What follows belongs to an exercise in optimizing a design on an open flow for small area and a short achievable clock period; a production flow would make more cautious choices.
Where RTL was checked, it was by simulation tests only, not by an equivalence proof against the original.
Not every run is shown, and edits may drop behaviour that the tests do not exercise.
The RTL of runs 3 and 6 to 9 was laid out without a check of its function.

Run 1, register map, names as in the netlist:
Bar = 100 um. Other sequential cells in the stronger gray, the rest of the logic in the fainter gray.
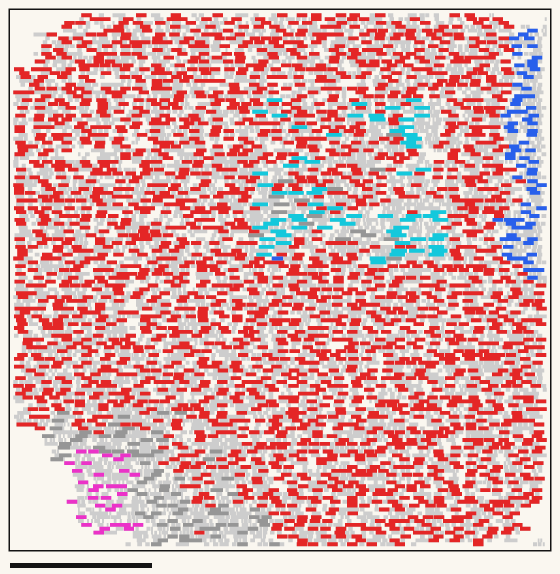
Run 1, congestion heat map:
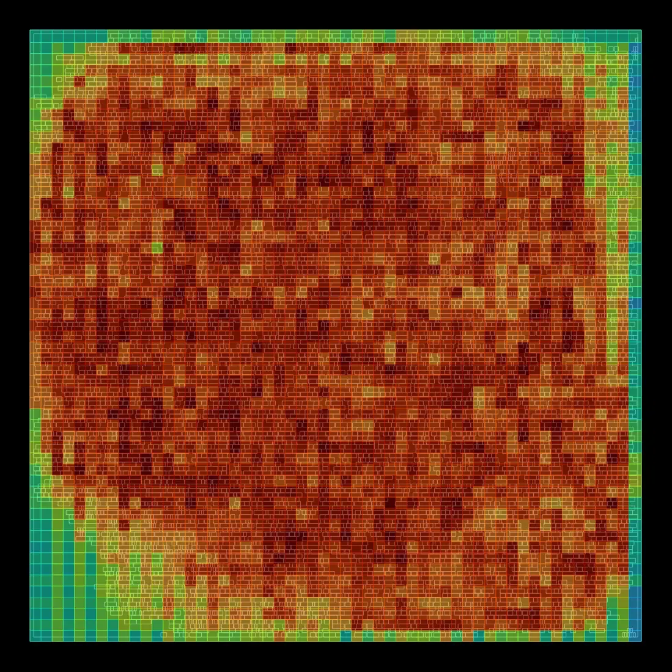
Run 1, routed clock nets over the placement:
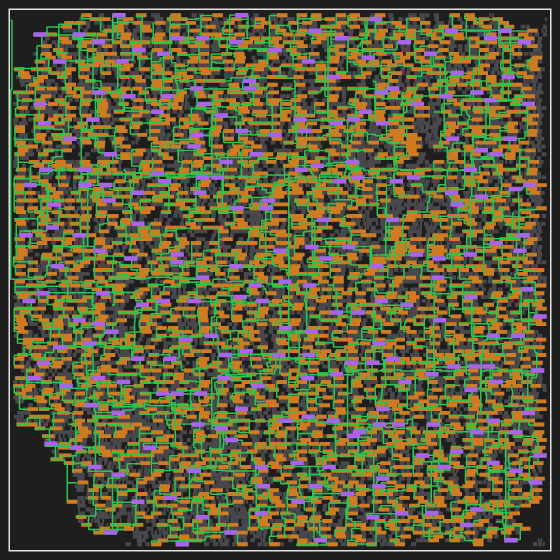
[config.mk]
export PLATFORM = sky130hd
export DESIGN_NAME = fifo_ecc72
export DESIGN_NICKNAME = fifo_ecc72
export VERILOG_FILES = /design/flow/design.v
export SDC_FILE = /design/flow/constraint.sdc
export NUM_CORES = 4
export LEC_CHECK = 0
export ABC_CLOCK_PERIOD_IN_PS = 3000
export CAP_MARGIN = 20
export CORE_MARGIN = 2
export CORE_UTILIZATION = 65
export PLACE_DENSITY = 0.75
export SETUP_SLACK_MARGIN = 3.9
export SLEW_MARGIN = 20
[run.sh]
#!/bin/bash
# synth_recipe.tcl (not shown) runs the flow's synth.tcl, then flattens the netlist and writes it again
# the make line also repeats each setting of config.mk as NAME=value (left out here)
make -C /OpenROAD-flow-scripts/flow DESIGN_CONFIG=/design/flow/config.mk WORK_HOME=/design/flow/orfs CLKGATE_MAP_FILE= SYNTH_SCRIPT=/design/flow/synth_recipe.tcl finish
[constraint.sdc]
create_clock -name core_clock -period 7.0 [get_ports {clk}]
set_input_delay 1.4000 -clock core_clock [delete_from_list [all_inputs] [get_ports {clk}]]
set_output_delay 1.4000 -clock core_clock [all_outputs]
set_load 0.01 [all_outputs]
[design.v]
module fifo_ecc72 (
    input         clk,
    input         RST,
    input         WREN,
    input  [63:0] DIN,
    input   [7:0] DINP,
    output        FULL,
    output        PROGFULL,
    output [13:0] WRCOUNT,
    output        WRERR,
    output        WRRSTBUSY,
    input         RDEN,
    output [63:0] DOUT,
    output  [7:0] DOUTP,
    output        EMPTY,
    output        PROGEMPTY,
    output [13:0] RDCOUNT,
    output        RDERR,
    output        RDRSTBUSY,
    output        SBITERR,
    output        DBITERR
);
    function [71:0] ham(input [71:0] x);
        ham = { x[63:57], x[70], x[56:26], x[69], x[25:11], x[68],
                x[10:4], x[67], x[3:1], x[66], x[0], x[65:64], x[71] };
    endfunction
    function [71:0] unham(input [71:0] h);
        unham = { h[0], h[64], h[32], h[16], h[8], h[4], h[2], h[1],
                  h[71:65], h[63:33], h[31:17], h[15:9], h[7:5], h[3] };
    endfunction
    function [16:0] grp(input [71:0] h);
        reg [7:0] lo;
        reg [8:0] hi;
        integer   k;
        begin
            lo = 8'd0;
            hi = 9'd0;
            for (k = 0; k < 72; k = k + 1) begin
                lo[k % 8] = lo[k % 8] ^ h[k];
                hi[k / 8] = hi[k / 8] ^ h[k];
            end
            grp = { hi, lo };
        end
    endfunction
    function [73:0] ecc_dec(input [71:0] h, input [16:0] g);
        reg  [7:0] lo;
        reg  [8:0] hi;
        reg  [7:0] s;
        reg  [7:0] lsel;
        reg  [8:0] hsel;
        reg [71:0] c;
        integer    k;
        begin
            lo = g[7:0];
            hi = g[16:8];
            s[0] = lo[1] ^ lo[3] ^ lo[5] ^ lo[7];
            s[1] = lo[2] ^ lo[3] ^ lo[6] ^ lo[7];
            s[2] = lo[4] ^ lo[5] ^ lo[6] ^ lo[7];
            s[3] = hi[1] ^ hi[3] ^ hi[5] ^ hi[7];
            s[4] = hi[2] ^ hi[3] ^ hi[6] ^ hi[7];
            s[5] = hi[4] ^ hi[5] ^ hi[6] ^ hi[7];
            s[6] = hi[8];
            s[7] = ^lo;
            for (k = 0; k < 8; k = k + 1)
                lsel[k] = s[7] & (s[2:0] == k);
            for (k = 0; k < 9; k = k + 1)
                hsel[k] = (s[6:3] == k);
            for (k = 0; k < 72; k = k + 1)
                c[k] = h[k] ^ (lsel[k % 8] & hsel[k / 8]);
            ecc_dec = { ~s[7] & (|s[6:0]), s[7], unham(c) };
        end
    endfunction
    reg busy;
    always @(posedge clk) busy <= RST & ~busy;
    assign WRRSTBUSY = busy;
    assign RDRSTBUSY = busy;
    reg full, empty;
    wire w = WREN & ~full & ~busy;
    wire r = RDEN & ~empty & ~busy;
    reg  [5:0] wcnt;
    reg        w_d, r_d;
    wire [5:0] occ = wcnt + {5'd0, w_d} - {5'd0, r_d};
    wire       occ1  = (occ == 6'd1);
    wire       occ31 = (occ == 6'd31);
    reg        le1;
    reg pfull, pempty;
    always @(posedge clk) begin
        w_d    <= w;
        r_d    <= r;
        wcnt   <= busy ? 6'd0 : occ;
        pfull  <= ~busy & (occ >= 6'd24);
        pempty <= busy | (occ <= 6'd4);
        empty  <= busy | (r & ~w & occ1) | (empty & ~w);
        full   <= ~busy & ((w & ~r & occ31) | (full & ~r));
        le1    <= busy | (occ == 6'd0) | (occ1 & ~(w & ~r)) | ((occ == 6'd2) & r & ~w);
    end
    reg [30:0] wsel, wseln;    
    reg [30:0] rsel;
    wire       rp_mv  = le1 ? (w & (empty | r)) : r;
    always @(posedge clk) begin
        wsel  <= busy ? 31'd1 : (w ? { wsel[29:0], wsel[30] } : wsel);
        wseln <= busy ? ~31'd1 : (w ? { wseln[29:0], wseln[30] } : wseln);
        rsel <= busy ? 31'd1 : (rp_mv ? { rsel[29:0], rsel[30] } : rsel);
    end
    wire [71:0] din_h = ham({ DINP, DIN });
    wire [71:0] mq [0:30];
    reg  [71:0] m_rd;
    integer     j;
    genvar i;
    generate
        for (i = 0; i < 31; i = i + 1) begin : g_word
            reg [71:0] q;
            wire       ld   = wsel[i] & ~full;
            wire       hold = wseln[i] | full;
            always @(posedge clk)
                q <= ({72{ld}} & din_h) | ({72{hold}} & q);
            assign mq[i] = q;
        end
    endgenerate
    always @* begin
        m_rd = 72'd0;
        for (j = 0; j < 31; j = j + 1)
            m_rd = m_rd | ({72{rsel[j]}} & mq[j]);
    end
    wire [71:0] h_nxt = le1 ? din_h : m_rd;
    reg  [71:0] H;
    reg  [16:0] HG;
    wire        h_en = empty | RDEN;
    always @(posedge clk)
        if (h_en) begin
            H  <= h_nxt;
            HG <= grp(h_nxt);
        end
    reg [73:0] dout;
    always @(posedge clk)
        if (busy)   dout <= 74'd0;
        else if (r) dout <= ecc_dec(H, HG);
    assign { DBITERR, SBITERR, DOUTP, DOUT } = dout;
    reg       rderr, wrerr, rden_seen;
    reg [5:0] rcnt;
    always @(posedge clk) begin
        rderr     <= RDEN & (empty | busy);
        wrerr     <= WREN & (full | busy);
        rden_seen <= ~busy & (rden_seen | RDEN);
        if (busy)           rcnt <= 6'd0;
        else if (rden_seen) rcnt <= occ;
    end
    assign FULL      = full;
    assign EMPTY     = empty;
    assign PROGFULL  = pfull;
    assign PROGEMPTY = pempty;
    assign WRERR     = wrerr;
    assign RDERR     = rderr;
    assign WRCOUNT   = { 8'd0, wcnt };
    assign RDCOUNT   = { 8'd0, rcnt };
endmodule
==> run summary, run 1 <==
die height 380.4 um; status finished clean; share of layout cells above drive strength 1 approximately a tenth; Pre-antenna DRT Iters 12; Core Box Area ~140000 sq um; vias in the first global route 78030; Hold WC Path Type reg -> reg; Slew Limit Fails 0; maximum fanout along the worst path 40; max reg flops 2232; Worst Path Arrival 4.09 ns; seq_cells 2510; Min-Delay Path Depth 2; Vias roughly 86000; Fin Hold WS ~0.42 ns; Compound-Gate Fraction of Synth Area 33.32%; Syn-to-layout area delta 12.12%; slowest CP cell buf_4; Placer Congestion 1.007; Worst-Margin Slew 1.340 ns; dominant cells by area after synthesis dfxtp_1, a22o_1, a221oi_1, clkbuf_1, a22oi_1; critical path type reg -> reg; R2R Path End g_word[21].q[21]; share of cell area taken by multi-input logic gates a little over a third; CP cell instances buf_12 -> buf_4 -> nor2b_4 -> buf_4 -> buf_4 -> a22o_1; reg2reg start full; Synth top area share 52.66%; diode count 49; Placement Cell Area 93950 sq um; top-count cell post-synth a22o_1; Critical Path Sink g_word[21].q[21]; Tcrit/Tclk final 46.82%; final std cells w/o fill 9906; unrepaired setup endpoints after global routing yes; largest net degree at the start of global routing 97; CTS H-Tree Depth 4; largest family of logic cells by synthesized area compound AO/OA/AOI/OAI gates; final net count 7860; most frequent CP cell buf_4; row count 138; Clock Buffer Count 352; hold bufs inserted after CTS 0; Starting Density between 60% and 70%; Synth Area in Simple Gates around 3.9%; WP data required 7.81 ns; Clock transition at path regs 0.07 ns
-- 'register map, names as in the netlist' (at the start) --
Key: `wsel` = magenta [placed flops 31, where lower left]; `g_word.q` = red [placed flops 2232, where spread over the die]; `H` = cyan [placed flops 72]; `dout` = blue [placed flops 74]
Another 101 sequential cells are not colored.
sequential cell area share: 49.65%
register area: 51260 sq um
final core occ: 73.18%

-- 'congestion heat map' (at the start) --
grt met1 use: 70.16%
GR peak layer: met2
met3 GRT Util: 29.52%
met2 Use GR: 74.14%

-- 'routed clock nets over the placement' (at the start) --
Key: cells driving clock nets = purple [count 233]; clock wires = green [length 26.2 mm]; flip-flops = orange [count 2510]
There are 234 routed clock nets.
worst skew pair latency: 0.89 ns
Layout Skew: 0.04421 ns

-- run 1: routing by layer --
layer | part of all wire (%) | track usage [%]
met3 | 21 | 29.52
met5 | 0.12 | 0.4299
met1 | 32 | 70.16
met4 | 11 | 42.88
met2 | 37 | 74.14
-- run 1: placed cells by master (no fill, tap or decap), types with 16 or more instances in the layout --
cell type        synthesis  routed
a22o_1                2592    2592
dfxtp_1               2422    2386
a22oi_1                361     360
a221oi_1               352     346
clkbuf_16                0     246
nand2_1                228     227
buf_4                   20     196
nand4_1                147     147
o21ai_0                138     137
a21oi_1                115     115
dlygate4sd2_1            0      94
xnor2_1                106      93
edfxtp_1                88      88
xor2_1                  87      86
nand3_1                 76      76
nand3b_1                75      75
clkdlybuf4s50_1          0      71
clkbuf_1               782      60
diode_2                  0      49
o32a_1                  72      49
clkbuf_8                 0      49
clkinv_2                 0      42
buf_12                   0      35
nand2b_1                34      34
dfxtp_4                  0      34
nor2_1                  32      32
or2_4                    0      32
nor2b_4                  0      31
buf_6                   32      26
o32a_2                   0      20
xnor2_2                  8      17
conb_1                   1      16
--- run 2 (diff from run 1) ---
--- a/config.mk
+++ b/config.mk
@@ -8,7 +8,10 @@
 export ABC_CLOCK_PERIOD_IN_PS = 3000
 export CAP_MARGIN = 20
 export CORE_MARGIN = 2
-export CORE_UTILIZATION = 65
-export PLACE_DENSITY = 0.75
-export SETUP_SLACK_MARGIN = 3.9
+export CORE_UTILIZATION = 52
+export CTS_BUF_LIST = sky130_fd_sc_hd__clkbuf_8
+export CTS_CLUSTER_DIAMETER = 50
+export CTS_CLUSTER_SIZE = 12
+export PLACE_DENSITY = 0.62
+export SETUP_SLACK_MARGIN = 4.1
 export SLEW_MARGIN = 20
Run 2, cell classes on the final placement:
Bar = 100 um.
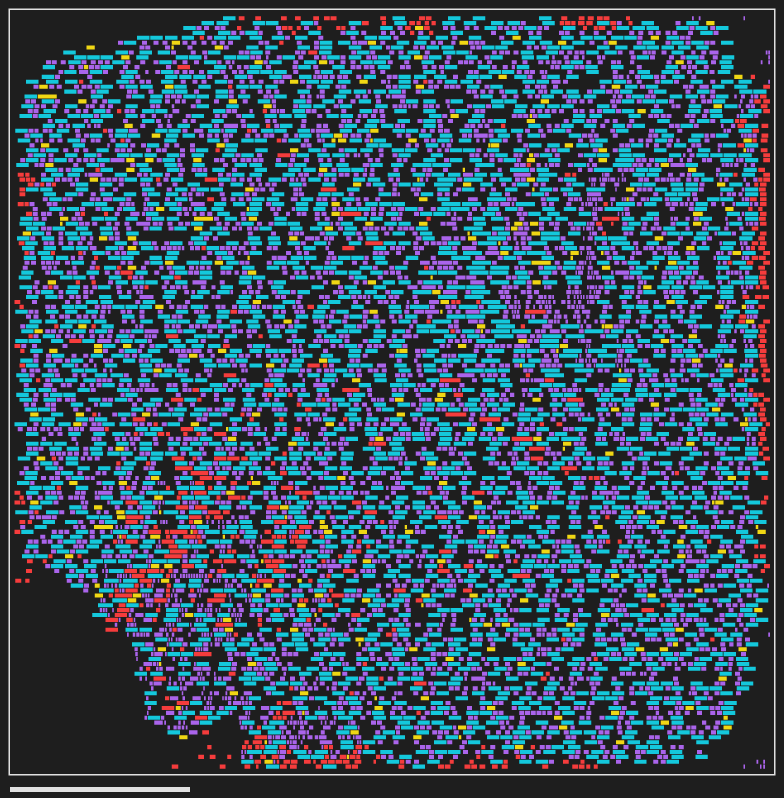
Key: other buffers and delay cells = red [cells 575, share of their area 6.5%]; flip-flops = cyan [cells 2510, share of their area 52%]; clock drivers and dummy loads = yellow [cells 321, share of their area 4.0%]; all other logic = purple [cells 4579, share of their area 38%]
row count: 154
sequential cell area share: 50.18%

Run 2, routed clock nets over the placement:
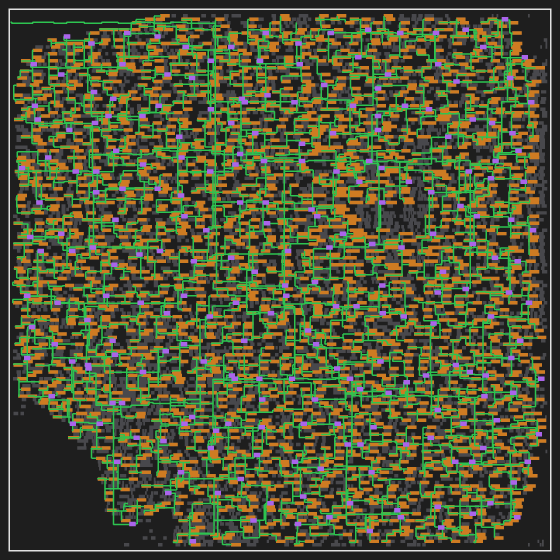
Key: clock wires = green [length 28.1 mm]; flip-flops = orange [count 2510]; cells driving clock nets = purple [count 236]
Position of the flops: spread over the die. There are 237 routed clock nets.
Layout Skew: 0.06617 ns
worst skew pair latency: 1.09 ns

Run 2, zoomed window:
Region (200, 285) to (225, 310) um. Cells in gray, sequential cells in the stronger gray; small squares are vias.
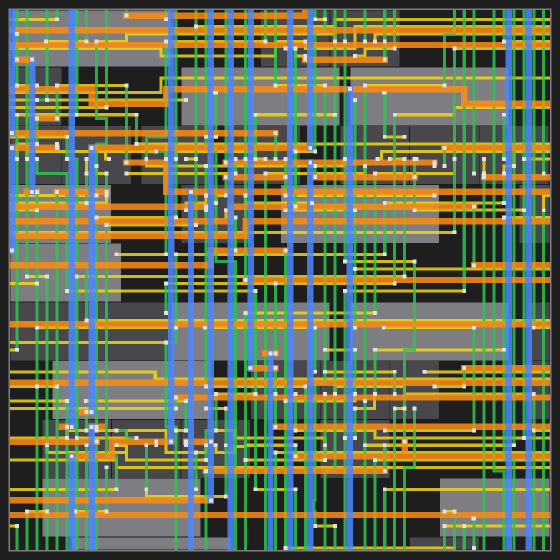
Key: met1 = yellow; met2 = green; met3 = orange; met4 = blue
29 logic cells have their middle in the window. Sequential cells in the window: 11. Netlist names of flops here include `g_word.q` (11). Most frequent: a22o_1 (13), dfxtp_1 (11), a221oi_1 (3).

==> run 2 against run 1 <==
Cell area fell by 0.82%. Critical path depth decreased by 1. Fmax is 4.8% higher. Hold slack improved by 0.0047 ns. Global-route usage decreased by 7.0 points. Wire length up 8.2%. Clock skew increased by 0.022 ns. Worst setup slack gained 0.15 ns. Flip-flop and latch count stayed put.
==> run summary, run 2 <==
Tcrit/Tclk final 44.68% (was 46.82%); Placer Congestion 0.9288 (was 1.007); Clock transition at path regs 0.08 ns (was 0.07 ns); Hold WC Path Type reg -> reg (unchanged); most common cell after layout, fill and taps aside a22o_1 (unchanged); Synth top area share 52.66% (unchanged); reg2reg start full (unchanged); TNS Setup 0 ns (unchanged); Tot GR Track Use 49.76% (was 56.81%); share of layout cells above drive strength 1 13.63% (was 10.23%); predominant post-synthesis flop cell dfxtp_1 (unchanged); Worst Slack Setup Final 3.872 ns (was 3.723 ns); final std cells w/o fill 10360 (was 9906); vias in the first global route 76110 (was 78030); CP Depth 5 (was 6); worst hold path endpoint wseln[9] (was wseln[2]); max reg flops 2232 (unchanged); cell family with most CP delay buffers and inverters (unchanged); Worst-Margin Slew 1.338 ns (was 1.340 ns); largest net degree at the start of global routing 101 (was 97); top-count cell post-synth a22o_1 (unchanged); hold bufs inserted after CTS 0 (unchanged); Slew Limit Fails 0 (unchanged); Synth Area in Simple Gates 3.923% (unchanged); grt met1 use 64.06% (was 70.16%); Vias 84180 (was 86400); critical path type reg -> reg (unchanged); slowest CP cell or2_4 (was buf_4); DR WL met3 84370 um (was 89740 um); Min-Delay Path Depth 2 (unchanged); most frequent cells in the layout a22o_1, dfxtp_1, a22oi_1 (unchanged); hold_sp wseln[8] (was wseln[1]); total grt overflow 0 (unchanged); final net count 7985 (was 7860); die height 424.8 um (was 380.4 um); Starting Density 52.29% (was 65.28%); Core Box Area 176100 sq um (was 141100 sq um); met2 Use GR 67.64% (was 74.14%); global-route wire length before repair 633000 um (was 591900 um); GR peak layer met2 (unchanged); final core occ 58.14% (was 73.18%); Worst Path Arrival 4.10 ns (was 4.09 ns); met3 GRT Util 20.18% (was 29.52%); crit end category flip-flop (unchanged); most frequent CP cell buf_4 (unchanged); Vias/cell 8.122 (was 8.721); maximum fanout along the worst path 42 (was 40); Critical Path Sink g_word[2].q[23] (was g_word[21].q[21]); unrepaired setup endpoints after global routing yes (unchanged); largest family of logic cells by synthesized area compound AO/OA/AOI/OAI gates (unchanged); Pre-antenna DRT Iters 9 (was 12); WP buf/inv 3 (was 4); met1 wire length 164000 um (was 139300 um); top layer in use met5 (unchanged); WP data required 7.97 ns (was 7.81 ns); Syn-to-layout area delta 11.20% (was 12.12%); asr flop ratio synth 0% (unchanged); Compound-Gate Fraction of Synth Area 33.32% (unchanged); Fin Hold WS 0.4257 ns (was 0.4211 ns); CP cell instances buf_4 -> buf_8 -> or2_4 -> buf_4 -> a22o_1 (was buf_12 -> buf_4 -> nor2b_4 -> buf_4 -> buf_4 -> a22o_1); status finished clean (unchanged); Synth top cells by count a22o_1, dfxtp_1, clkbuf_1 (unchanged); Post-Syn Area 92080 sq um (unchanged); CTS H-Tree Depth 4 (unchanged); met2 WL 180200 um (was 159200 um); dominant cells by area after synthesis dfxtp_1, a22o_1, a221oi_1, clkbuf_1, a22oi_1 (unchanged); R2R Path End g_word[2].q[23] (was g_word[21].q[21])
[run 2: changes by cell type in the layout (fill, tap and decap cells not counted), moves of 22 or more]
cell	before	now
clkinv_2	42	12
dfxtp_2	2	82
clkbuf_1	60	0
clkbuf_16	246	4
o32a_4	3	25
inv_1	9	46
o32a_1	49	27
dlygate4sd2_1	94	0
buf_12	35	72
dfxtp_1	2386	2301
buf_6	26	115
buf_4	196	264
clkbuf_8	49	254
[run 2: final cells by class]
type                       instances  area [sq um]
timing repair buffer             575          6505
antenna                           39         97.59
sequential                      2510         51380
fill                           14660         73720
clock buffer                     254          3496
multi-input combinational       4568         37480
inverter                          11         53.80
tap                             2340          2928
clock inverter                    67         454.2
[run 2: cells by family (layout without fill, tap and decap cells)]
group	count (synthesis)	count (layout)
compound gates	3648	3648
xor+xnor	209	209
fa+ha+maj	7	7
buf+inv	1068	907
flops	2510	2510
mux	4	4
other cells	1	55
simple gates	683	684
[run 2: stage by stage]
stage	cell area (sq um)
global placement	94620
floorplan	92140
finish	102400
CTS	101300
detailed placement	94730
global route	102300
--- run 3 (diff from run 2) ---
--- a/design.v
+++ b/design.v
@@ -94,12 +94,11 @@
         full   <= ~busy & ((w & ~r & occ31) | (full & ~r));
         le1    <= busy | (occ == 6'd0) | (occ1 & ~(w & ~r)) | ((occ == 6'd2) & r & ~w);
     end
-    reg [30:0] wsel, wseln;    
+    reg [30:0] wsel;
     reg [30:0] rsel;
     wire       rp_mv  = le1 ? (w & (empty | r)) : r;
     always @(posedge clk) begin
-        wsel  <= busy ? 31'd1 : (w ? { wsel[29:0], wsel[30] } : wsel);
-        wseln <= busy ? ~31'd1 : (w ? { wseln[29:0], wseln[30] } : wseln);
+        wsel <= busy ? 31'd1 : (w ? { wsel[29:0], wsel[30] } : wsel);
         rsel <= busy ? 31'd1 : (rp_mv ? { rsel[29:0], rsel[30] } : rsel);
     end
     wire [71:0] din_h = ham({ DINP, DIN });
@@ -110,10 +109,8 @@
     generate
         for (i = 0; i < 31; i = i + 1) begin : g_word
             reg [71:0] q;
-            wire       ld   = wsel[i] & ~full;
-            wire       hold = wseln[i] | full;
             always @(posedge clk)
-                q <= ({72{ld}} & din_h) | ({72{hold}} & q);
+                if (wsel[i] & ~full) q <= din_h;
             assign mq[i] = q;
         end
     endgenerate
--- a/config.mk
+++ b/config.mk
@@ -8,10 +8,10 @@
 export ABC_CLOCK_PERIOD_IN_PS = 3000
 export CAP_MARGIN = 20
 export CORE_MARGIN = 2
-export CORE_UTILIZATION = 52
+export CORE_UTILIZATION = 65
 export CTS_BUF_LIST = sky130_fd_sc_hd__clkbuf_8
 export CTS_CLUSTER_DIAMETER = 50
 export CTS_CLUSTER_SIZE = 12
-export PLACE_DENSITY = 0.62
+export PLACE_DENSITY = 0.75
 export SETUP_SLACK_MARGIN = 4.1
 export SLEW_MARGIN = 20
Run 3, cell classes on the final placement:
Bar = 100 um.
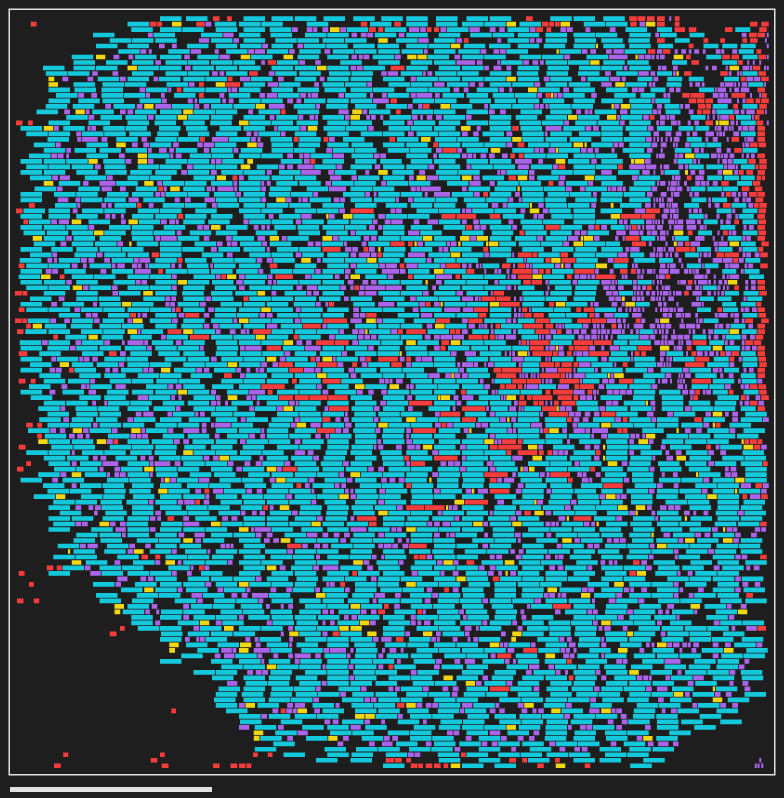
Key: all other logic = purple [cells 2222, share of their area 18%]; clock drivers and dummy loads = yellow [cells 306, share of their area 3.6%]; other buffers and delay cells = red [cells 525, share of their area 6.5%]; flip-flops = cyan [cells 2479, share of their area 72%]
row count: 137
sequential cell area share: 70.68%

Run 3, register map, names as in the netlist:
Bar = 100 um. Other sequential cells in the stronger gray, the rest of the logic in the fainter gray.
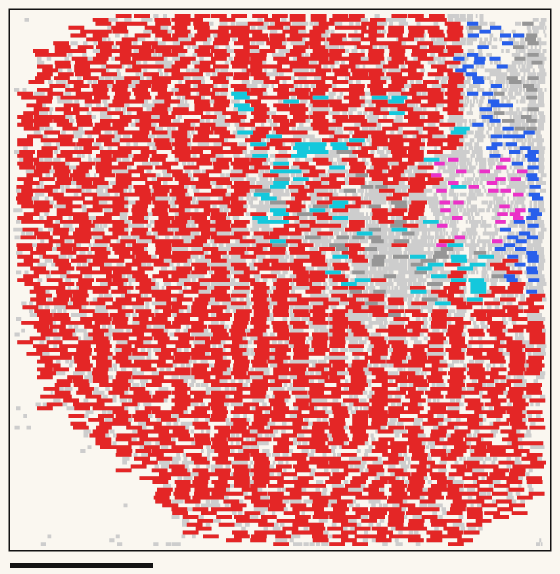
Key: `H` = cyan [placed flops 72]; `dout` = blue [placed flops 74]; `g_word.q` = red [placed flops 2232, where spread over the die]; `wsel` = magenta [placed flops 31]
Another 70 sequential cells are not colored.
final core occ: 74.30%
register area: 73090 sq um

Run 3, zoomed window:
Region (177, 252) to (202, 277) um. Cells in gray, sequential cells in the stronger gray; small squares are vias.
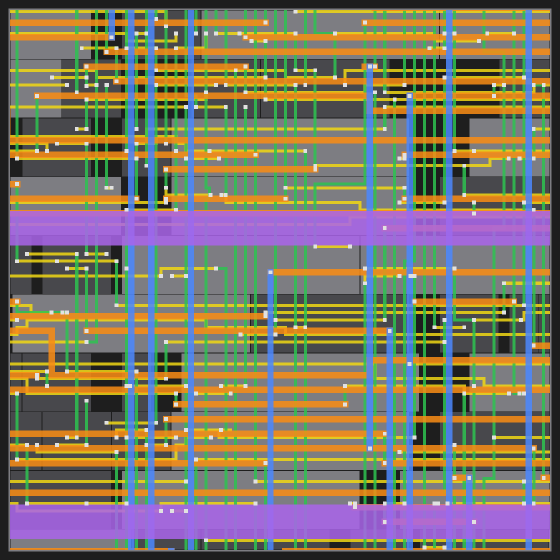
Key: met5 = purple; met1 = yellow; met2 = green; met3 = orange; met4 = blue
Netlist names of flops here include `H` (5), `g_word.q` (4). Most frequent: edfxtp_1 (10), xnor2_1 (5). 28 logic cells have their middle in the window. Sequential cells in the window: 10.

==> run 3 against run 2 <==
Wire length down 29%. Core utilization grew 16 points. Final cell count down 28%. Die area is 21% lower. Critical path type unchanged.
==> run summary, run 3 <==
Core Box Area 139200 sq um (was 176100 sq um); Clock transition at path regs 0.10 ns (was 0.08 ns); Layout Skew 0.07093 ns (was 0.06617 ns); TNS Setup 0 ns (unchanged); Tot GR Track Use 45.18% (was 49.76%); asr flop ratio synth 0% (unchanged); Worst Path Arrival 3.89 ns (was 4.10 ns); largest family of logic cells by synthesized area compound AO/OA/AOI/OAI gates (unchanged); total grt overflow 0 (unchanged); crit end category flip-flop (unchanged); top-count cell post-synth edfxtp_1 (was a22o_1); fin area 103400 sq um (was 102400 sq um); CP cell instances buf_16 -> a22o_1 -> a221oi_1 -> nand3_1 -> o32a_4 -> xnor2_4 -> xnor3_2 -> xnor2_2 (was buf_4 -> buf_8 -> or2_4 -> buf_4 -> a22o_1); worst skew pair latency 1.06 ns (was 1.09 ns); Synth Area in Simple Gates 3.497% (was 3.923%); Hold WC Path Type reg -> reg (unchanged); CTS Root Cell clkbuf_8 (unchanged); Fin Hold WS 0.4678 ns (was 0.4257 ns); Compound-Gate Fraction of Synth Area 12.13% (was 33.32%); Min-Delay Path Depth 2 (unchanged); dominant cells by area after synthesis edfxtp_1, dfxtp_1, a22o_1, a221oi_1, a22oi_1 (was dfxtp_1, a22o_1, a221oi_1, clkbuf_1, a22oi_1); final net count 5539 (was 7985); Placer Congestion 0.8850 (was 0.9288); reg2reg start rsel[22] (was full); WP buf/inv 1 (was 3); clock sink count 2479 (was 2510); Pre-antenna DRT Iters 9 (unchanged); Worst-Margin Slew 1.235 ns (was 1.338 ns); most common cell after layout, fill and taps aside edfxtp_1 (was a22o_1); hold_sp wsel[30] (was wseln[8]); final std cells w/o fill 7437 (was 10360); slowest CP cell xnor3_2 (was or2_4); Starting Density 65.40% (was 52.29%); critical path type reg -> reg (unchanged); maximum fanout along the worst path 29 (was 42); Horiz. Die Dim 378.2 um (was 424.8 um); post-synthesis cell count 5018 (was 8130); worst hold path endpoint wsel[0] (was wseln[9]); Synth top cells by count edfxtp_1, a22oi_1, a22o_1 (was a22o_1, dfxtp_1, clkbuf_1); hold bufs inserted after CTS 0 (unchanged); max reg flops 2232 (unchanged); Vias 59210 (was 84180); fill count 7765 (was 14660); largest net degree at the start of global routing 121 (was 101); Vias/cell 7.961 (was 8.122); most frequent cells in the layout edfxtp_1, a22oi_1, a22o_1 (was a22o_1, dfxtp_1, a22oi_1); predominant post-synthesis flop cell edfxtp_1 (was dfxtp_1); global-route wire length before repair 432300 um (was 633000 um); WP data required 7.81 ns (was 7.97 ns); Slew Limit Fails 0 (unchanged); Post-Syn Area 91030 sq um (was 92080 sq um); vias in the first global route 53450 (was 76110); Tcrit/Tclk final 44.07% (was 44.68%); cell family with most CP delay XOR/XNOR gates (was buffers and inverters); status finished clean (unchanged); CTS H-Tree Depth 4 (unchanged); post_cts resized 708 (was 731); die height 378.2 um (was 424.8 um); unrepaired setup endpoints after global routing yes (unchanged); share of layout cells above drive strength 1 18.53% (was 13.63%); multi-input logic area 17710 sq um (was 37480 sq um); Worst Slack Setup Final 3.915 ns (was 3.872 ns); Placement Cell Area 95170 sq um (was 94730 sq um); Synth top area share 76.53% (was 52.66%)
run 3: changes by cell type after synthesis, sizes merged:
cell    change
edfxtp   +2232
or2        -31
buf        -15
dfxtp    -2263
a22o     -2232
o21ai      -31
nand2      -61
nand2b      -1
clkbuf    -710
run 3: worst max-delay path by stage:
stage	cells past startpoint	slack, ns	from	endpoint
2_1_floorplan	1	2.91	full	g_word[29].q[0]
3_3_place_gp	5	2.79	DIN[29]	HG[4]
3_5_place_dp	5	2.75	DIN[30]	HG[5]
4_1_cts	1	4.01	busy	RDRSTBUSY
5_1_grt	5	3.99	DIN[56]	HG[15]
6_report	8	3.92	rsel[22]	HG[5]
run 3: final cells by class:
cell class                 count  share of cell area, %
sequential                  2479                  70.68
clock buffer                 235                  3.128
timing repair buffer         525                  6.321
multi-input combinational   2211                  17.12
tap                         1876                  2.270
clock inverter                71                 0.3618
inverter                      11                0.04719
antenna                       29                0.07018
run 3: layer usage:
layer	track usage [%]	part of all wire, %	up-vias
met2	63.63	41	7297
met4	27.29	8.0	24
met1	58.23	30	28600
met3	19.74	20	1728
met5	1.166	0.26	-
li1	-	-	21560
--- run 4 (diff from run 3) ---
--- a/design.v
+++ b/design.v
@@ -94,11 +94,16 @@
         full   <= ~busy & ((w & ~r & occ31) | (full & ~r));
         le1    <= busy | (occ == 6'd0) | (occ1 & ~(w & ~r)) | ((occ == 6'd2) & r & ~w);
     end
-    reg [30:0] wsel;
+    reg [30:0] wsel, wseln;    
+    wire       to_full = w & ~r & occ31;
+    wire       unfull  = full & r;
     reg [30:0] rsel;
     wire       rp_mv  = le1 ? (w & (empty | r)) : r;
     always @(posedge clk) begin
-        wsel <= busy ? 31'd1 : (w ? { wsel[29:0], wsel[30] } : wsel);
+        wsel  <= busy ? 31'd1 : to_full ? 31'd0 : unfull ? rsel :
+                 (w ? { wsel[29:0], wsel[30] } : wsel);
+        wseln <= busy ? ~31'd1 : to_full ? ~31'd0 : unfull ? ~rsel :
+                 (w ? { wseln[29:0], wseln[30] } : wseln);
         rsel <= busy ? 31'd1 : (rp_mv ? { rsel[29:0], rsel[30] } : rsel);
     end
     wire [71:0] din_h = ham({ DINP, DIN });
@@ -110,7 +115,7 @@
         for (i = 0; i < 31; i = i + 1) begin : g_word
             reg [71:0] q;
             always @(posedge clk)
-                if (wsel[i] & ~full) q <= din_h;
+                q <= ({72{wsel[i]}} & din_h) | ({72{wseln[i]}} & q);
             assign mq[i] = q;
         end
     endgenerate
--- a/config.mk
+++ b/config.mk
@@ -8,10 +8,10 @@
 export ABC_CLOCK_PERIOD_IN_PS = 3000
 export CAP_MARGIN = 20
 export CORE_MARGIN = 2
-export CORE_UTILIZATION = 65
+export CORE_UTILIZATION = 52
 export CTS_BUF_LIST = sky130_fd_sc_hd__clkbuf_8
 export CTS_CLUSTER_DIAMETER = 50
 export CTS_CLUSTER_SIZE = 12
-export PLACE_DENSITY = 0.75
+export PLACE_DENSITY = 0.62
 export SETUP_SLACK_MARGIN = 4.1
 export SLEW_MARGIN = 20
Run 4, register map, names as in the netlist:
Bar = 100 um. Other sequential cells in the stronger gray, the rest of the logic in the fainter gray.
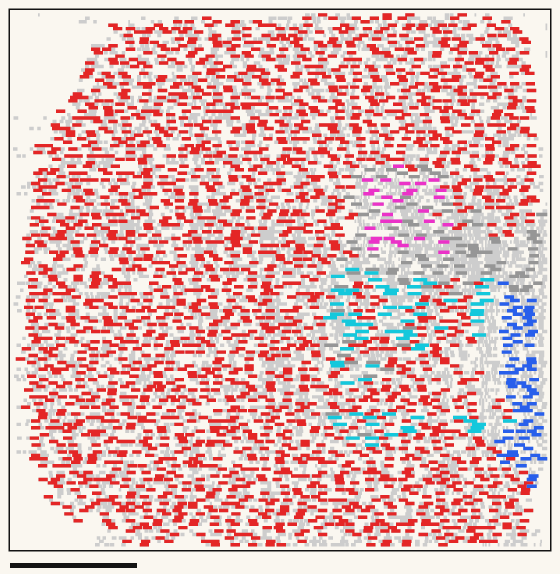
Key: `wsel` = magenta [placed flops 31]; `dout` = blue [placed flops 74]; `H` = cyan [placed flops 72]; `g_word.q` = red [placed flops 2232, where spread over the die]
register area: 51630 sq um
final core occ: 58.42%
sequential cell area share: 49.64%

Run 4, congestion heat map:
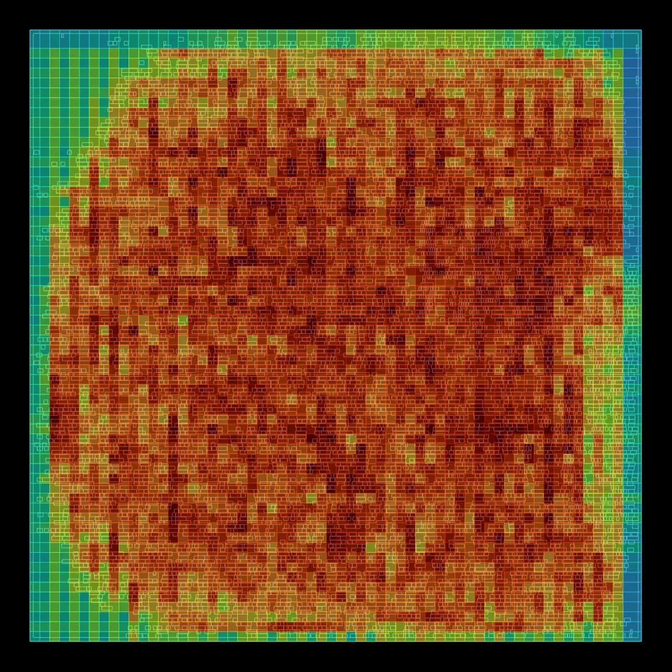
Tot GR Track Use: 50.59%
grt met1 use: 62.90%
met3 GRT Util: 25.48%
met2 Use GR: 66.62%

Run 4, zoomed window:
Region (201, 286) to (226, 311) um. Cells in gray, sequential cells in the stronger gray; small squares are vias.
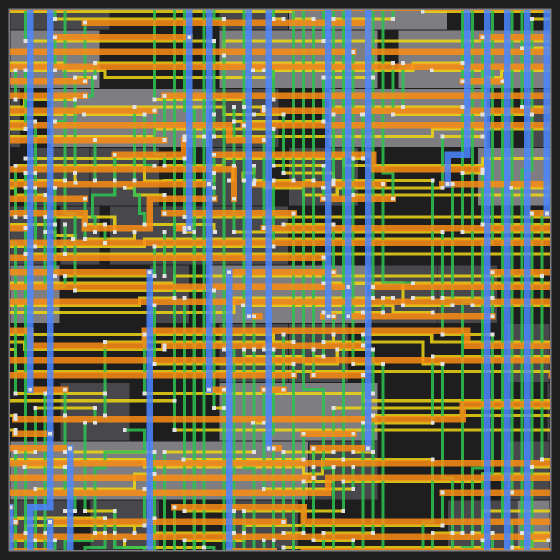
Key: met2 = green; met4 = blue; met3 = orange; met1 = yellow
Sequential cells in the window: 9. Most frequent: a22o_1 (10), dfxtp_1 (9), a22oi_1 (3). 28 logic cells have their middle in the window. Netlist names of flops here include `g_word.q` (9).

==> run 4 against run 3 <==
Fmax grew 0.33%. First-iteration DRC count is 38% higher. Register-to-register slack about the same. Clock-buffer cell count is 21 higher. Worst setup slack gained 0.010 ns. Core utilization shrank 16 points. Largest cell class unchanged. Highest routed layer unchanged.
==> run summary, run 4 <==
met2 WL 184200 um (was 137700 um); Core Box Area 178000 sq um (was 139200 sq um); IO Pins 186 (unchanged); Pre-antenna DRT Iters 16 (was 9); routed wire length 486200 um (was 333900 um); most common cell after layout, fill and taps aside a22o_1 (was edfxtp_1); largest family of logic cells by synthesized area compound AO/OA/AOI/OAI gates (unchanged); Layout Skew 0.06961 ns (was 0.07093 ns); status finished clean (unchanged); met1 wire length 167000 um (was 100200 um); Worst-Margin Slew 1.437 ns (was 1.235 ns); Final Hold Fails 0 (unchanged); largest net degree at the start of global routing 119 (was 121); hold_sp g_word[15].q[0] (was wsel[30]); DR WL met3 89650 um (was 68160 um); drc violations 0 (unchanged); Synth top cells by count a22o_1, dfxtp_1, clkbuf_1 (was edfxtp_1, a22oi_1, a22o_1); Worst Slack Setup Final 3.926 ns (was 3.915 ns); max reg flops 2232 (unchanged); WP data required 7.85 ns (was 7.81 ns); Placer Congestion 0.8936 (was 0.8850); Critical Path Sink HG[3] (was HG[5]); hold bufs inserted after CTS 0 (unchanged); Compound-Gate Fraction of Synth Area 33.72% (was 12.13%); Clock transition at path regs 0.09 ns (was 0.10 ns); Placement Cell Area 94980 sq um (was 95170 sq um); Final min period 3.074 ns (was 3.085 ns); Starting Density 52.21% (was 65.40%); share of layout cells above drive strength 1 15.46% (was 18.53%); Fin Hold WS 0.4743 ns (was 0.4678 ns); asr flop ratio synth 0% (unchanged); critical path type reg -> reg (unchanged); Min-Delay Path Depth 1 (was 2); vias in the first global route 76170 (was 53450); CP Launch Point rsel[12] (was rsel[22]); max frequency 0.3253 GHz (was 0.3242 GHz); worst hold path endpoint g_word[15].q[0] (was wsel[0]); fin area 104000 sq um (was 103400 sq um); row count 155 (was 137); Horiz. Die Dim 426.8 um (was 378.2 um); reg2reg start rsel[12] (was rsel[22]); Hold WC Path Type reg -> reg (unchanged); Tcrit/Tclk final 43.92% (was 44.07%); Slew Limit Fails 0 (unchanged); relative slew slack 4.188% (was 17.68%); Post-Syn Area 92950 sq um (was 91030 sq um); predominant post-synthesis flop cell dfxtp_1 (was edfxtp_1); Ys Warns 1 (unchanged); post-synthesis cell count 8163 (was 5018); unrepaired setup endpoints after global routing yes (unchanged); final net count 8052 (was 5539); dominant cells by area after synthesis dfxtp_1, a22o_1, a22oi_1, edfxtp_1, a221oi_1 (was edfxtp_1, dfxtp_1, a22o_1, a221oi_1, a22oi_1); most frequent cells in the layout a22o_1, dfxtp_1, a22oi_1 (was edfxtp_1, a22oi_1, a22o_1); Synth Area in Simple Gates 3.552% (was 3.497%); Synth top area share 52.16% (was 76.53%); maximum fanout along the worst path 8 (was 29); Vias 86550 (was 59210); GR peak layer met2 (unchanged); top-count cell post-synth a22o_1 (was edfxtp_1); CTS Root Cell clkbuf_8 (unchanged); final std cells w/o fill 10490 (was 7437); clock sink count 2510 (was 2479); WL/cell 46.36 um (was 44.89 um); die height 426.8 um (was 378.2 um); XOR/XNOR Fraction of Synth Area 2.243% (was 2.198%); R2R Path End HG[3] (was HG[5]); CTS H-Tree Depth 4 (unchanged); TNS Setup 0 ns (unchanged); top layer in use met5 (unchanged); Syn-to-layout area delta 11.90% (was 13.60%); worst skew pair latency 1.09 ns (was 1.06 ns); Vias/cell 8.253 (was 7.961); dpl ws 2.956 ns (was 2.753 ns); Worst Path Arrival 3.92 ns (was 3.89 ns); total grt overflow 0 (unchanged); crit end category flip-flop (unchanged); global-route wire length before repair 643000 um (was 432300 um)
## run 4: changes by cell type in the layout (fill, tap and decap cells not counted), sizes merged, moves of 30 or more
cell,before,now
dfxtp,159,2422
a22o,360,2592
edfxtp,2320,88
nor2,32,124
nand2,167,258
buf,427,510
nand3,76,150
nand3b,75,1
diode,29,70
nor2b,41,8
nand2b,33,1
a31oi,0,30
## run 4: timing repair
item | 4_1_cts | 5_1_grt
gates cloned | 26 | 13
setup endpoints to repair | 180 | 202
gates resized for setup | 707 | 139
buffers inserted | 108 | 78
pin swaps | 18 | 60
## run 4: layout make-up
type	instances	area, sq um
Inverter	12	60.06
Tap cell	2355	2947
Fill cell	14620	74020
Timing Repair Buffer	607	7132
Clock inverter	77	590.6
Antenna cell	70	175.2
Sequential cell	2510	51630
Clock buffer	256	3523
Multi-Input combinational cell	4600	37950
## run 4: critical path, cell delays in order (launching register included)
cell,delay (ns)
dfxtp_4,0.38
buf_12,0.16
buf_12,0.13
buf_16,0.16
buf_12,0.17
a22o_1,0.22
a221oi_1,0.24
nand4_1,0.23
o32a_4,0.43
xnor2_2,0.21
xnor3_1,0.38
xnor2_1,0.14
--- run 5 (diff from run 4) ---
--- a/config.mk
+++ b/config.mk
@@ -9,9 +9,9 @@
 export CAP_MARGIN = 20
 export CORE_MARGIN = 2
 export CORE_UTILIZATION = 52
-export CTS_BUF_LIST = sky130_fd_sc_hd__clkbuf_8
-export CTS_CLUSTER_DIAMETER = 50
-export CTS_CLUSTER_SIZE = 12
+export CTS_BUF_LIST = sky130_fd_sc_hd__clkbuf_16
+export CTS_CLUSTER_DIAMETER = 60
+export CTS_CLUSTER_SIZE = 20
 export PLACE_DENSITY = 0.62
-export SETUP_SLACK_MARGIN = 4.1
+export SETUP_SLACK_MARGIN = 4.2
 export SLEW_MARGIN = 20
Run 5, register map, names as in the netlist:
Bar = 100 um. Other sequential cells in the stronger gray, the rest of the logic in the fainter gray.
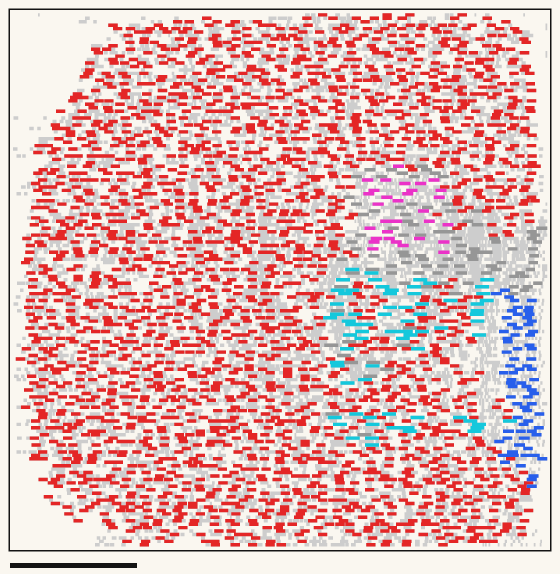
Key: `g_word.q` = red [placed flops 2232, where spread over the die]; `dout` = blue [placed flops 74]; `H` = cyan [placed flops 72]; `wsel` = magenta [placed flops 31]
register area: 51600 sq um
final core occ: 59.62%
sequential cell area share: 48.61%

Run 5, congestion heat map:
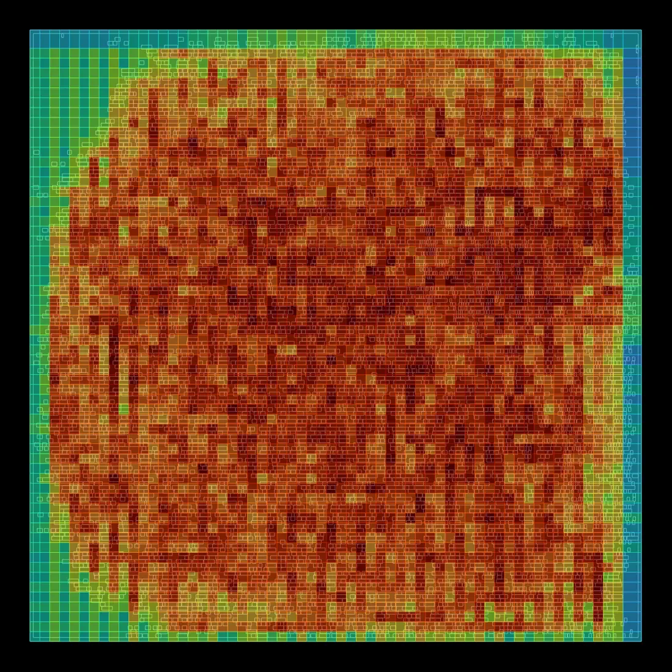
met2 Use GR: 67.52%
WL/cell: 47.05 um

Run 5, zoomed window:
Region (201, 286) to (226, 311) um. Cells in gray, sequential cells in the stronger gray; small squares are vias.
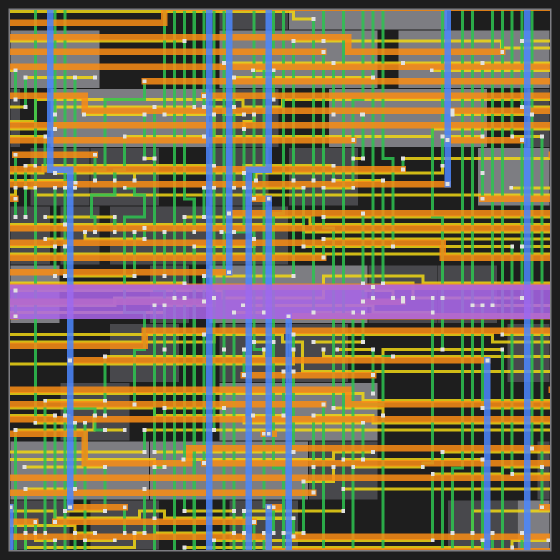
Key: met5 = purple; met1 = yellow; met3 = orange; met2 = green; met4 = blue
29 logic cells have their middle in the window. Most frequent: a22o_1 (10), dfxtp_1 (9), a22oi_1 (3). Sequential cells in the window: 9. Netlist names of flops here include `g_word.q` (9).

==> run 5 against run 4 <==
Die area is the same. Synthesized area is the same. Hold slack lost 0.010 ns. Wire length grew 1.5%. Global-route usage grew 1.0 points. Register-to-register slack is essentially flat. Critical path depth shrank 5. Core utilization grew 1.2 points. Clock skew shrank 0.034 ns. Clock-buffer cell count shrank 79.
==> run summary, run 5 <==
status finished clean (unchanged); Signal buffers 681 (was 607); Starting Density 52.21% (unchanged); final net count 8058 (was 8052); max reg flops 2232 (unchanged); IO Pins 186 (unchanged); multi-input logic area 38340 sq um (was 37950 sq um); largest net degree at the start of global routing 119 (unchanged); Max Cap Viol 0 (unchanged); largest family of logic cells by synthesized area compound AO/OA/AOI/OAI gates (unchanged); Pre-antenna DRT Iters 13 (was 16); post-synthesis cell count 8163 (unchanged); Inverters 12 (unchanged); WP data required 7.63 ns (was 7.85 ns); hold_sp dout[50] (was g_word[15].q[0]); Vias/cell 8.237 (was 8.253); slowest CP cell o32a_1 (was o32a_4); fill count 14330 (was 14620); Worst Path Arrival 3.71 ns (was 3.92 ns); dominant cells by area after synthesis dfxtp_1, a22o_1, a22oi_1, edfxtp_1, a221oi_1 (unchanged); Worst-Margin Slew 1.378 ns (was 1.437 ns); clock sink count 2510 (unchanged); predominant post-synthesis flop cell dfxtp_1 (unchanged); Placement Cell Area 94980 sq um (unchanged); Compound-Gate Fraction of Synth Area 33.72% (unchanged); hold bufs inserted after CTS 0 (unchanged); asr flop ratio synth 0% (unchanged); Horiz. Die Dim 426.8 um (unchanged); Syn-to-layout area delta 14.20% (was 11.90%); Post-Syn Area 92950 sq um (unchanged); fin area 106100 sq um (was 104000 sq um); cell family with most CP delay buffers and inverters (was compound AO/OA/AOI/OAI gates); CTS Root Cell clkbuf_16 (was clkbuf_8); Final Hold Fails 0 (unchanged); row count 155 (unchanged); CP max stage delay 0.58 ns (was 0.43 ns); relative slew slack 8.135% (was 4.188%); Slew Limit Fails 0 (unchanged); worst skew pair latency 0.89 ns (was 1.09 ns); share of layout cells above drive strength 1 16.24% (was 15.46%); crit end category flip-flop (unchanged); seq_cells 2510 (unchanged); Tot GR Track Use 51.62% (was 50.59%); Clock Buffer Count 177 (was 256); top-count cell post-synth a22o_1 (unchanged); Tapcells 2355 (unchanged); Worst Slack Setup Final 3.923 ns (was 3.926 ns); drc violations 0 (unchanged); Ys Warns 1 (unchanged); die height 426.8 um (unchanged); buffering overhead 7.270% (was 6.857%); CP cell instances inv_12 -> buf_6 -> o32a_1 -> xnor2_2 -> xnor3_1 -> xnor2_1 (was buf_12 -> buf_12 -> buf_16 -> buf_12 -> a22o_1 -> a221oi_1 -> nand4_1 -> o32a_4 -> xnor2_2 -> xnor3_1 -> xnor2_1); dpl ws 2.956 ns (unchanged); CP Launch Point le1 (was rsel[12]); max frequency 0.3250 GHz (was 0.3253 GHz); most frequent cells in the layout a22o_1, dfxtp_1, a22oi_1 (unchanged); XOR/XNOR Fraction of Synth Area 2.243% (unchanged); Synth top cells by count a22o_1, dfxtp_1, clkbuf_1 (unchanged); global-route wire length before repair 653800 um (was 643000 um); Clock transition at path regs 0.08 ns (was 0.09 ns); WP buf/inv 2 (was 4); most common cell after layout, fill and taps aside a22o_1 (unchanged); Fin Hold WS 0.4641 ns (was 0.4743 ns)
[run 5: cell counts after synthesis]
No cell type changed its count.
[run 5: metrics by stage]
step	cells	util [%]
finish	10490	59.62
global placement	9859	53.35
CTS	10360	58.62
global route	10450	59.57
floorplan	8178	-
detailed placement	9859	53.35
[run 5: layer usage]
metal / up-vias / track usage [%] / wire length [um]
li1: 31570 / - / -
met1: 42030 / 64.01 / 167900
met2: 9756 / 67.52 / 182500
met3: 2996 / 26.19 / 93350
met4: 42 / 38.24 / 48660
met5: - / 1.270 / 1071
[run 5: final timing paths]
path | endpoint | slack [ns] | depth (start not counted)
max | HG[0] | 3.92 | 6
max reg2reg | HG[0] | 3.92 | 6
min reg2reg | dout[50] | 0.46 | 2
min | dout[50] | 0.46 | 2
[run 5: timing repair]
item	in CTS	in global routing
buffers inserted	184	68
endpoints found under the setup margin	278	132
resized for setup	714	122
gates cloned	37	11
pin swaps	71	73
[run 5: worst min-delay path, cell delays in order (launching register included)]
cell and delay [ns]:
dfxtp_2 0.32, nand3_1 0.05, o21ai_0 0.06
--- run 6 (diff from run 5) ---
==> design.v (replaced) <==
module fifo_ecc72 (
    input         clk,
    input         RST,
    input         WREN,
    input  [63:0] DIN,
    input   [7:0] DINP,
    output        FULL,
    output        PROGFULL,
    output [13:0] WRCOUNT,
    output        WRERR,
    output        WRRSTBUSY,
    input         RDEN,
    output [63:0] DOUT,
    output  [7:0] DOUTP,
    output        EMPTY,
    output        PROGEMPTY,
    output [13:0] RDCOUNT,
    output        RDERR,
    output        RDRSTBUSY,
    output        SBITERR,
    output        DBITERR
);
    function [73:0] ecc_dec(input [71:0] x);
        reg [63:0] d;
        reg  [7:0] dp;
        reg  [7:0] s;
        reg [71:0] h;
        integer    k;
        begin
            d  = x[63:0];
            dp = x[71:64];
            s[0] = dp[0] ^ ^(d & 64'b1010101_1010101010101010101010101010101_101010101010101_1010101_101_1);
            s[1] = dp[1] ^ ^(d & 64'b1100110_1100110011001100110011001100110_110011001100110_1100110_110_1);
            s[2] = dp[2] ^ ^(d & 64'b1111000_1111000011110000111100001111000_111100001111000_1111000_111_0);
            s[3] = dp[3] ^ ^(d & 64'b0000000_1111111100000000111111110000000_111111110000000_1111111_000_0);
            s[4] = dp[4] ^ ^(d & 64'b0000000_1111111111111111000000000000000_111111111111111_0000000_000_0);
            s[5] = dp[5] ^ ^(d & 64'b0000000_1111111111111111111111111111111_000000000000000_0000000_000_0);
            s[6] = dp[6] ^ ^(d & 64'b1111111_0000000000000000000000000000000_000000000000000_0000000_000_0);
            s[7] = ^x;
            h = { d[63:57], dp[6], d[56:26], dp[5], d[25:11], dp[4],
                  d[10:4], dp[3], d[3:1], dp[2], d[0], dp[1:0], dp[7] };
            for (k = 0; k < 72; k = k + 1)
                h[k] = h[k] ^ (s[7] & (s[6:0] == k));
            ecc_dec = { ~s[7] & (|s[6:0]), s[7],
                        h[0], h[64], h[32], h[16], h[8], h[4], h[2], h[1],
                        h[71:65], h[63:33], h[31:17], h[15:9], h[7:5], h[3] };
        end
    endfunction
    reg busy;
    always @(posedge clk) busy <= RST & ~busy;
    assign WRRSTBUSY = busy;
    assign RDRSTBUSY = busy;
    reg full, empty;
    wire w = WREN & ~full & ~busy;
    wire r = RDEN & ~empty & ~busy;
    reg  [5:0] wcnt;
    reg        w_d, r_d;
    wire [5:0] occ = wcnt + {5'd0, w_d} - {5'd0, r_d};
    wire       occ1  = (occ == 6'd1);
    wire       occ31 = (occ == 6'd31);
    wire       le1   = empty | occ1;
    reg pfull, pempty;
    always @(posedge clk) begin
        w_d    <= w;
        r_d    <= r;
        wcnt   <= busy ? 6'd0 : occ;
        pfull  <= ~busy & (occ >= 6'd24);
        pempty <= busy | (occ <= 6'd4);
        empty  <= busy | (r & ~w & occ1) | (empty & ~w);
        full   <= ~busy & ((w & ~r & occ31) | (full & ~r));
    end
    reg [71:0] M [0:30];
    reg  [4:0] wp, rp;
    wire [4:0] wp_inc = (wp == 5'd30) ? 5'd0 : wp + 5'd1;
    wire [4:0] rp_inc = (rp == 5'd30) ? 5'd0 : rp + 5'd1;
    wire       rp_mv  = le1 ? (w & (empty | r)) : r;
    always @(posedge clk) begin
        if (w) M[wp] <= { DINP, DIN };
        wp <= busy ? 5'd0 : (w ? wp_inc : wp);
        rp <= busy ? 5'd0 : (rp_mv ? rp_inc : rp);
    end
    reg [71:0] H;
    wire       h_en = empty ? WREN : RDEN;
    always @(posedge clk)
        if (h_en) H <= le1 ? { DINP, DIN } : M[rp];
    reg [73:0] dout;
    always @(posedge clk)
        if (busy)   dout <= 74'd0;
        else if (r) dout <= ecc_dec(H);
    assign { DBITERR, SBITERR, DOUTP, DOUT } = dout;
    reg rderr, wrerr, rden_seen, rdv;
    always @(posedge clk) begin
        rderr     <= RDEN & (empty | busy);
        wrerr     <= WREN & (full | busy);
        rden_seen <= ~busy & (rden_seen | RDEN);
        rdv       <= rden_seen;
    end
    assign FULL      = full;
    assign EMPTY     = empty;
    assign PROGFULL  = pfull;
    assign PROGEMPTY = pempty;
    assign WRERR     = wrerr;
    assign RDERR     = rderr;
    assign WRCOUNT   = { 8'd0, wcnt };
    assign RDCOUNT   = { 8'd0, wcnt & {6{rdv}} };
endmodule
==> config.mk (replaced) <==
export PLATFORM = sky130hd
export DESIGN_NAME = fifo_ecc72
export DESIGN_NICKNAME = fifo_ecc72
export VERILOG_FILES = /design/flow/design.v
export SDC_FILE = /design/flow/constraint.sdc
export NUM_CORES = 4
export LEC_CHECK = 0
export CAP_MARGIN = 20
export CORE_MARGIN = 2
export CORE_UTILIZATION = 40
export SLEW_MARGIN = 20
Run 6, cell classes on the final placement:
Bar = 100 um.
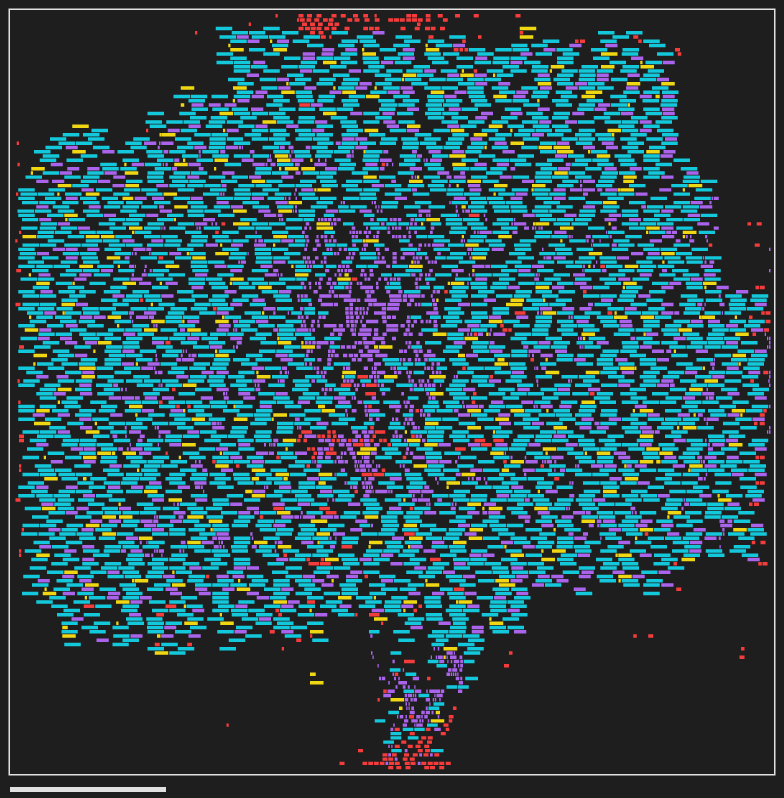
Key: all other logic = purple [cells 1710, share of their area 21%]; clock drivers and dummy loads = yellow [cells 432, share of their area 7.3%]; other buffers and delay cells = red [cells 303, share of their area 2.8%]; flip-flops = cyan [cells 2410, share of their area 69%]
fin area: 107900 sq um
Core Box Area: 234700 sq um
row count: 178

Run 6, routed clock nets over the placement:
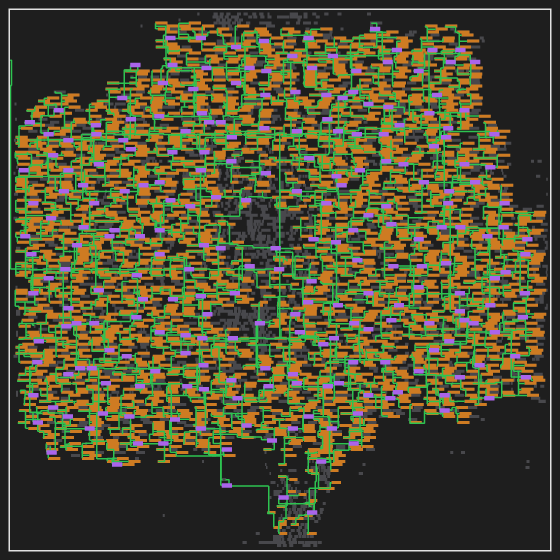
Key: clock wires = green [length 27.5 mm]; cells driving clock nets = purple [count 236]; flip-flops = orange [count 2410]
There are 237 routed clock nets.
Layout Skew: 0.03191 ns

Run 6, congestion heat map:
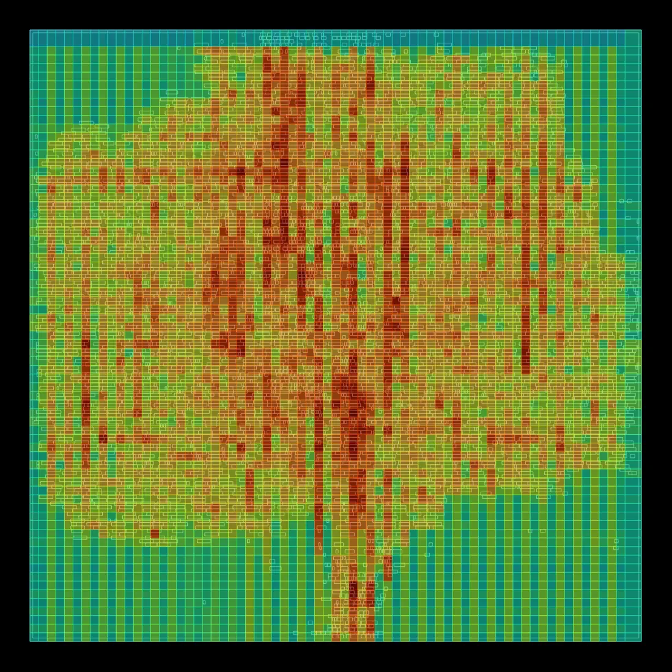
met3 GRT Util: 2.872%
final core occ: 45.98%

==> run 6 against run 5 <==
Still clean. Hold slack got worse by 0.098 ns. Worst setup slack worse by 1.1 ns. Synthesized area rose by 1.3%. Wire length is 50% lower. Clock skew is 0.0040 ns lower. Flip-flop and latch count decreased by 100.
==> run summary, run 6 <==
Post CTS Setup Buffer Count 0 (was 184); crit end category flip-flop (unchanged); drc violations 0 (unchanged); #MultiIn Comb 1691 (was 4602); Horiz. Die Dim 489.2 um (was 426.8 um); Largest regs M x2232, dout x74, H x72 (was g_word.q x2232, dout x74, H x72); Max Cap Viol 0 (unchanged); asr flop ratio synth 0% (unchanged); most frequent cells in the layout edfxtp_1, mux4_2, clkbuf_16 (was a22o_1, dfxtp_1, a22oi_1); largest net degree at the start of global routing 145 (was 119); Final Hold Fails 0 (unchanged); global-route wire length before repair 346200 um (was 653800 um); Tcrit/Tclk final 59.75% (was 43.95%); post-synthesis cell count 4358 (was 8163); unrepaired setup endpoints after global routing no (was yes); TritonCTS clock tree built (unchanged); sequential share of the synthesized area 75.73% (was 55.01%); Placement Cell Area 100400 sq um (was 94980 sq um); seq_cells 2410 (was 2510); status finished clean (unchanged); Post-Syn Area 94160 sq um (was 92950 sq um); Ys Warns 1 (unchanged); dominant cells by area after synthesis edfxtp_1, mux4_2, dfxtp_1, mux2i_1, o21ai_0 (was dfxtp_1, a22o_1, a22oi_1, edfxtp_1, a221oi_1); Clock Buffer Count 293 (was 177); vias in the first global route 45710 (was 76430); Largest cell class sequential cells (unchanged); IO Pins 186 (unchanged); clock network area share 6.987% (was 5.053%); placed cells 7571 (was 9859); Syn-to-layout area delta 14.62% (was 14.20%); Final min period 4.183 ns (was 3.077 ns); CP max stage delay 0.81 ns (was 0.58 ns); most common cell after layout, fill and taps aside edfxtp_1 (was a22o_1); Detail Route Antenna Nets 0 (unchanged); CTS H-Tree Depth 4 (unchanged); Tapcells 3150 (was 2355); Clock Path Buffers 3 (unchanged); routed wire length 244700 um (was 493500 um); Placer Congestion 0.8524 (was 0.8936); CP cell instances xnor3_1 -> xnor3_1 -> xnor3_1 -> xnor3_1 -> xnor3_1 -> nand4bb_2 -> or3_1 -> a31oi_1 (was inv_12 -> buf_6 -> o32a_1 -> xnor2_2 -> xnor3_1 -> xnor2_1); Hold WC Path Type reg -> reg (unchanged); clock sink count 2410 (was 2510); final std cells w/o fill 8008 (was 10490); WP data required 7.78 ns (was 7.63 ns); Worst Slack Setup Final 2.817 ns (was 3.923 ns); WL/cell 30.56 um (was 47.05 um); dpl hpwl 137000 um (was 214300 um); Clock transition at path regs 0.07 ns (was 0.08 ns); share of layout cells above drive strength 1 24.61% (was 16.24%); Signal buffers 303 (was 681); most frequent CP cell xnor3_1; total grt overflow 0 (unchanged); slowest CP cell nand4bb_2 (was o32a_1); top-count cell post-synth edfxtp_1 (was a22o_1); buffering overhead 2.744% (was 7.270%); worst skew pair latency 0.88 ns (was 0.89 ns); multi-input logic area 22080 sq um (was 38340 sq um); diode count 3 (was 47); max reg flops 2232 (unchanged); Worst-Margin Slew 1.122 ns (was 1.378 ns); post_cts resized 0 (was 714); Vias/cell 5.686 (was 8.237); Fin Hold WS 0.3656 ns (was 0.4641 ns); cell taking the most area after synthesis edfxtp_1 (was dfxtp_1); CTS Root Cell clkbuf_16 (unchanged); Synth top cells by count edfxtp_1, mux4_2, clkbuf_1 (was a22o_1, dfxtp_1, clkbuf_1); fill count 19520 (was 14330); Tot GR Track Use 20.36% (was 51.62%); predominant post-synthesis flop cell edfxtp_1 (was dfxtp_1); Post-synth EDFFs 2304 (was 88); critical path type reg -> reg (unchanged); Inverters 19 (was 12); dpl ws 2.149 ns (was 2.956 ns); Starting Density 40.11% (was 52.21%); Pre-antenna DRT Iters 6 (was 13); Mapped Avg Cell Area 21.61 sq um (was 11.39 sq um); Vias 45530 (was 86400); initial antenna violation count 11 (was 36); Worst Path Arrival 4.96 ns (was 3.71 ns); CTS buffer count 236 (was 168); TNS Setup 0 ns (unchanged); Synth top area share 73.48% (was 52.16%); relative slew slack 25.02% (was 8.135%); hold bufs inserted after CTS 0 (unchanged); flops & latches, synth 2410 (was 2510); final net count 4750 (was 8058); cell family with most CP delay XOR/XNOR gates (was buffers and inverters); share of cell area taken by multi-input logic gates 20.46% (was 36.12%); maximum fanout along the worst path 32 (was 39); die height 489.2 um (was 426.8 um); max frequency 0.2391 GHz (was 0.3250 GHz); Slew Limit Fails 0 (unchanged); sequential cell area share 66.09% (was 48.61%); Startpoint Class flip-flop (unchanged); register area 71330 sq um (was 51600 sq um); post-synthesis cell type count 48 (was 52); WP buf/inv 0 (was 2)
run 6: cell count changes after synthesis, sizes merged, moves of 360 or more:
cell / previous run / this run
a22o: 2592 / 0
dfxtp: 2422 / 106
edfxtp: 88 / 2304
mux4: 0 / 648
clkbuf: 609 / 161
a22oi: 361 / 0
a221oi: 360 / 0
run 6: final timing paths:
check / slack, ns / cells past startpoint / from / end
setup / recovery: 2.82 / 8 / H[31] / dout[37]
hold / removal: 0.37 / 0 / rden_seen / rdv
setup reg to reg: 2.82 / 8 / H[31] / dout[37]
hold reg to reg: 0.37 / 0 / rden_seen / rdv
run 6: kinds of logic after synthesis:
| family | share of synthesized area [%] |
|---|---|
| DFF | 75.73 |
| adders and majority gates | 0.1807 |
| buffers and inverters | 1.163 |
| and+or+nand+nor | 1.652 |
| AOI/OAI and AO/OA | 2.561 |
| xor gates and xnor gates | 1.661 |
| other | 0.003982 |
| muxes | 17.05 |
run 6: routing by layer:
metal,part of all wire [%],GRT usage [%]
met1,40,26.99
met2,50,34.20
met3,5.7,2.872
met4,3.9,7.707
met5,0.014,0
--- run 7 (diff from run 6) ---
--- a/design.v
+++ b/design.v
@@ -69,20 +69,36 @@
         empty  <= busy | (r & ~w & occ1) | (empty & ~w);
         full   <= ~busy & ((w & ~r & occ31) | (full & ~r));
     end
-    reg [71:0] M [0:30];
     reg  [4:0] wp, rp;
     wire [4:0] wp_inc = (wp == 5'd30) ? 5'd0 : wp + 5'd1;
     wire [4:0] rp_inc = (rp == 5'd30) ? 5'd0 : rp + 5'd1;
     wire       rp_mv  = le1 ? (w & (empty | r)) : r;
     always @(posedge clk) begin
-        if (w) M[wp] <= { DINP, DIN };
         wp <= busy ? 5'd0 : (w ? wp_inc : wp);
         rp <= busy ? 5'd0 : (rp_mv ? rp_inc : rp);
+    end
+    wire [71:0] din_w = { DINP, DIN };
+    wire [71:0] mq [0:30];
+    reg  [71:0] h_nxt;
+    integer     j;
+    genvar i;
+    generate
+        for (i = 0; i < 31; i = i + 1) begin : g_word
+            reg [71:0] q;
+            always @(posedge clk)
+                if (w & (wp == i)) q <= din_w;
+            assign mq[i] = q;
+        end
+    endgenerate
+    always @* begin
+        h_nxt = {72{le1}} & din_w;
+        for (j = 0; j < 31; j = j + 1)
+            h_nxt = h_nxt | ({72{~le1 & (rp == j)}} & mq[j]);
     end
     reg [71:0] H;
     wire       h_en = empty ? WREN : RDEN;
     always @(posedge clk)
-        if (h_en) H <= le1 ? { DINP, DIN } : M[rp];
+        if (h_en) H <= h_nxt;
     reg [73:0] dout;
     always @(posedge clk)
         if (busy)   dout <= 74'd0;
--- a/config.mk
+++ b/config.mk
@@ -5,7 +5,9 @@
 export SDC_FILE = /design/flow/constraint.sdc
 export NUM_CORES = 4
 export LEC_CHECK = 0
+export ABC_CLOCK_PERIOD_IN_PS = 2800
 export CAP_MARGIN = 20
 export CORE_MARGIN = 2
 export CORE_UTILIZATION = 40
+export SETUP_SLACK_MARGIN = 4.2
 export SLEW_MARGIN = 20
Run 7, zoomed window:
Region (229, 326) to (254, 351) um. Cells in gray, sequential cells in the stronger gray; small squares are vias.
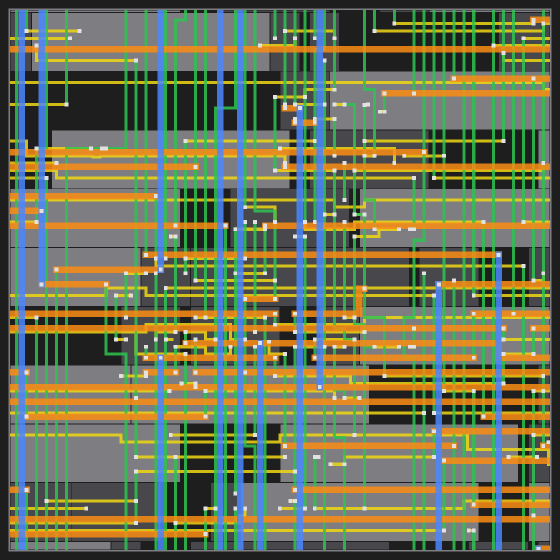
Key: met3 = orange; met1 = yellow; met4 = blue; met2 = green
29 logic cells have their middle in the window. Sequential cells in the window: 12. Most frequent: edfxtp_1 (12), nand2_1 (3). Netlist names of flops here include `g_word.q` (11), `H` (1).

Run 7, cell classes on the final placement:
Bar = 100 um.
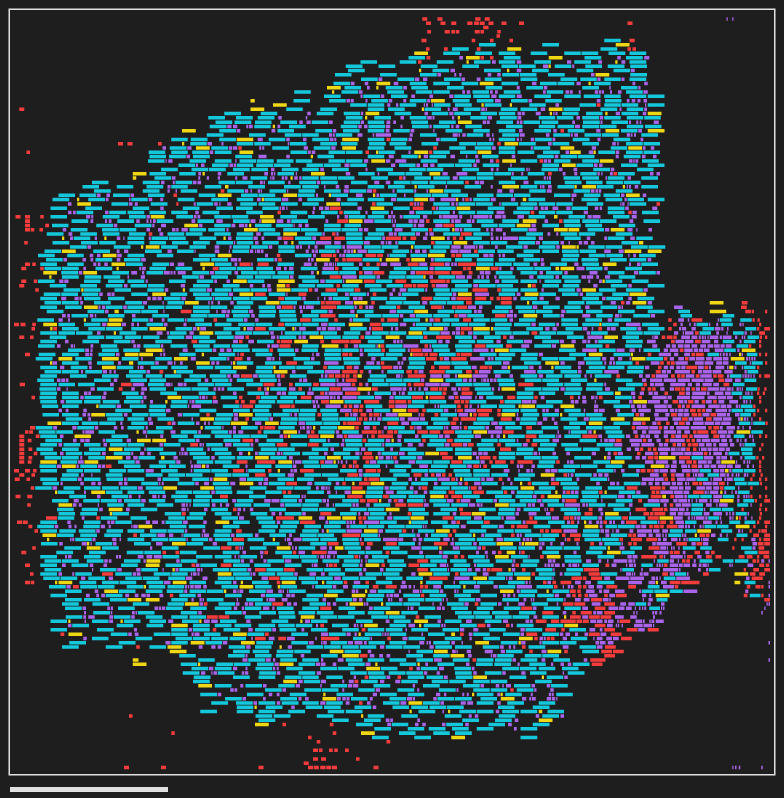
Key: clock drivers and dummy loads = yellow [cells 437, share of their area 6.7%]; flip-flops = cyan [cells 2405, share of their area 63%]; all other logic = purple [cells 2774, share of their area 20%]; other buffers and delay cells = red [cells 970, share of their area 9.8%]
sequential cell area share: 61.17%
fin area: 116600 sq um
final core occ: 51.20%
Core Box Area: 227700 sq um

Run 7, register map, names as in the netlist:
Bar = 100 um. Other sequential cells in the stronger gray, the rest of the logic in the fainter gray.
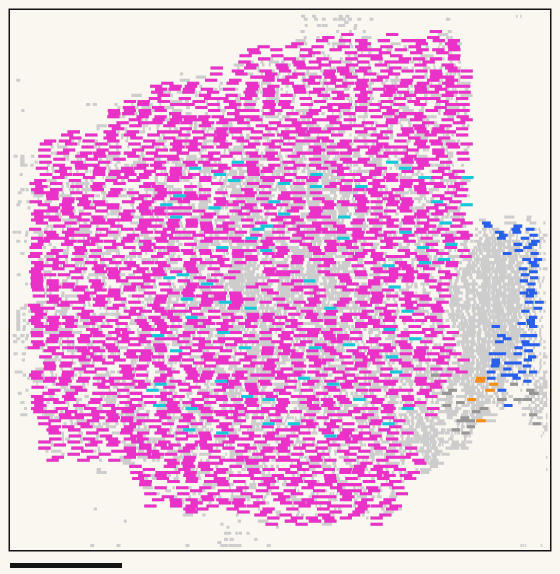
Key: `dout` = blue [placed flops 74, where middle right]; `wcnt` = orange [placed flops 6]; `H` = cyan [placed flops 72]; `g_word.q` = magenta [placed flops 2232, where spread over the die]
register area: 71310 sq um

==> run 7 against run 6 <==
Still clean on timing, DRC and antenna. Hold slack lost 0.016 ns. Synthesized area fell by 2.5%. First-iteration DRC count rose to 2.7 times the previous value. Sequential share of layout area decreased by 4.9 points. Wire length rose by 61%.
==> run summary, run 7 <==
predominant post-synthesis flop cell edfxtp_1 (unchanged); die height 483.0 um (was 489.2 um); total grt overflow 0 (unchanged); dpl ws 1.679 ns (was 2.149 ns); Fin Hold WS 0.3493 ns (was 0.3656 ns); buffering overhead 9.471% (was 2.744%); initial antenna violation count 30 (was 11); Worst Path Arrival 4.75 ns (was 4.96 ns); flops & latches, synth 2405 (was 2410); drc violations 0 (unchanged); largest net degree at the start of global routing 89 (was 145); fill count 18310 (was 19520); CP cell instances inv_2 -> ha_4 -> inv_4 -> ha_4 -> inv_2 -> fa_2 -> inv_2 -> a21oi_2 -> o21bai_2 -> xnor2_4 -> and4_4 -> buf_12 -> buf_16 -> buf_12 -> a31oi_4 -> buf_12 -> a221oi_1 -> nand2_1 -> or4_1 (was xnor3_1 -> xnor3_1 -> xnor3_1 -> xnor3_1 -> xnor3_1 -> nand4bb_2 -> or3_1 -> a31oi_1); dpl hpwl 200400 um (was 137000 um); Horiz. Die Dim 483.0 um (was 489.2 um); dominant cells by area after synthesis edfxtp_1, a22oi_1, dfxtp_1, xnor2_1, clkbuf_1 (was edfxtp_1, mux4_2, dfxtp_1, mux2i_1, o21ai_0); status finished clean (unchanged); Slew Limit Fails 0 (unchanged); top-count cell post-synth edfxtp_1 (unchanged); Tot GR Track Use 32.88% (was 20.36%); Layout Skew 0.04832 ns (was 0.03191 ns); Placer Congestion 0.8895 (was 0.8524); CTS buffer count 234 (was 236); worst hold path endpoint rdv (unchanged); hold_sp rden_seen (unchanged); max frequency 0.2434 GHz (was 0.2391 GHz); post-synthesis cell count 5560 (was 4358); Signal buffers 970 (was 303); share of cell area taken by multi-input logic gates 19.46% (was 20.46%); cell family with most CP delay buffers and inverters (was XOR/XNOR gates); crit end category flip-flop (unchanged); CP Launch Point w_d (was H[31]); WP buf/inv 8 (was 0); multi-input logic area 22690 sq um (was 22080 sq um); sequential share of the synthesized area 77.59% (was 75.73%); final net count 6478 (was 4750); WP data required 7.65 ns (was 7.78 ns); Post-Syn Area 91770 sq um (was 94160 sq um); Hold WC Path Type reg -> reg (unchanged); Post-synth EDFFs 2304 (unchanged); relative slew slack 23.12% (was 25.02%); Largest cell class sequential cells (unchanged); Synth top area share 75.39% (was 73.48%); Tcrit/Tclk final 58.68% (was 59.75%); reg2reg start w_d (was H[31]); cell taking the most area after synthesis edfxtp_1 (unchanged); final std cells w/o fill 9616 (was 8008); Tapcells 3009 (was 3150); Final Hold Fails 0 (unchanged); Worst Slack Setup Final 2.892 ns (was 2.817 ns); vias in the first global route 59800 (was 45710); R2R Path End H[19] (was dout[37]); Worst-Margin Slew 1.152 ns (was 1.122 ns); Placement Cell Area 99300 sq um (was 100400 sq um); Synth top cells by count edfxtp_1, a22oi_1, clkbuf_1 (was edfxtp_1, mux4_2, clkbuf_1); most common cell after layout, fill and taps aside edfxtp_1 (unchanged); maximum fanout along the worst path 8 (was 32); Detail Route Antenna Nets 0 (unchanged); clock network area share 6.511% (was 6.987%); Mapped Avg Cell Area 16.51 sq um (was 21.61 sq um); Clock transition at path regs 0.07 ns (about the same); diode count 21 (was 3); Clock Buffer Count 282 (was 293); seq_cells 2405 (was 2410); slowest CP cell or4_1 (was nand4bb_2); placed cells 8633 (was 7571); TNS Setup 0 ns (unchanged); max reg flops 2232 (unchanged); share of layout cells above drive strength 1 27.60% (was 24.61%); CTS H-Tree Depth 4 (unchanged); #MultiIn Comb 2745 (was 1691); IO Pins 186 (unchanged); asr flop ratio synth 0% (unchanged); Critical Path Sink H[19] (was dout[37]); post-synthesis cell type count 87 (was 48); Clock Path Buffers 3 (unchanged); CTS Root Cell clkbuf_16 (unchanged); clock sink count 2405 (was 2410); Final min period 4.108 ns (was 4.183 ns); routed wire length 393200 um (was 244700 um); Pre-antenna DRT Iters 9 (was 6); critical path type reg -> reg (unchanged); Largest regs g_word.q x2232, dout x74, H x72 (was M x2232, dout x74, H x72); R2R setup slack 2.89 ns (was 2.82 ns); most frequent cells in the layout edfxtp_1, a22oi_1, buf_4 (was edfxtp_1, mux4_2, clkbuf_16); unrepaired setup endpoints after global routing yes (was no); Max Cap Viol 0 (unchanged); row count 175 (was 178)
run 7: changes by cell type in the layout (fill, tap and decap cells not counted), sizes merged, moves of 73 or more:
| cell | change |
|---|---|
| a221oi | +97 |
| a22o | +116 |
| a22oi | +602 |
| buf | +722 |
| mux2i | -120 |
| mux4 | -648 |
| nand2 | +182 |
| nand3 | +143 |
| nand4 | +73 |
| nor2 | +100 |
| o22ai | +122 |
| xnor2 | +82 |
run 7: logic make-up (layout without fill, tap and decap cells):
family	Yosys count	after routing	synth area share, %
compound gates	1563	1565	12.69
xor+xnor	199	200	2.345
fa+ha+maj	17	17	0.2400
buf+inv	435	1436	1.932
flops	2405	2405	77.59
mux	43	43	0.4922
other cells	1	37	0.004086
simple gates	897	904	4.705
run 7: what timing repair did:
action | CTS | global route
gates cloned | 41 | 4
endpoints found under the setup margin | 1959 | 568
resized for setup | 1102 | 244
buffers inserted | 405 | 75
hold buffers | 0 | 0
pin swaps | 207 | 158
run 7: metal layers:
layer	GRT usage [%]	part of all wire (%)
met5	0.8783	0.13
met4	19.58	7.3
met3	13.77	17
met2	45.91	41
met1	42.53	34
--- run 8 (diff from run 7) ---
--- a/config.mk
+++ b/config.mk
@@ -5,9 +5,9 @@
 export SDC_FILE = /design/flow/constraint.sdc
 export NUM_CORES = 4
 export LEC_CHECK = 0
-export ABC_CLOCK_PERIOD_IN_PS = 2800
+export ABC_CLOCK_PERIOD_IN_PS = 3500
 export CAP_MARGIN = 20
 export CORE_MARGIN = 2
 export CORE_UTILIZATION = 40
-export SETUP_SLACK_MARGIN = 4.2
+export SETUP_SLACK_MARGIN = 3.5
 export SLEW_MARGIN = 20
Run 8, zoomed window:
Region (229, 326) to (254, 351) um. Cells in gray, sequential cells in the stronger gray; small squares are vias.
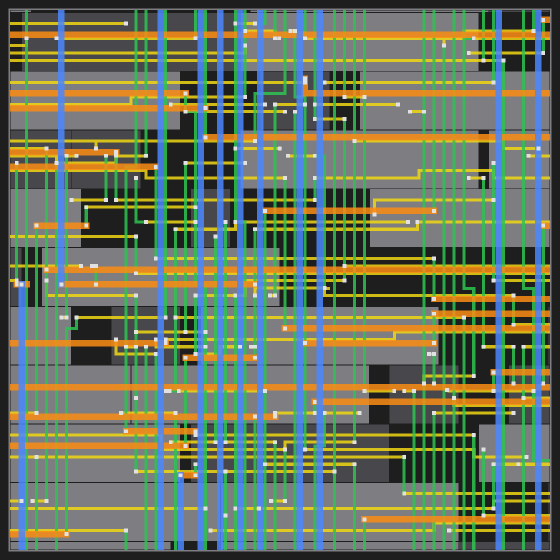
Key: met2 = green; met3 = orange; met4 = blue; met1 = yellow
Most frequent: edfxtp_1 (12), a22o_1 (3). 20 logic cells have their middle in the window. Netlist names of flops here include `g_word.q` (11), `H` (1). Sequential cells in the window: 12.

Run 8, register map, names as in the netlist:
Bar = 100 um. Other sequential cells in the stronger gray, the rest of the logic in the fainter gray.
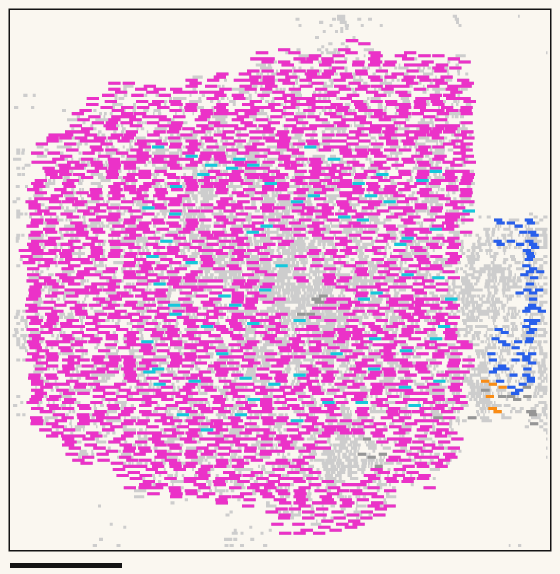
Key: `wcnt` = orange [placed flops 6]; `dout` = blue [placed flops 74, where middle right]; `g_word.q` = magenta [placed flops 2232, where spread over the die]; `H` = cyan [placed flops 72]
Another 21 sequential cells are not colored.
sequential cell area share: 62.81%
final core occ: 49.80%
register area: 71230 sq um

Run 8, congestion heat map:
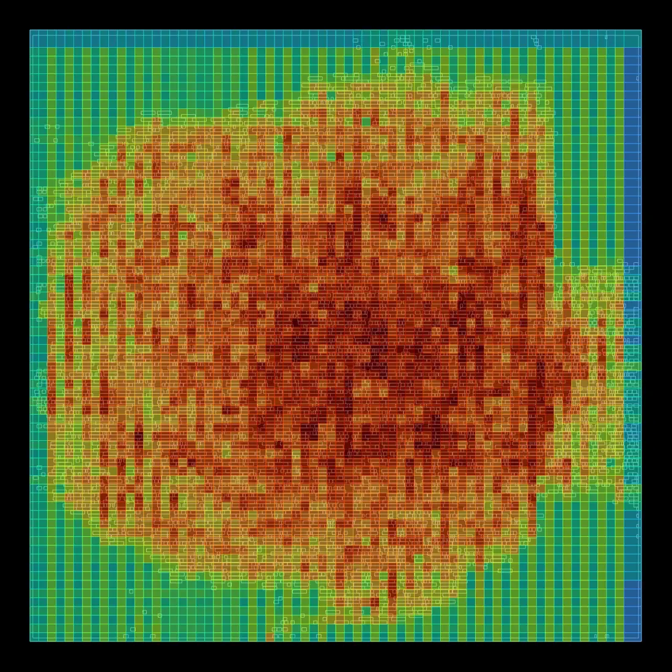
met2 Use GR: 45.45%
WL/cell: 41.06 um

==> run 8 against run 7 <==
Synthesized cell count is the same. Sequential share of layout area rose by 1.6 points. Flip-flop and latch count unchanged. Core utilization is 1.4 points lower. Largest cell class unchanged. Cell area down 2.7%. Global-route usage decreased by 0.63 points. Die area is the same. Synthesized area unchanged. Register-to-register slack worse by 0.04 ns. Wire length down 1.6%. Highest routed layer unchanged. Still clean.
==> run summary, run 8 <==
status finished clean (unchanged); Slew Limit Fails 0 (unchanged); Core Box Area 227700 sq um (unchanged); CTS H-Tree Depth 4 (unchanged); post-synthesis cell count 5560 (unchanged); IO Pins 186 (unchanged); final std cells w/o fill 9429 (was 9616); Post-Syn Area 91770 sq um (unchanged); Tot GR Track Use 32.25% (was 32.88%); Largest regs g_word.q x2232, dout x74, H x72 (unchanged); Placer Congestion 0.9159 (was 0.8895); share of cell area taken by multi-input logic gates 18.65% (was 19.46%); dominant cells by area after synthesis edfxtp_1, a22oi_1, dfxtp_1, xnor2_1, clkbuf_1 (unchanged); Starting Density 40.30% (unchanged); routed wire length 387100 um (was 393200 um); Ys Warns 1 (unchanged); total grt overflow 0 (unchanged); predominant post-synthesis flop cell edfxtp_1 (unchanged); clock network area share 6.662% (was 6.511%); dpl ws 1.785 ns (was 1.679 ns); Syn-to-layout area delta 23.57% (was 27.03%); most common cell after layout, fill and taps aside edfxtp_1 (unchanged); max frequency 0.2409 GHz (was 0.2434 GHz); worst skew pair latency 0.93 ns (was 0.92 ns); post-synthesis cell type count 87 (unchanged); initial antenna violation count 21 (was 30); Pre-antenna DRT Iters 11 (was 9); reg2reg start rp[1] (was w_d); global-route wire length before repair 510900 um (was 521100 um); Placement Cell Area 99250 sq um (was 99300 sq um); Synth top area share 75.39% (unchanged); R2R setup slack 2.85 ns (was 2.89 ns); hold_sp rden_seen (unchanged); WP buf/inv 3 (was 8); Clock transition at path regs 0.06 ns (was 0.07 ns); Vias/cell 6.777 (was 6.769); buffering overhead 8.404% (was 9.471%); TritonCTS clock tree built (unchanged); Final min period 4.150 ns (was 4.108 ns); crit end category flip-flop (unchanged); Vias 63900 (was 65090); critical path type reg -> reg (unchanged); top-count cell post-synth edfxtp_1 (unchanged); TNS Setup 0 ns (unchanged); WP data required 7.78 ns (was 7.65 ns); fill count 18550 (was 18310); die height 483.0 um (unchanged); diode count 22 (was 21); CP Depth 10 (was 19); unrepaired setup endpoints after global routing yes (unchanged); dpl hpwl 205100 um (was 200400 um); Mapped Avg Cell Area 16.51 sq um (unchanged); CTS buffer count 232 (was 234); Worst-Margin Slew 1.234 ns (was 1.152 ns); cell family with most CP delay buffers and inverters (unchanged); cell depth of the worst flop-to-flop path 10 (was 19); share of layout cells above drive strength 1 20.41% (was 27.60%); largest net degree at the start of global routing 74 (was 89); Inverters 29 (unchanged); R2R Path End H[32] (was H[19]); asr flop ratio synth 0% (unchanged); Fin Hold WS 0.3489 ns (was 0.3493 ns); fin area 113400 sq um (was 116600 sq um); Startpoint Class flip-flop (unchanged)
[run 8: cell counts after synthesis]
Identical to the previous run, type by type.
[run 8: worst min path at each step]
stage	end	slack [ns]	cells after the start
3_5_place_dp	rdv	0.34	0
5_1_grt	rdv	0.35	0
6_report	rdv	0.35	0
3_3_place_gp	rdv	0.34	0
2_1_floorplan	rdv	0.33	0
4_1_cts	rdv	0.35	0
[run 8: cells by family after synthesis]
kind of cell	count (synthesis)	share of synthesized area, %
flops	2405	77.59
compound gates	1563	12.69
simple gates	897	4.705
buf+inv	435	1.932
xor+xnor	199	2.345
mux	43	0.4922
fa+ha+maj	17	0.2400
other cells	1	0.004086
[run 8: routing by layer]
metal  part of all wire, %  vias to the layer above  global-route usage, %  wire length, um
met2                    41                     6293                  45.45           159200
met3                    17                     1460                  13.12            65110
met5                  0.11                        -                 0.5923              410
met4                   7.5                       16                  19.92            29220
met1                    34                    32020                  41.34           133200
li1                      -                    24110                      -                -
[run 8: timing repair]
action | in CTS | in global routing
gates cloned | 38 | 6
pin swaps | 142 | 116
endpoints found under the setup margin | 354 | 329
gates resized for setup | 360 | 140
buffers inserted | 220 | 88
--- run 9: outline of the changes from run 8 ---
design.v: 122 -> 1001 lines; modules unchanged: 0
  FIFO36E2: new, 923 lines
  fifo_ecc72: edited, 122 -> 78 lines
==> module fifo_ecc72 as of run 9 <==
module fifo_ecc72 (
    input         clk,
    input         RST,
    input         WREN,
    input  [63:0] DIN,
    input   [7:0] DINP,
    output        FULL,
    output        PROGFULL,
    output [13:0] WRCOUNT,
    output        WRERR,
    output        WRRSTBUSY,
    input         RDEN,
    output [63:0] DOUT,
    output  [7:0] DOUTP,
    output        EMPTY,
    output        PROGEMPTY,
    output [13:0] RDCOUNT,
    output        RDERR,
    output        RDRSTBUSY,
    output        SBITERR,
    output        DBITERR
);
    FIFO36E2 #(
        .CASCADE_ORDER           ("NONE"),
        .CLOCK_DOMAINS           ("COMMON"),
        .EN_ECC_PIPE             ("FALSE"),
        .EN_ECC_READ             ("TRUE"),
        .EN_ECC_WRITE            ("FALSE"),
        .FIRST_WORD_FALL_THROUGH ("FALSE"),
        .PROG_EMPTY_THRESH       (4),
        .PROG_FULL_THRESH        (24),
        .RDCOUNT_TYPE            ("SIMPLE_DATACOUNT"),
        .READ_WIDTH              (72),
        .REGISTER_MODE           ("UNREGISTERED"),
        .WRCOUNT_TYPE            ("SIMPLE_DATACOUNT"),
        .WRITE_WIDTH             (72)
    ) u_fifo (
        .CASDIN        (64'b0),
        .CASDINP       (8'b0),
        .CASDOMUX      (1'b0),
        .CASDOMUXEN    (1'b0),
        .CASDOUT       (),
        .CASDOUTP      (),
        .CASNXTEMPTY   (),
        .CASNXTRDEN    (1'b0),
        .CASOREGIMUX   (1'b0),
        .CASOREGIMUXEN (1'b0),
        .CASPRVEMPTY   (1'b0),
        .CASPRVRDEN    (),
        .INJECTDBITERR (1'b0),
        .INJECTSBITERR (1'b0),
        .ECCPARITY     (),
        .DBITERR       (DBITERR),
        .SBITERR       (SBITERR),
        .RST           (RST),
        .RSTREG        (1'b0),
        .SLEEP         (1'b0),
        .RDCLK         (clk),
        .RDEN          (RDEN),
        .REGCE         (1'b1),
        .DOUT          (DOUT),
        .DOUTP         (DOUTP),
        .EMPTY         (EMPTY),
        .FULL          (FULL),
        .PROGEMPTY     (PROGEMPTY),
        .PROGFULL      (PROGFULL),
        .RDCOUNT       (RDCOUNT),
        .RDERR         (RDERR),
        .RDRSTBUSY     (RDRSTBUSY),
        .WRCOUNT       (WRCOUNT),
        .WRERR         (WRERR),
        .WRRSTBUSY     (WRRSTBUSY),
        .WRCLK         (clk),
        .WREN          (WREN),
        .DIN           (DIN),
        .DINP          (DINP)
    );
endmodule
--- a/config.mk
+++ b/config.mk
@@ -6,8 +6,6 @@
 export NUM_CORES = 4
 export LEC_CHECK = 0
-export ABC_CLOCK_PERIOD_IN_PS = 3500
 export CAP_MARGIN = 20
 export CORE_MARGIN = 2
 export CORE_UTILIZATION = 40
-export SETUP_SLACK_MARGIN = 3.5
 export SLEW_MARGIN = 20
Run 9, routed clock nets over the placement:
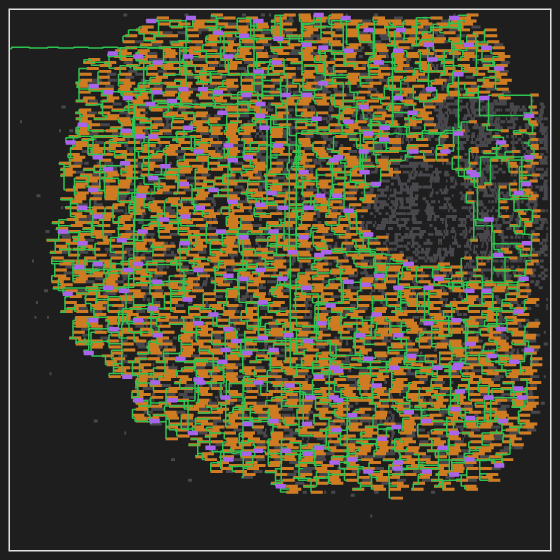
Key: flip-flops = orange [count 2408]; clock wires = green [length 27.0 mm]; cells driving clock nets = purple [count 237]
Position of the flops: spread over the die.
Layout Skew: 0.02925 ns

Run 9, zoomed window:
Region (235, 334) to (260, 359) um. Cells in gray, sequential cells in the stronger gray; small squares are vias.
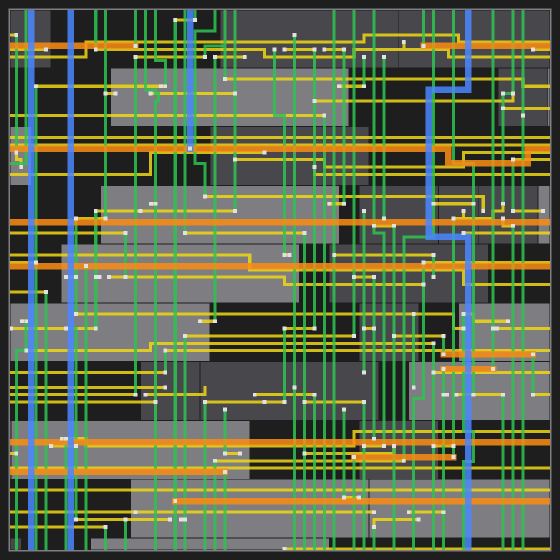
Key: met4 = blue; met2 = green; met3 = orange; met1 = yellow
Netlist names of flops here include `u_fifo._mem_blk` (8). 21 logic cells have their middle in the window. Sequential cells in the window: 8. Most frequent: edfxtp_1 (8), buf_4 (3), buf_12 (3).

Run 9, register map, names as in the netlist:
Bar = 100 um. Other sequential cells in the stronger gray, the rest of the logic in the fainter gray.
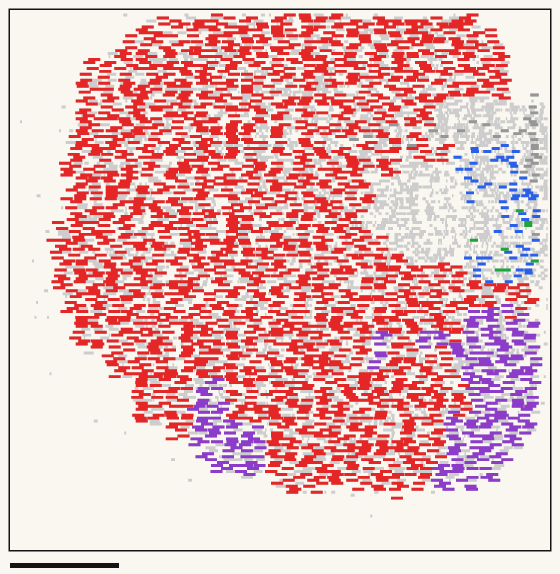
Key: `u_fifo._r_rd_data_p1` = blue [placed flops 64]; `u_fifo._mem_blk` = red [placed flops 2048]; `u_fifo._r_rd_ecc_p1` = green [placed flops 8, where middle right]; `u_fifo._mem_blk_p` = purple [placed flops 256]
Another 32 sequential cells are not colored.
register area: 71290 sq um
sequential cell area share: 64.06%

==> run 9 against run 8 <==
Sequential share of layout area is 1.2 points higher. Critical path depth is 8 higher. Synthesized area rose by 5.3%. Non-clock buffer count shrank 339. Global-route usage decreased by 9.0 points. Synthesized cell count fell by 13%. Core utilization shrank 3.5 points. Flip-flop and latch count grew 3. Fmax fell by 39%.
==> run summary, run 9 <==
status finished clean (unchanged); crit end category flip-flop (unchanged); final net count 5351 (was 6305); maximum fanout along the worst path 20 (was 24); placed cells 8193 (was 8635); post-synthesis cell type count 99 (was 87); mux cell area share after synthesis 15.12% (was 0.4922%); Final min period 6.803 ns (was 4.150 ns); largest family of logic cells by synthesized area multiplexers (was compound AO/OA/AOI/OAI gates); Signal buffers 465 (was 804); share of layout cells above drive strength 1 23.78% (was 20.41%); Tapcells 3185 (was 3009); CTS Root Cell clkbuf_16 (unchanged); Tcrit/Tclk final 97.19% (was 59.29%); initial antenna violation count 29 (was 21); Synth Area in Simple Gates 3.003% (was 4.705%); Synth top area share 71.57% (was 75.39%); die height 495.6 um (was 483.0 um); XOR/XNOR Fraction of Synth Area 1.837% (was 2.345%); Post-synth EDFFs 2304 (unchanged); row count 180 (was 175); Placement Cell Area 103700 sq um (was 99250 sq um); Tot GR Track Use 23.28% (was 32.25%); relative slew slack 19.27% (was 17.05%); dpl hpwl 162500 um (was 205100 um); Fin Hold WS 0.4556 ns (was 0.3489 ns); R2R setup slack 0.20 ns (was 2.85 ns); largest net degree at the start of global routing 82 (was 74); Clock Buffer Count 284 (was 272); clock network area share 6.820% (was 6.662%); TNS Setup 0 ns (unchanged); worst skew pair latency 0.87 ns (was 0.93 ns); Ys Warns 4 (was 1); Synth Area in Adders 0.3339% (was 0.2400%); seq_cells 2408 (was 2405); Vias/cell 5.975 (was 6.777); Largest regs u_fifo._mem_blk x2048, u_fifo._mem_blk_p x256, u_fifo._r_rd_data_p1 x64 (was g_word.q x2232, dout x74, H x72); CTS H-Tree Depth 4 (unchanged); buffering overhead 4.273% (was 8.404%); WP buf/inv 4 (was 3); total grt overflow 0 (unchanged); Worst Slack Setup Final 0.1968 ns (was 2.850 ns); fin area 111300 sq um (was 113400 sq um); cell taking the most area after synthesis edfxtp_1 (unchanged); WP data required 7.73 ns (was 7.78 ns); routed wire length 290000 um (was 387100 um); sequential share of the synthesized area 73.72% (was 77.59%); Synth top cells by count edfxtp_1, mux4_2, mux2i_1 (was edfxtp_1, a22oi_1, clkbuf_1); hold bufs inserted after CTS 0 (unchanged); Horiz. Die Dim 495.6 um (was 483.0 um); vias in the first global route 50290 (was 58520)
run 9: cell types whose count changed in the layout (fill, tap and decap cells not counted), moves of 68 or more:
cell and delta:
mux4_2 +489, a22oi_1 -450, mux2i_1 +288, buf_4 -151, nand2_1 -101, a22o_1 -95
nand3_1 -77, o22ai_1 -75, buf_12 -71, xnor2_1 -70, a222oi_1 -68, a31oi_1 -68
run 9: worst paths after layout:
path,start,to,cells past startpoint
setup / recovery,u_fifo._r_rd_addr_p0[5],u_fifo._r_rd_data_p1[32],18
hold / removal,u_fifo._r_rd_data_p1[23],u_fifo._r_rd_data_p1[23],2
setup reg to reg,u_fifo._r_rd_addr_p0[5],u_fifo._r_rd_data_p1[32],18
hold reg to reg,u_fifo._r_rd_data_p1[23],u_fifo._r_rd_data_p1[23],2
run 9: layer usage:
| metal | GRT usage (%) | wire length [um] | vias up |
|---|---|---|---|
| met5 | 0 | 118 | - |
| met4 | 6.895 | 8282 | 18 |
| met3 | 4.025 | 25320 | 453 |
| met2 | 36.30 | 134500 | 2624 |
| met1 | 33.66 | 121800 | 27810 |
| li1 | - | - | 20710 |

-- separate check: timing with driven ports --
The results above use ideal ports. As a check the final layouts listed here were re-extracted and re-timed, cells and wires unchanged. Step 1 sets driving cells, clkbuf_16 on the clock port and buf_2 on the other inputs (assumed; they add their load-dependent delay and slew). Step 2 moves the port delays by t, midway between the first and last clock arrival at a register: inputs arrive t later, outputs are due t later. That takes back most of the time a late clock gives input paths. Slacks: ideal / step 1 / step 2; pairs: ideal / step 1.
run | t (ns) | setup slack, ns | worst setup path at the end | worst register clock-pin slew, ns | worst data-port slew with drivers (ns)
run 1 | 0.959 | 3.723 / 3.723 / 3.021 | input to register | 0.07 / 0.07 | 0.15
run 2 | 1.148 | 3.872 / 3.832 / 3.208 | input to register | 0.09 / 0.09 | 0.15
run 3 | 1.108 | 3.915 / 3.915 / 2.845 | input to register | 0.11 / 0.11 | 0.18
run 4 | 1.155 | 3.926 / 3.848 / 2.988 | input to register | 0.10 / 0.10 | 0.09
run 5 | 0.968 | 3.923 / 3.923 / 3.185 | input to register | 0.09 / 0.09 | 0.09
run 6 | 0.937 | 2.817 / 2.817 / 2.121 | input to register | 0.07 / 0.07 | 0.15
run 7 | 0.992 | 2.892 / 2.892 / 2.892 | register to register | 0.07 / 0.07 | 0.11
run 8 | 0.995 | 2.850 / 2.850 / 2.529 | input to register | 0.07 / 0.07 | 0.10
run 9 | 0.950 | 0.197 / 0.197 / 0.197 | register to register | 0.07 / 0.07 | 0.20
After both steps setup and hold are still met in every run listed. The setup slack of run 3, which loses most, moves by 0.000 ns with the drivers and by -1.070 ns with both steps.
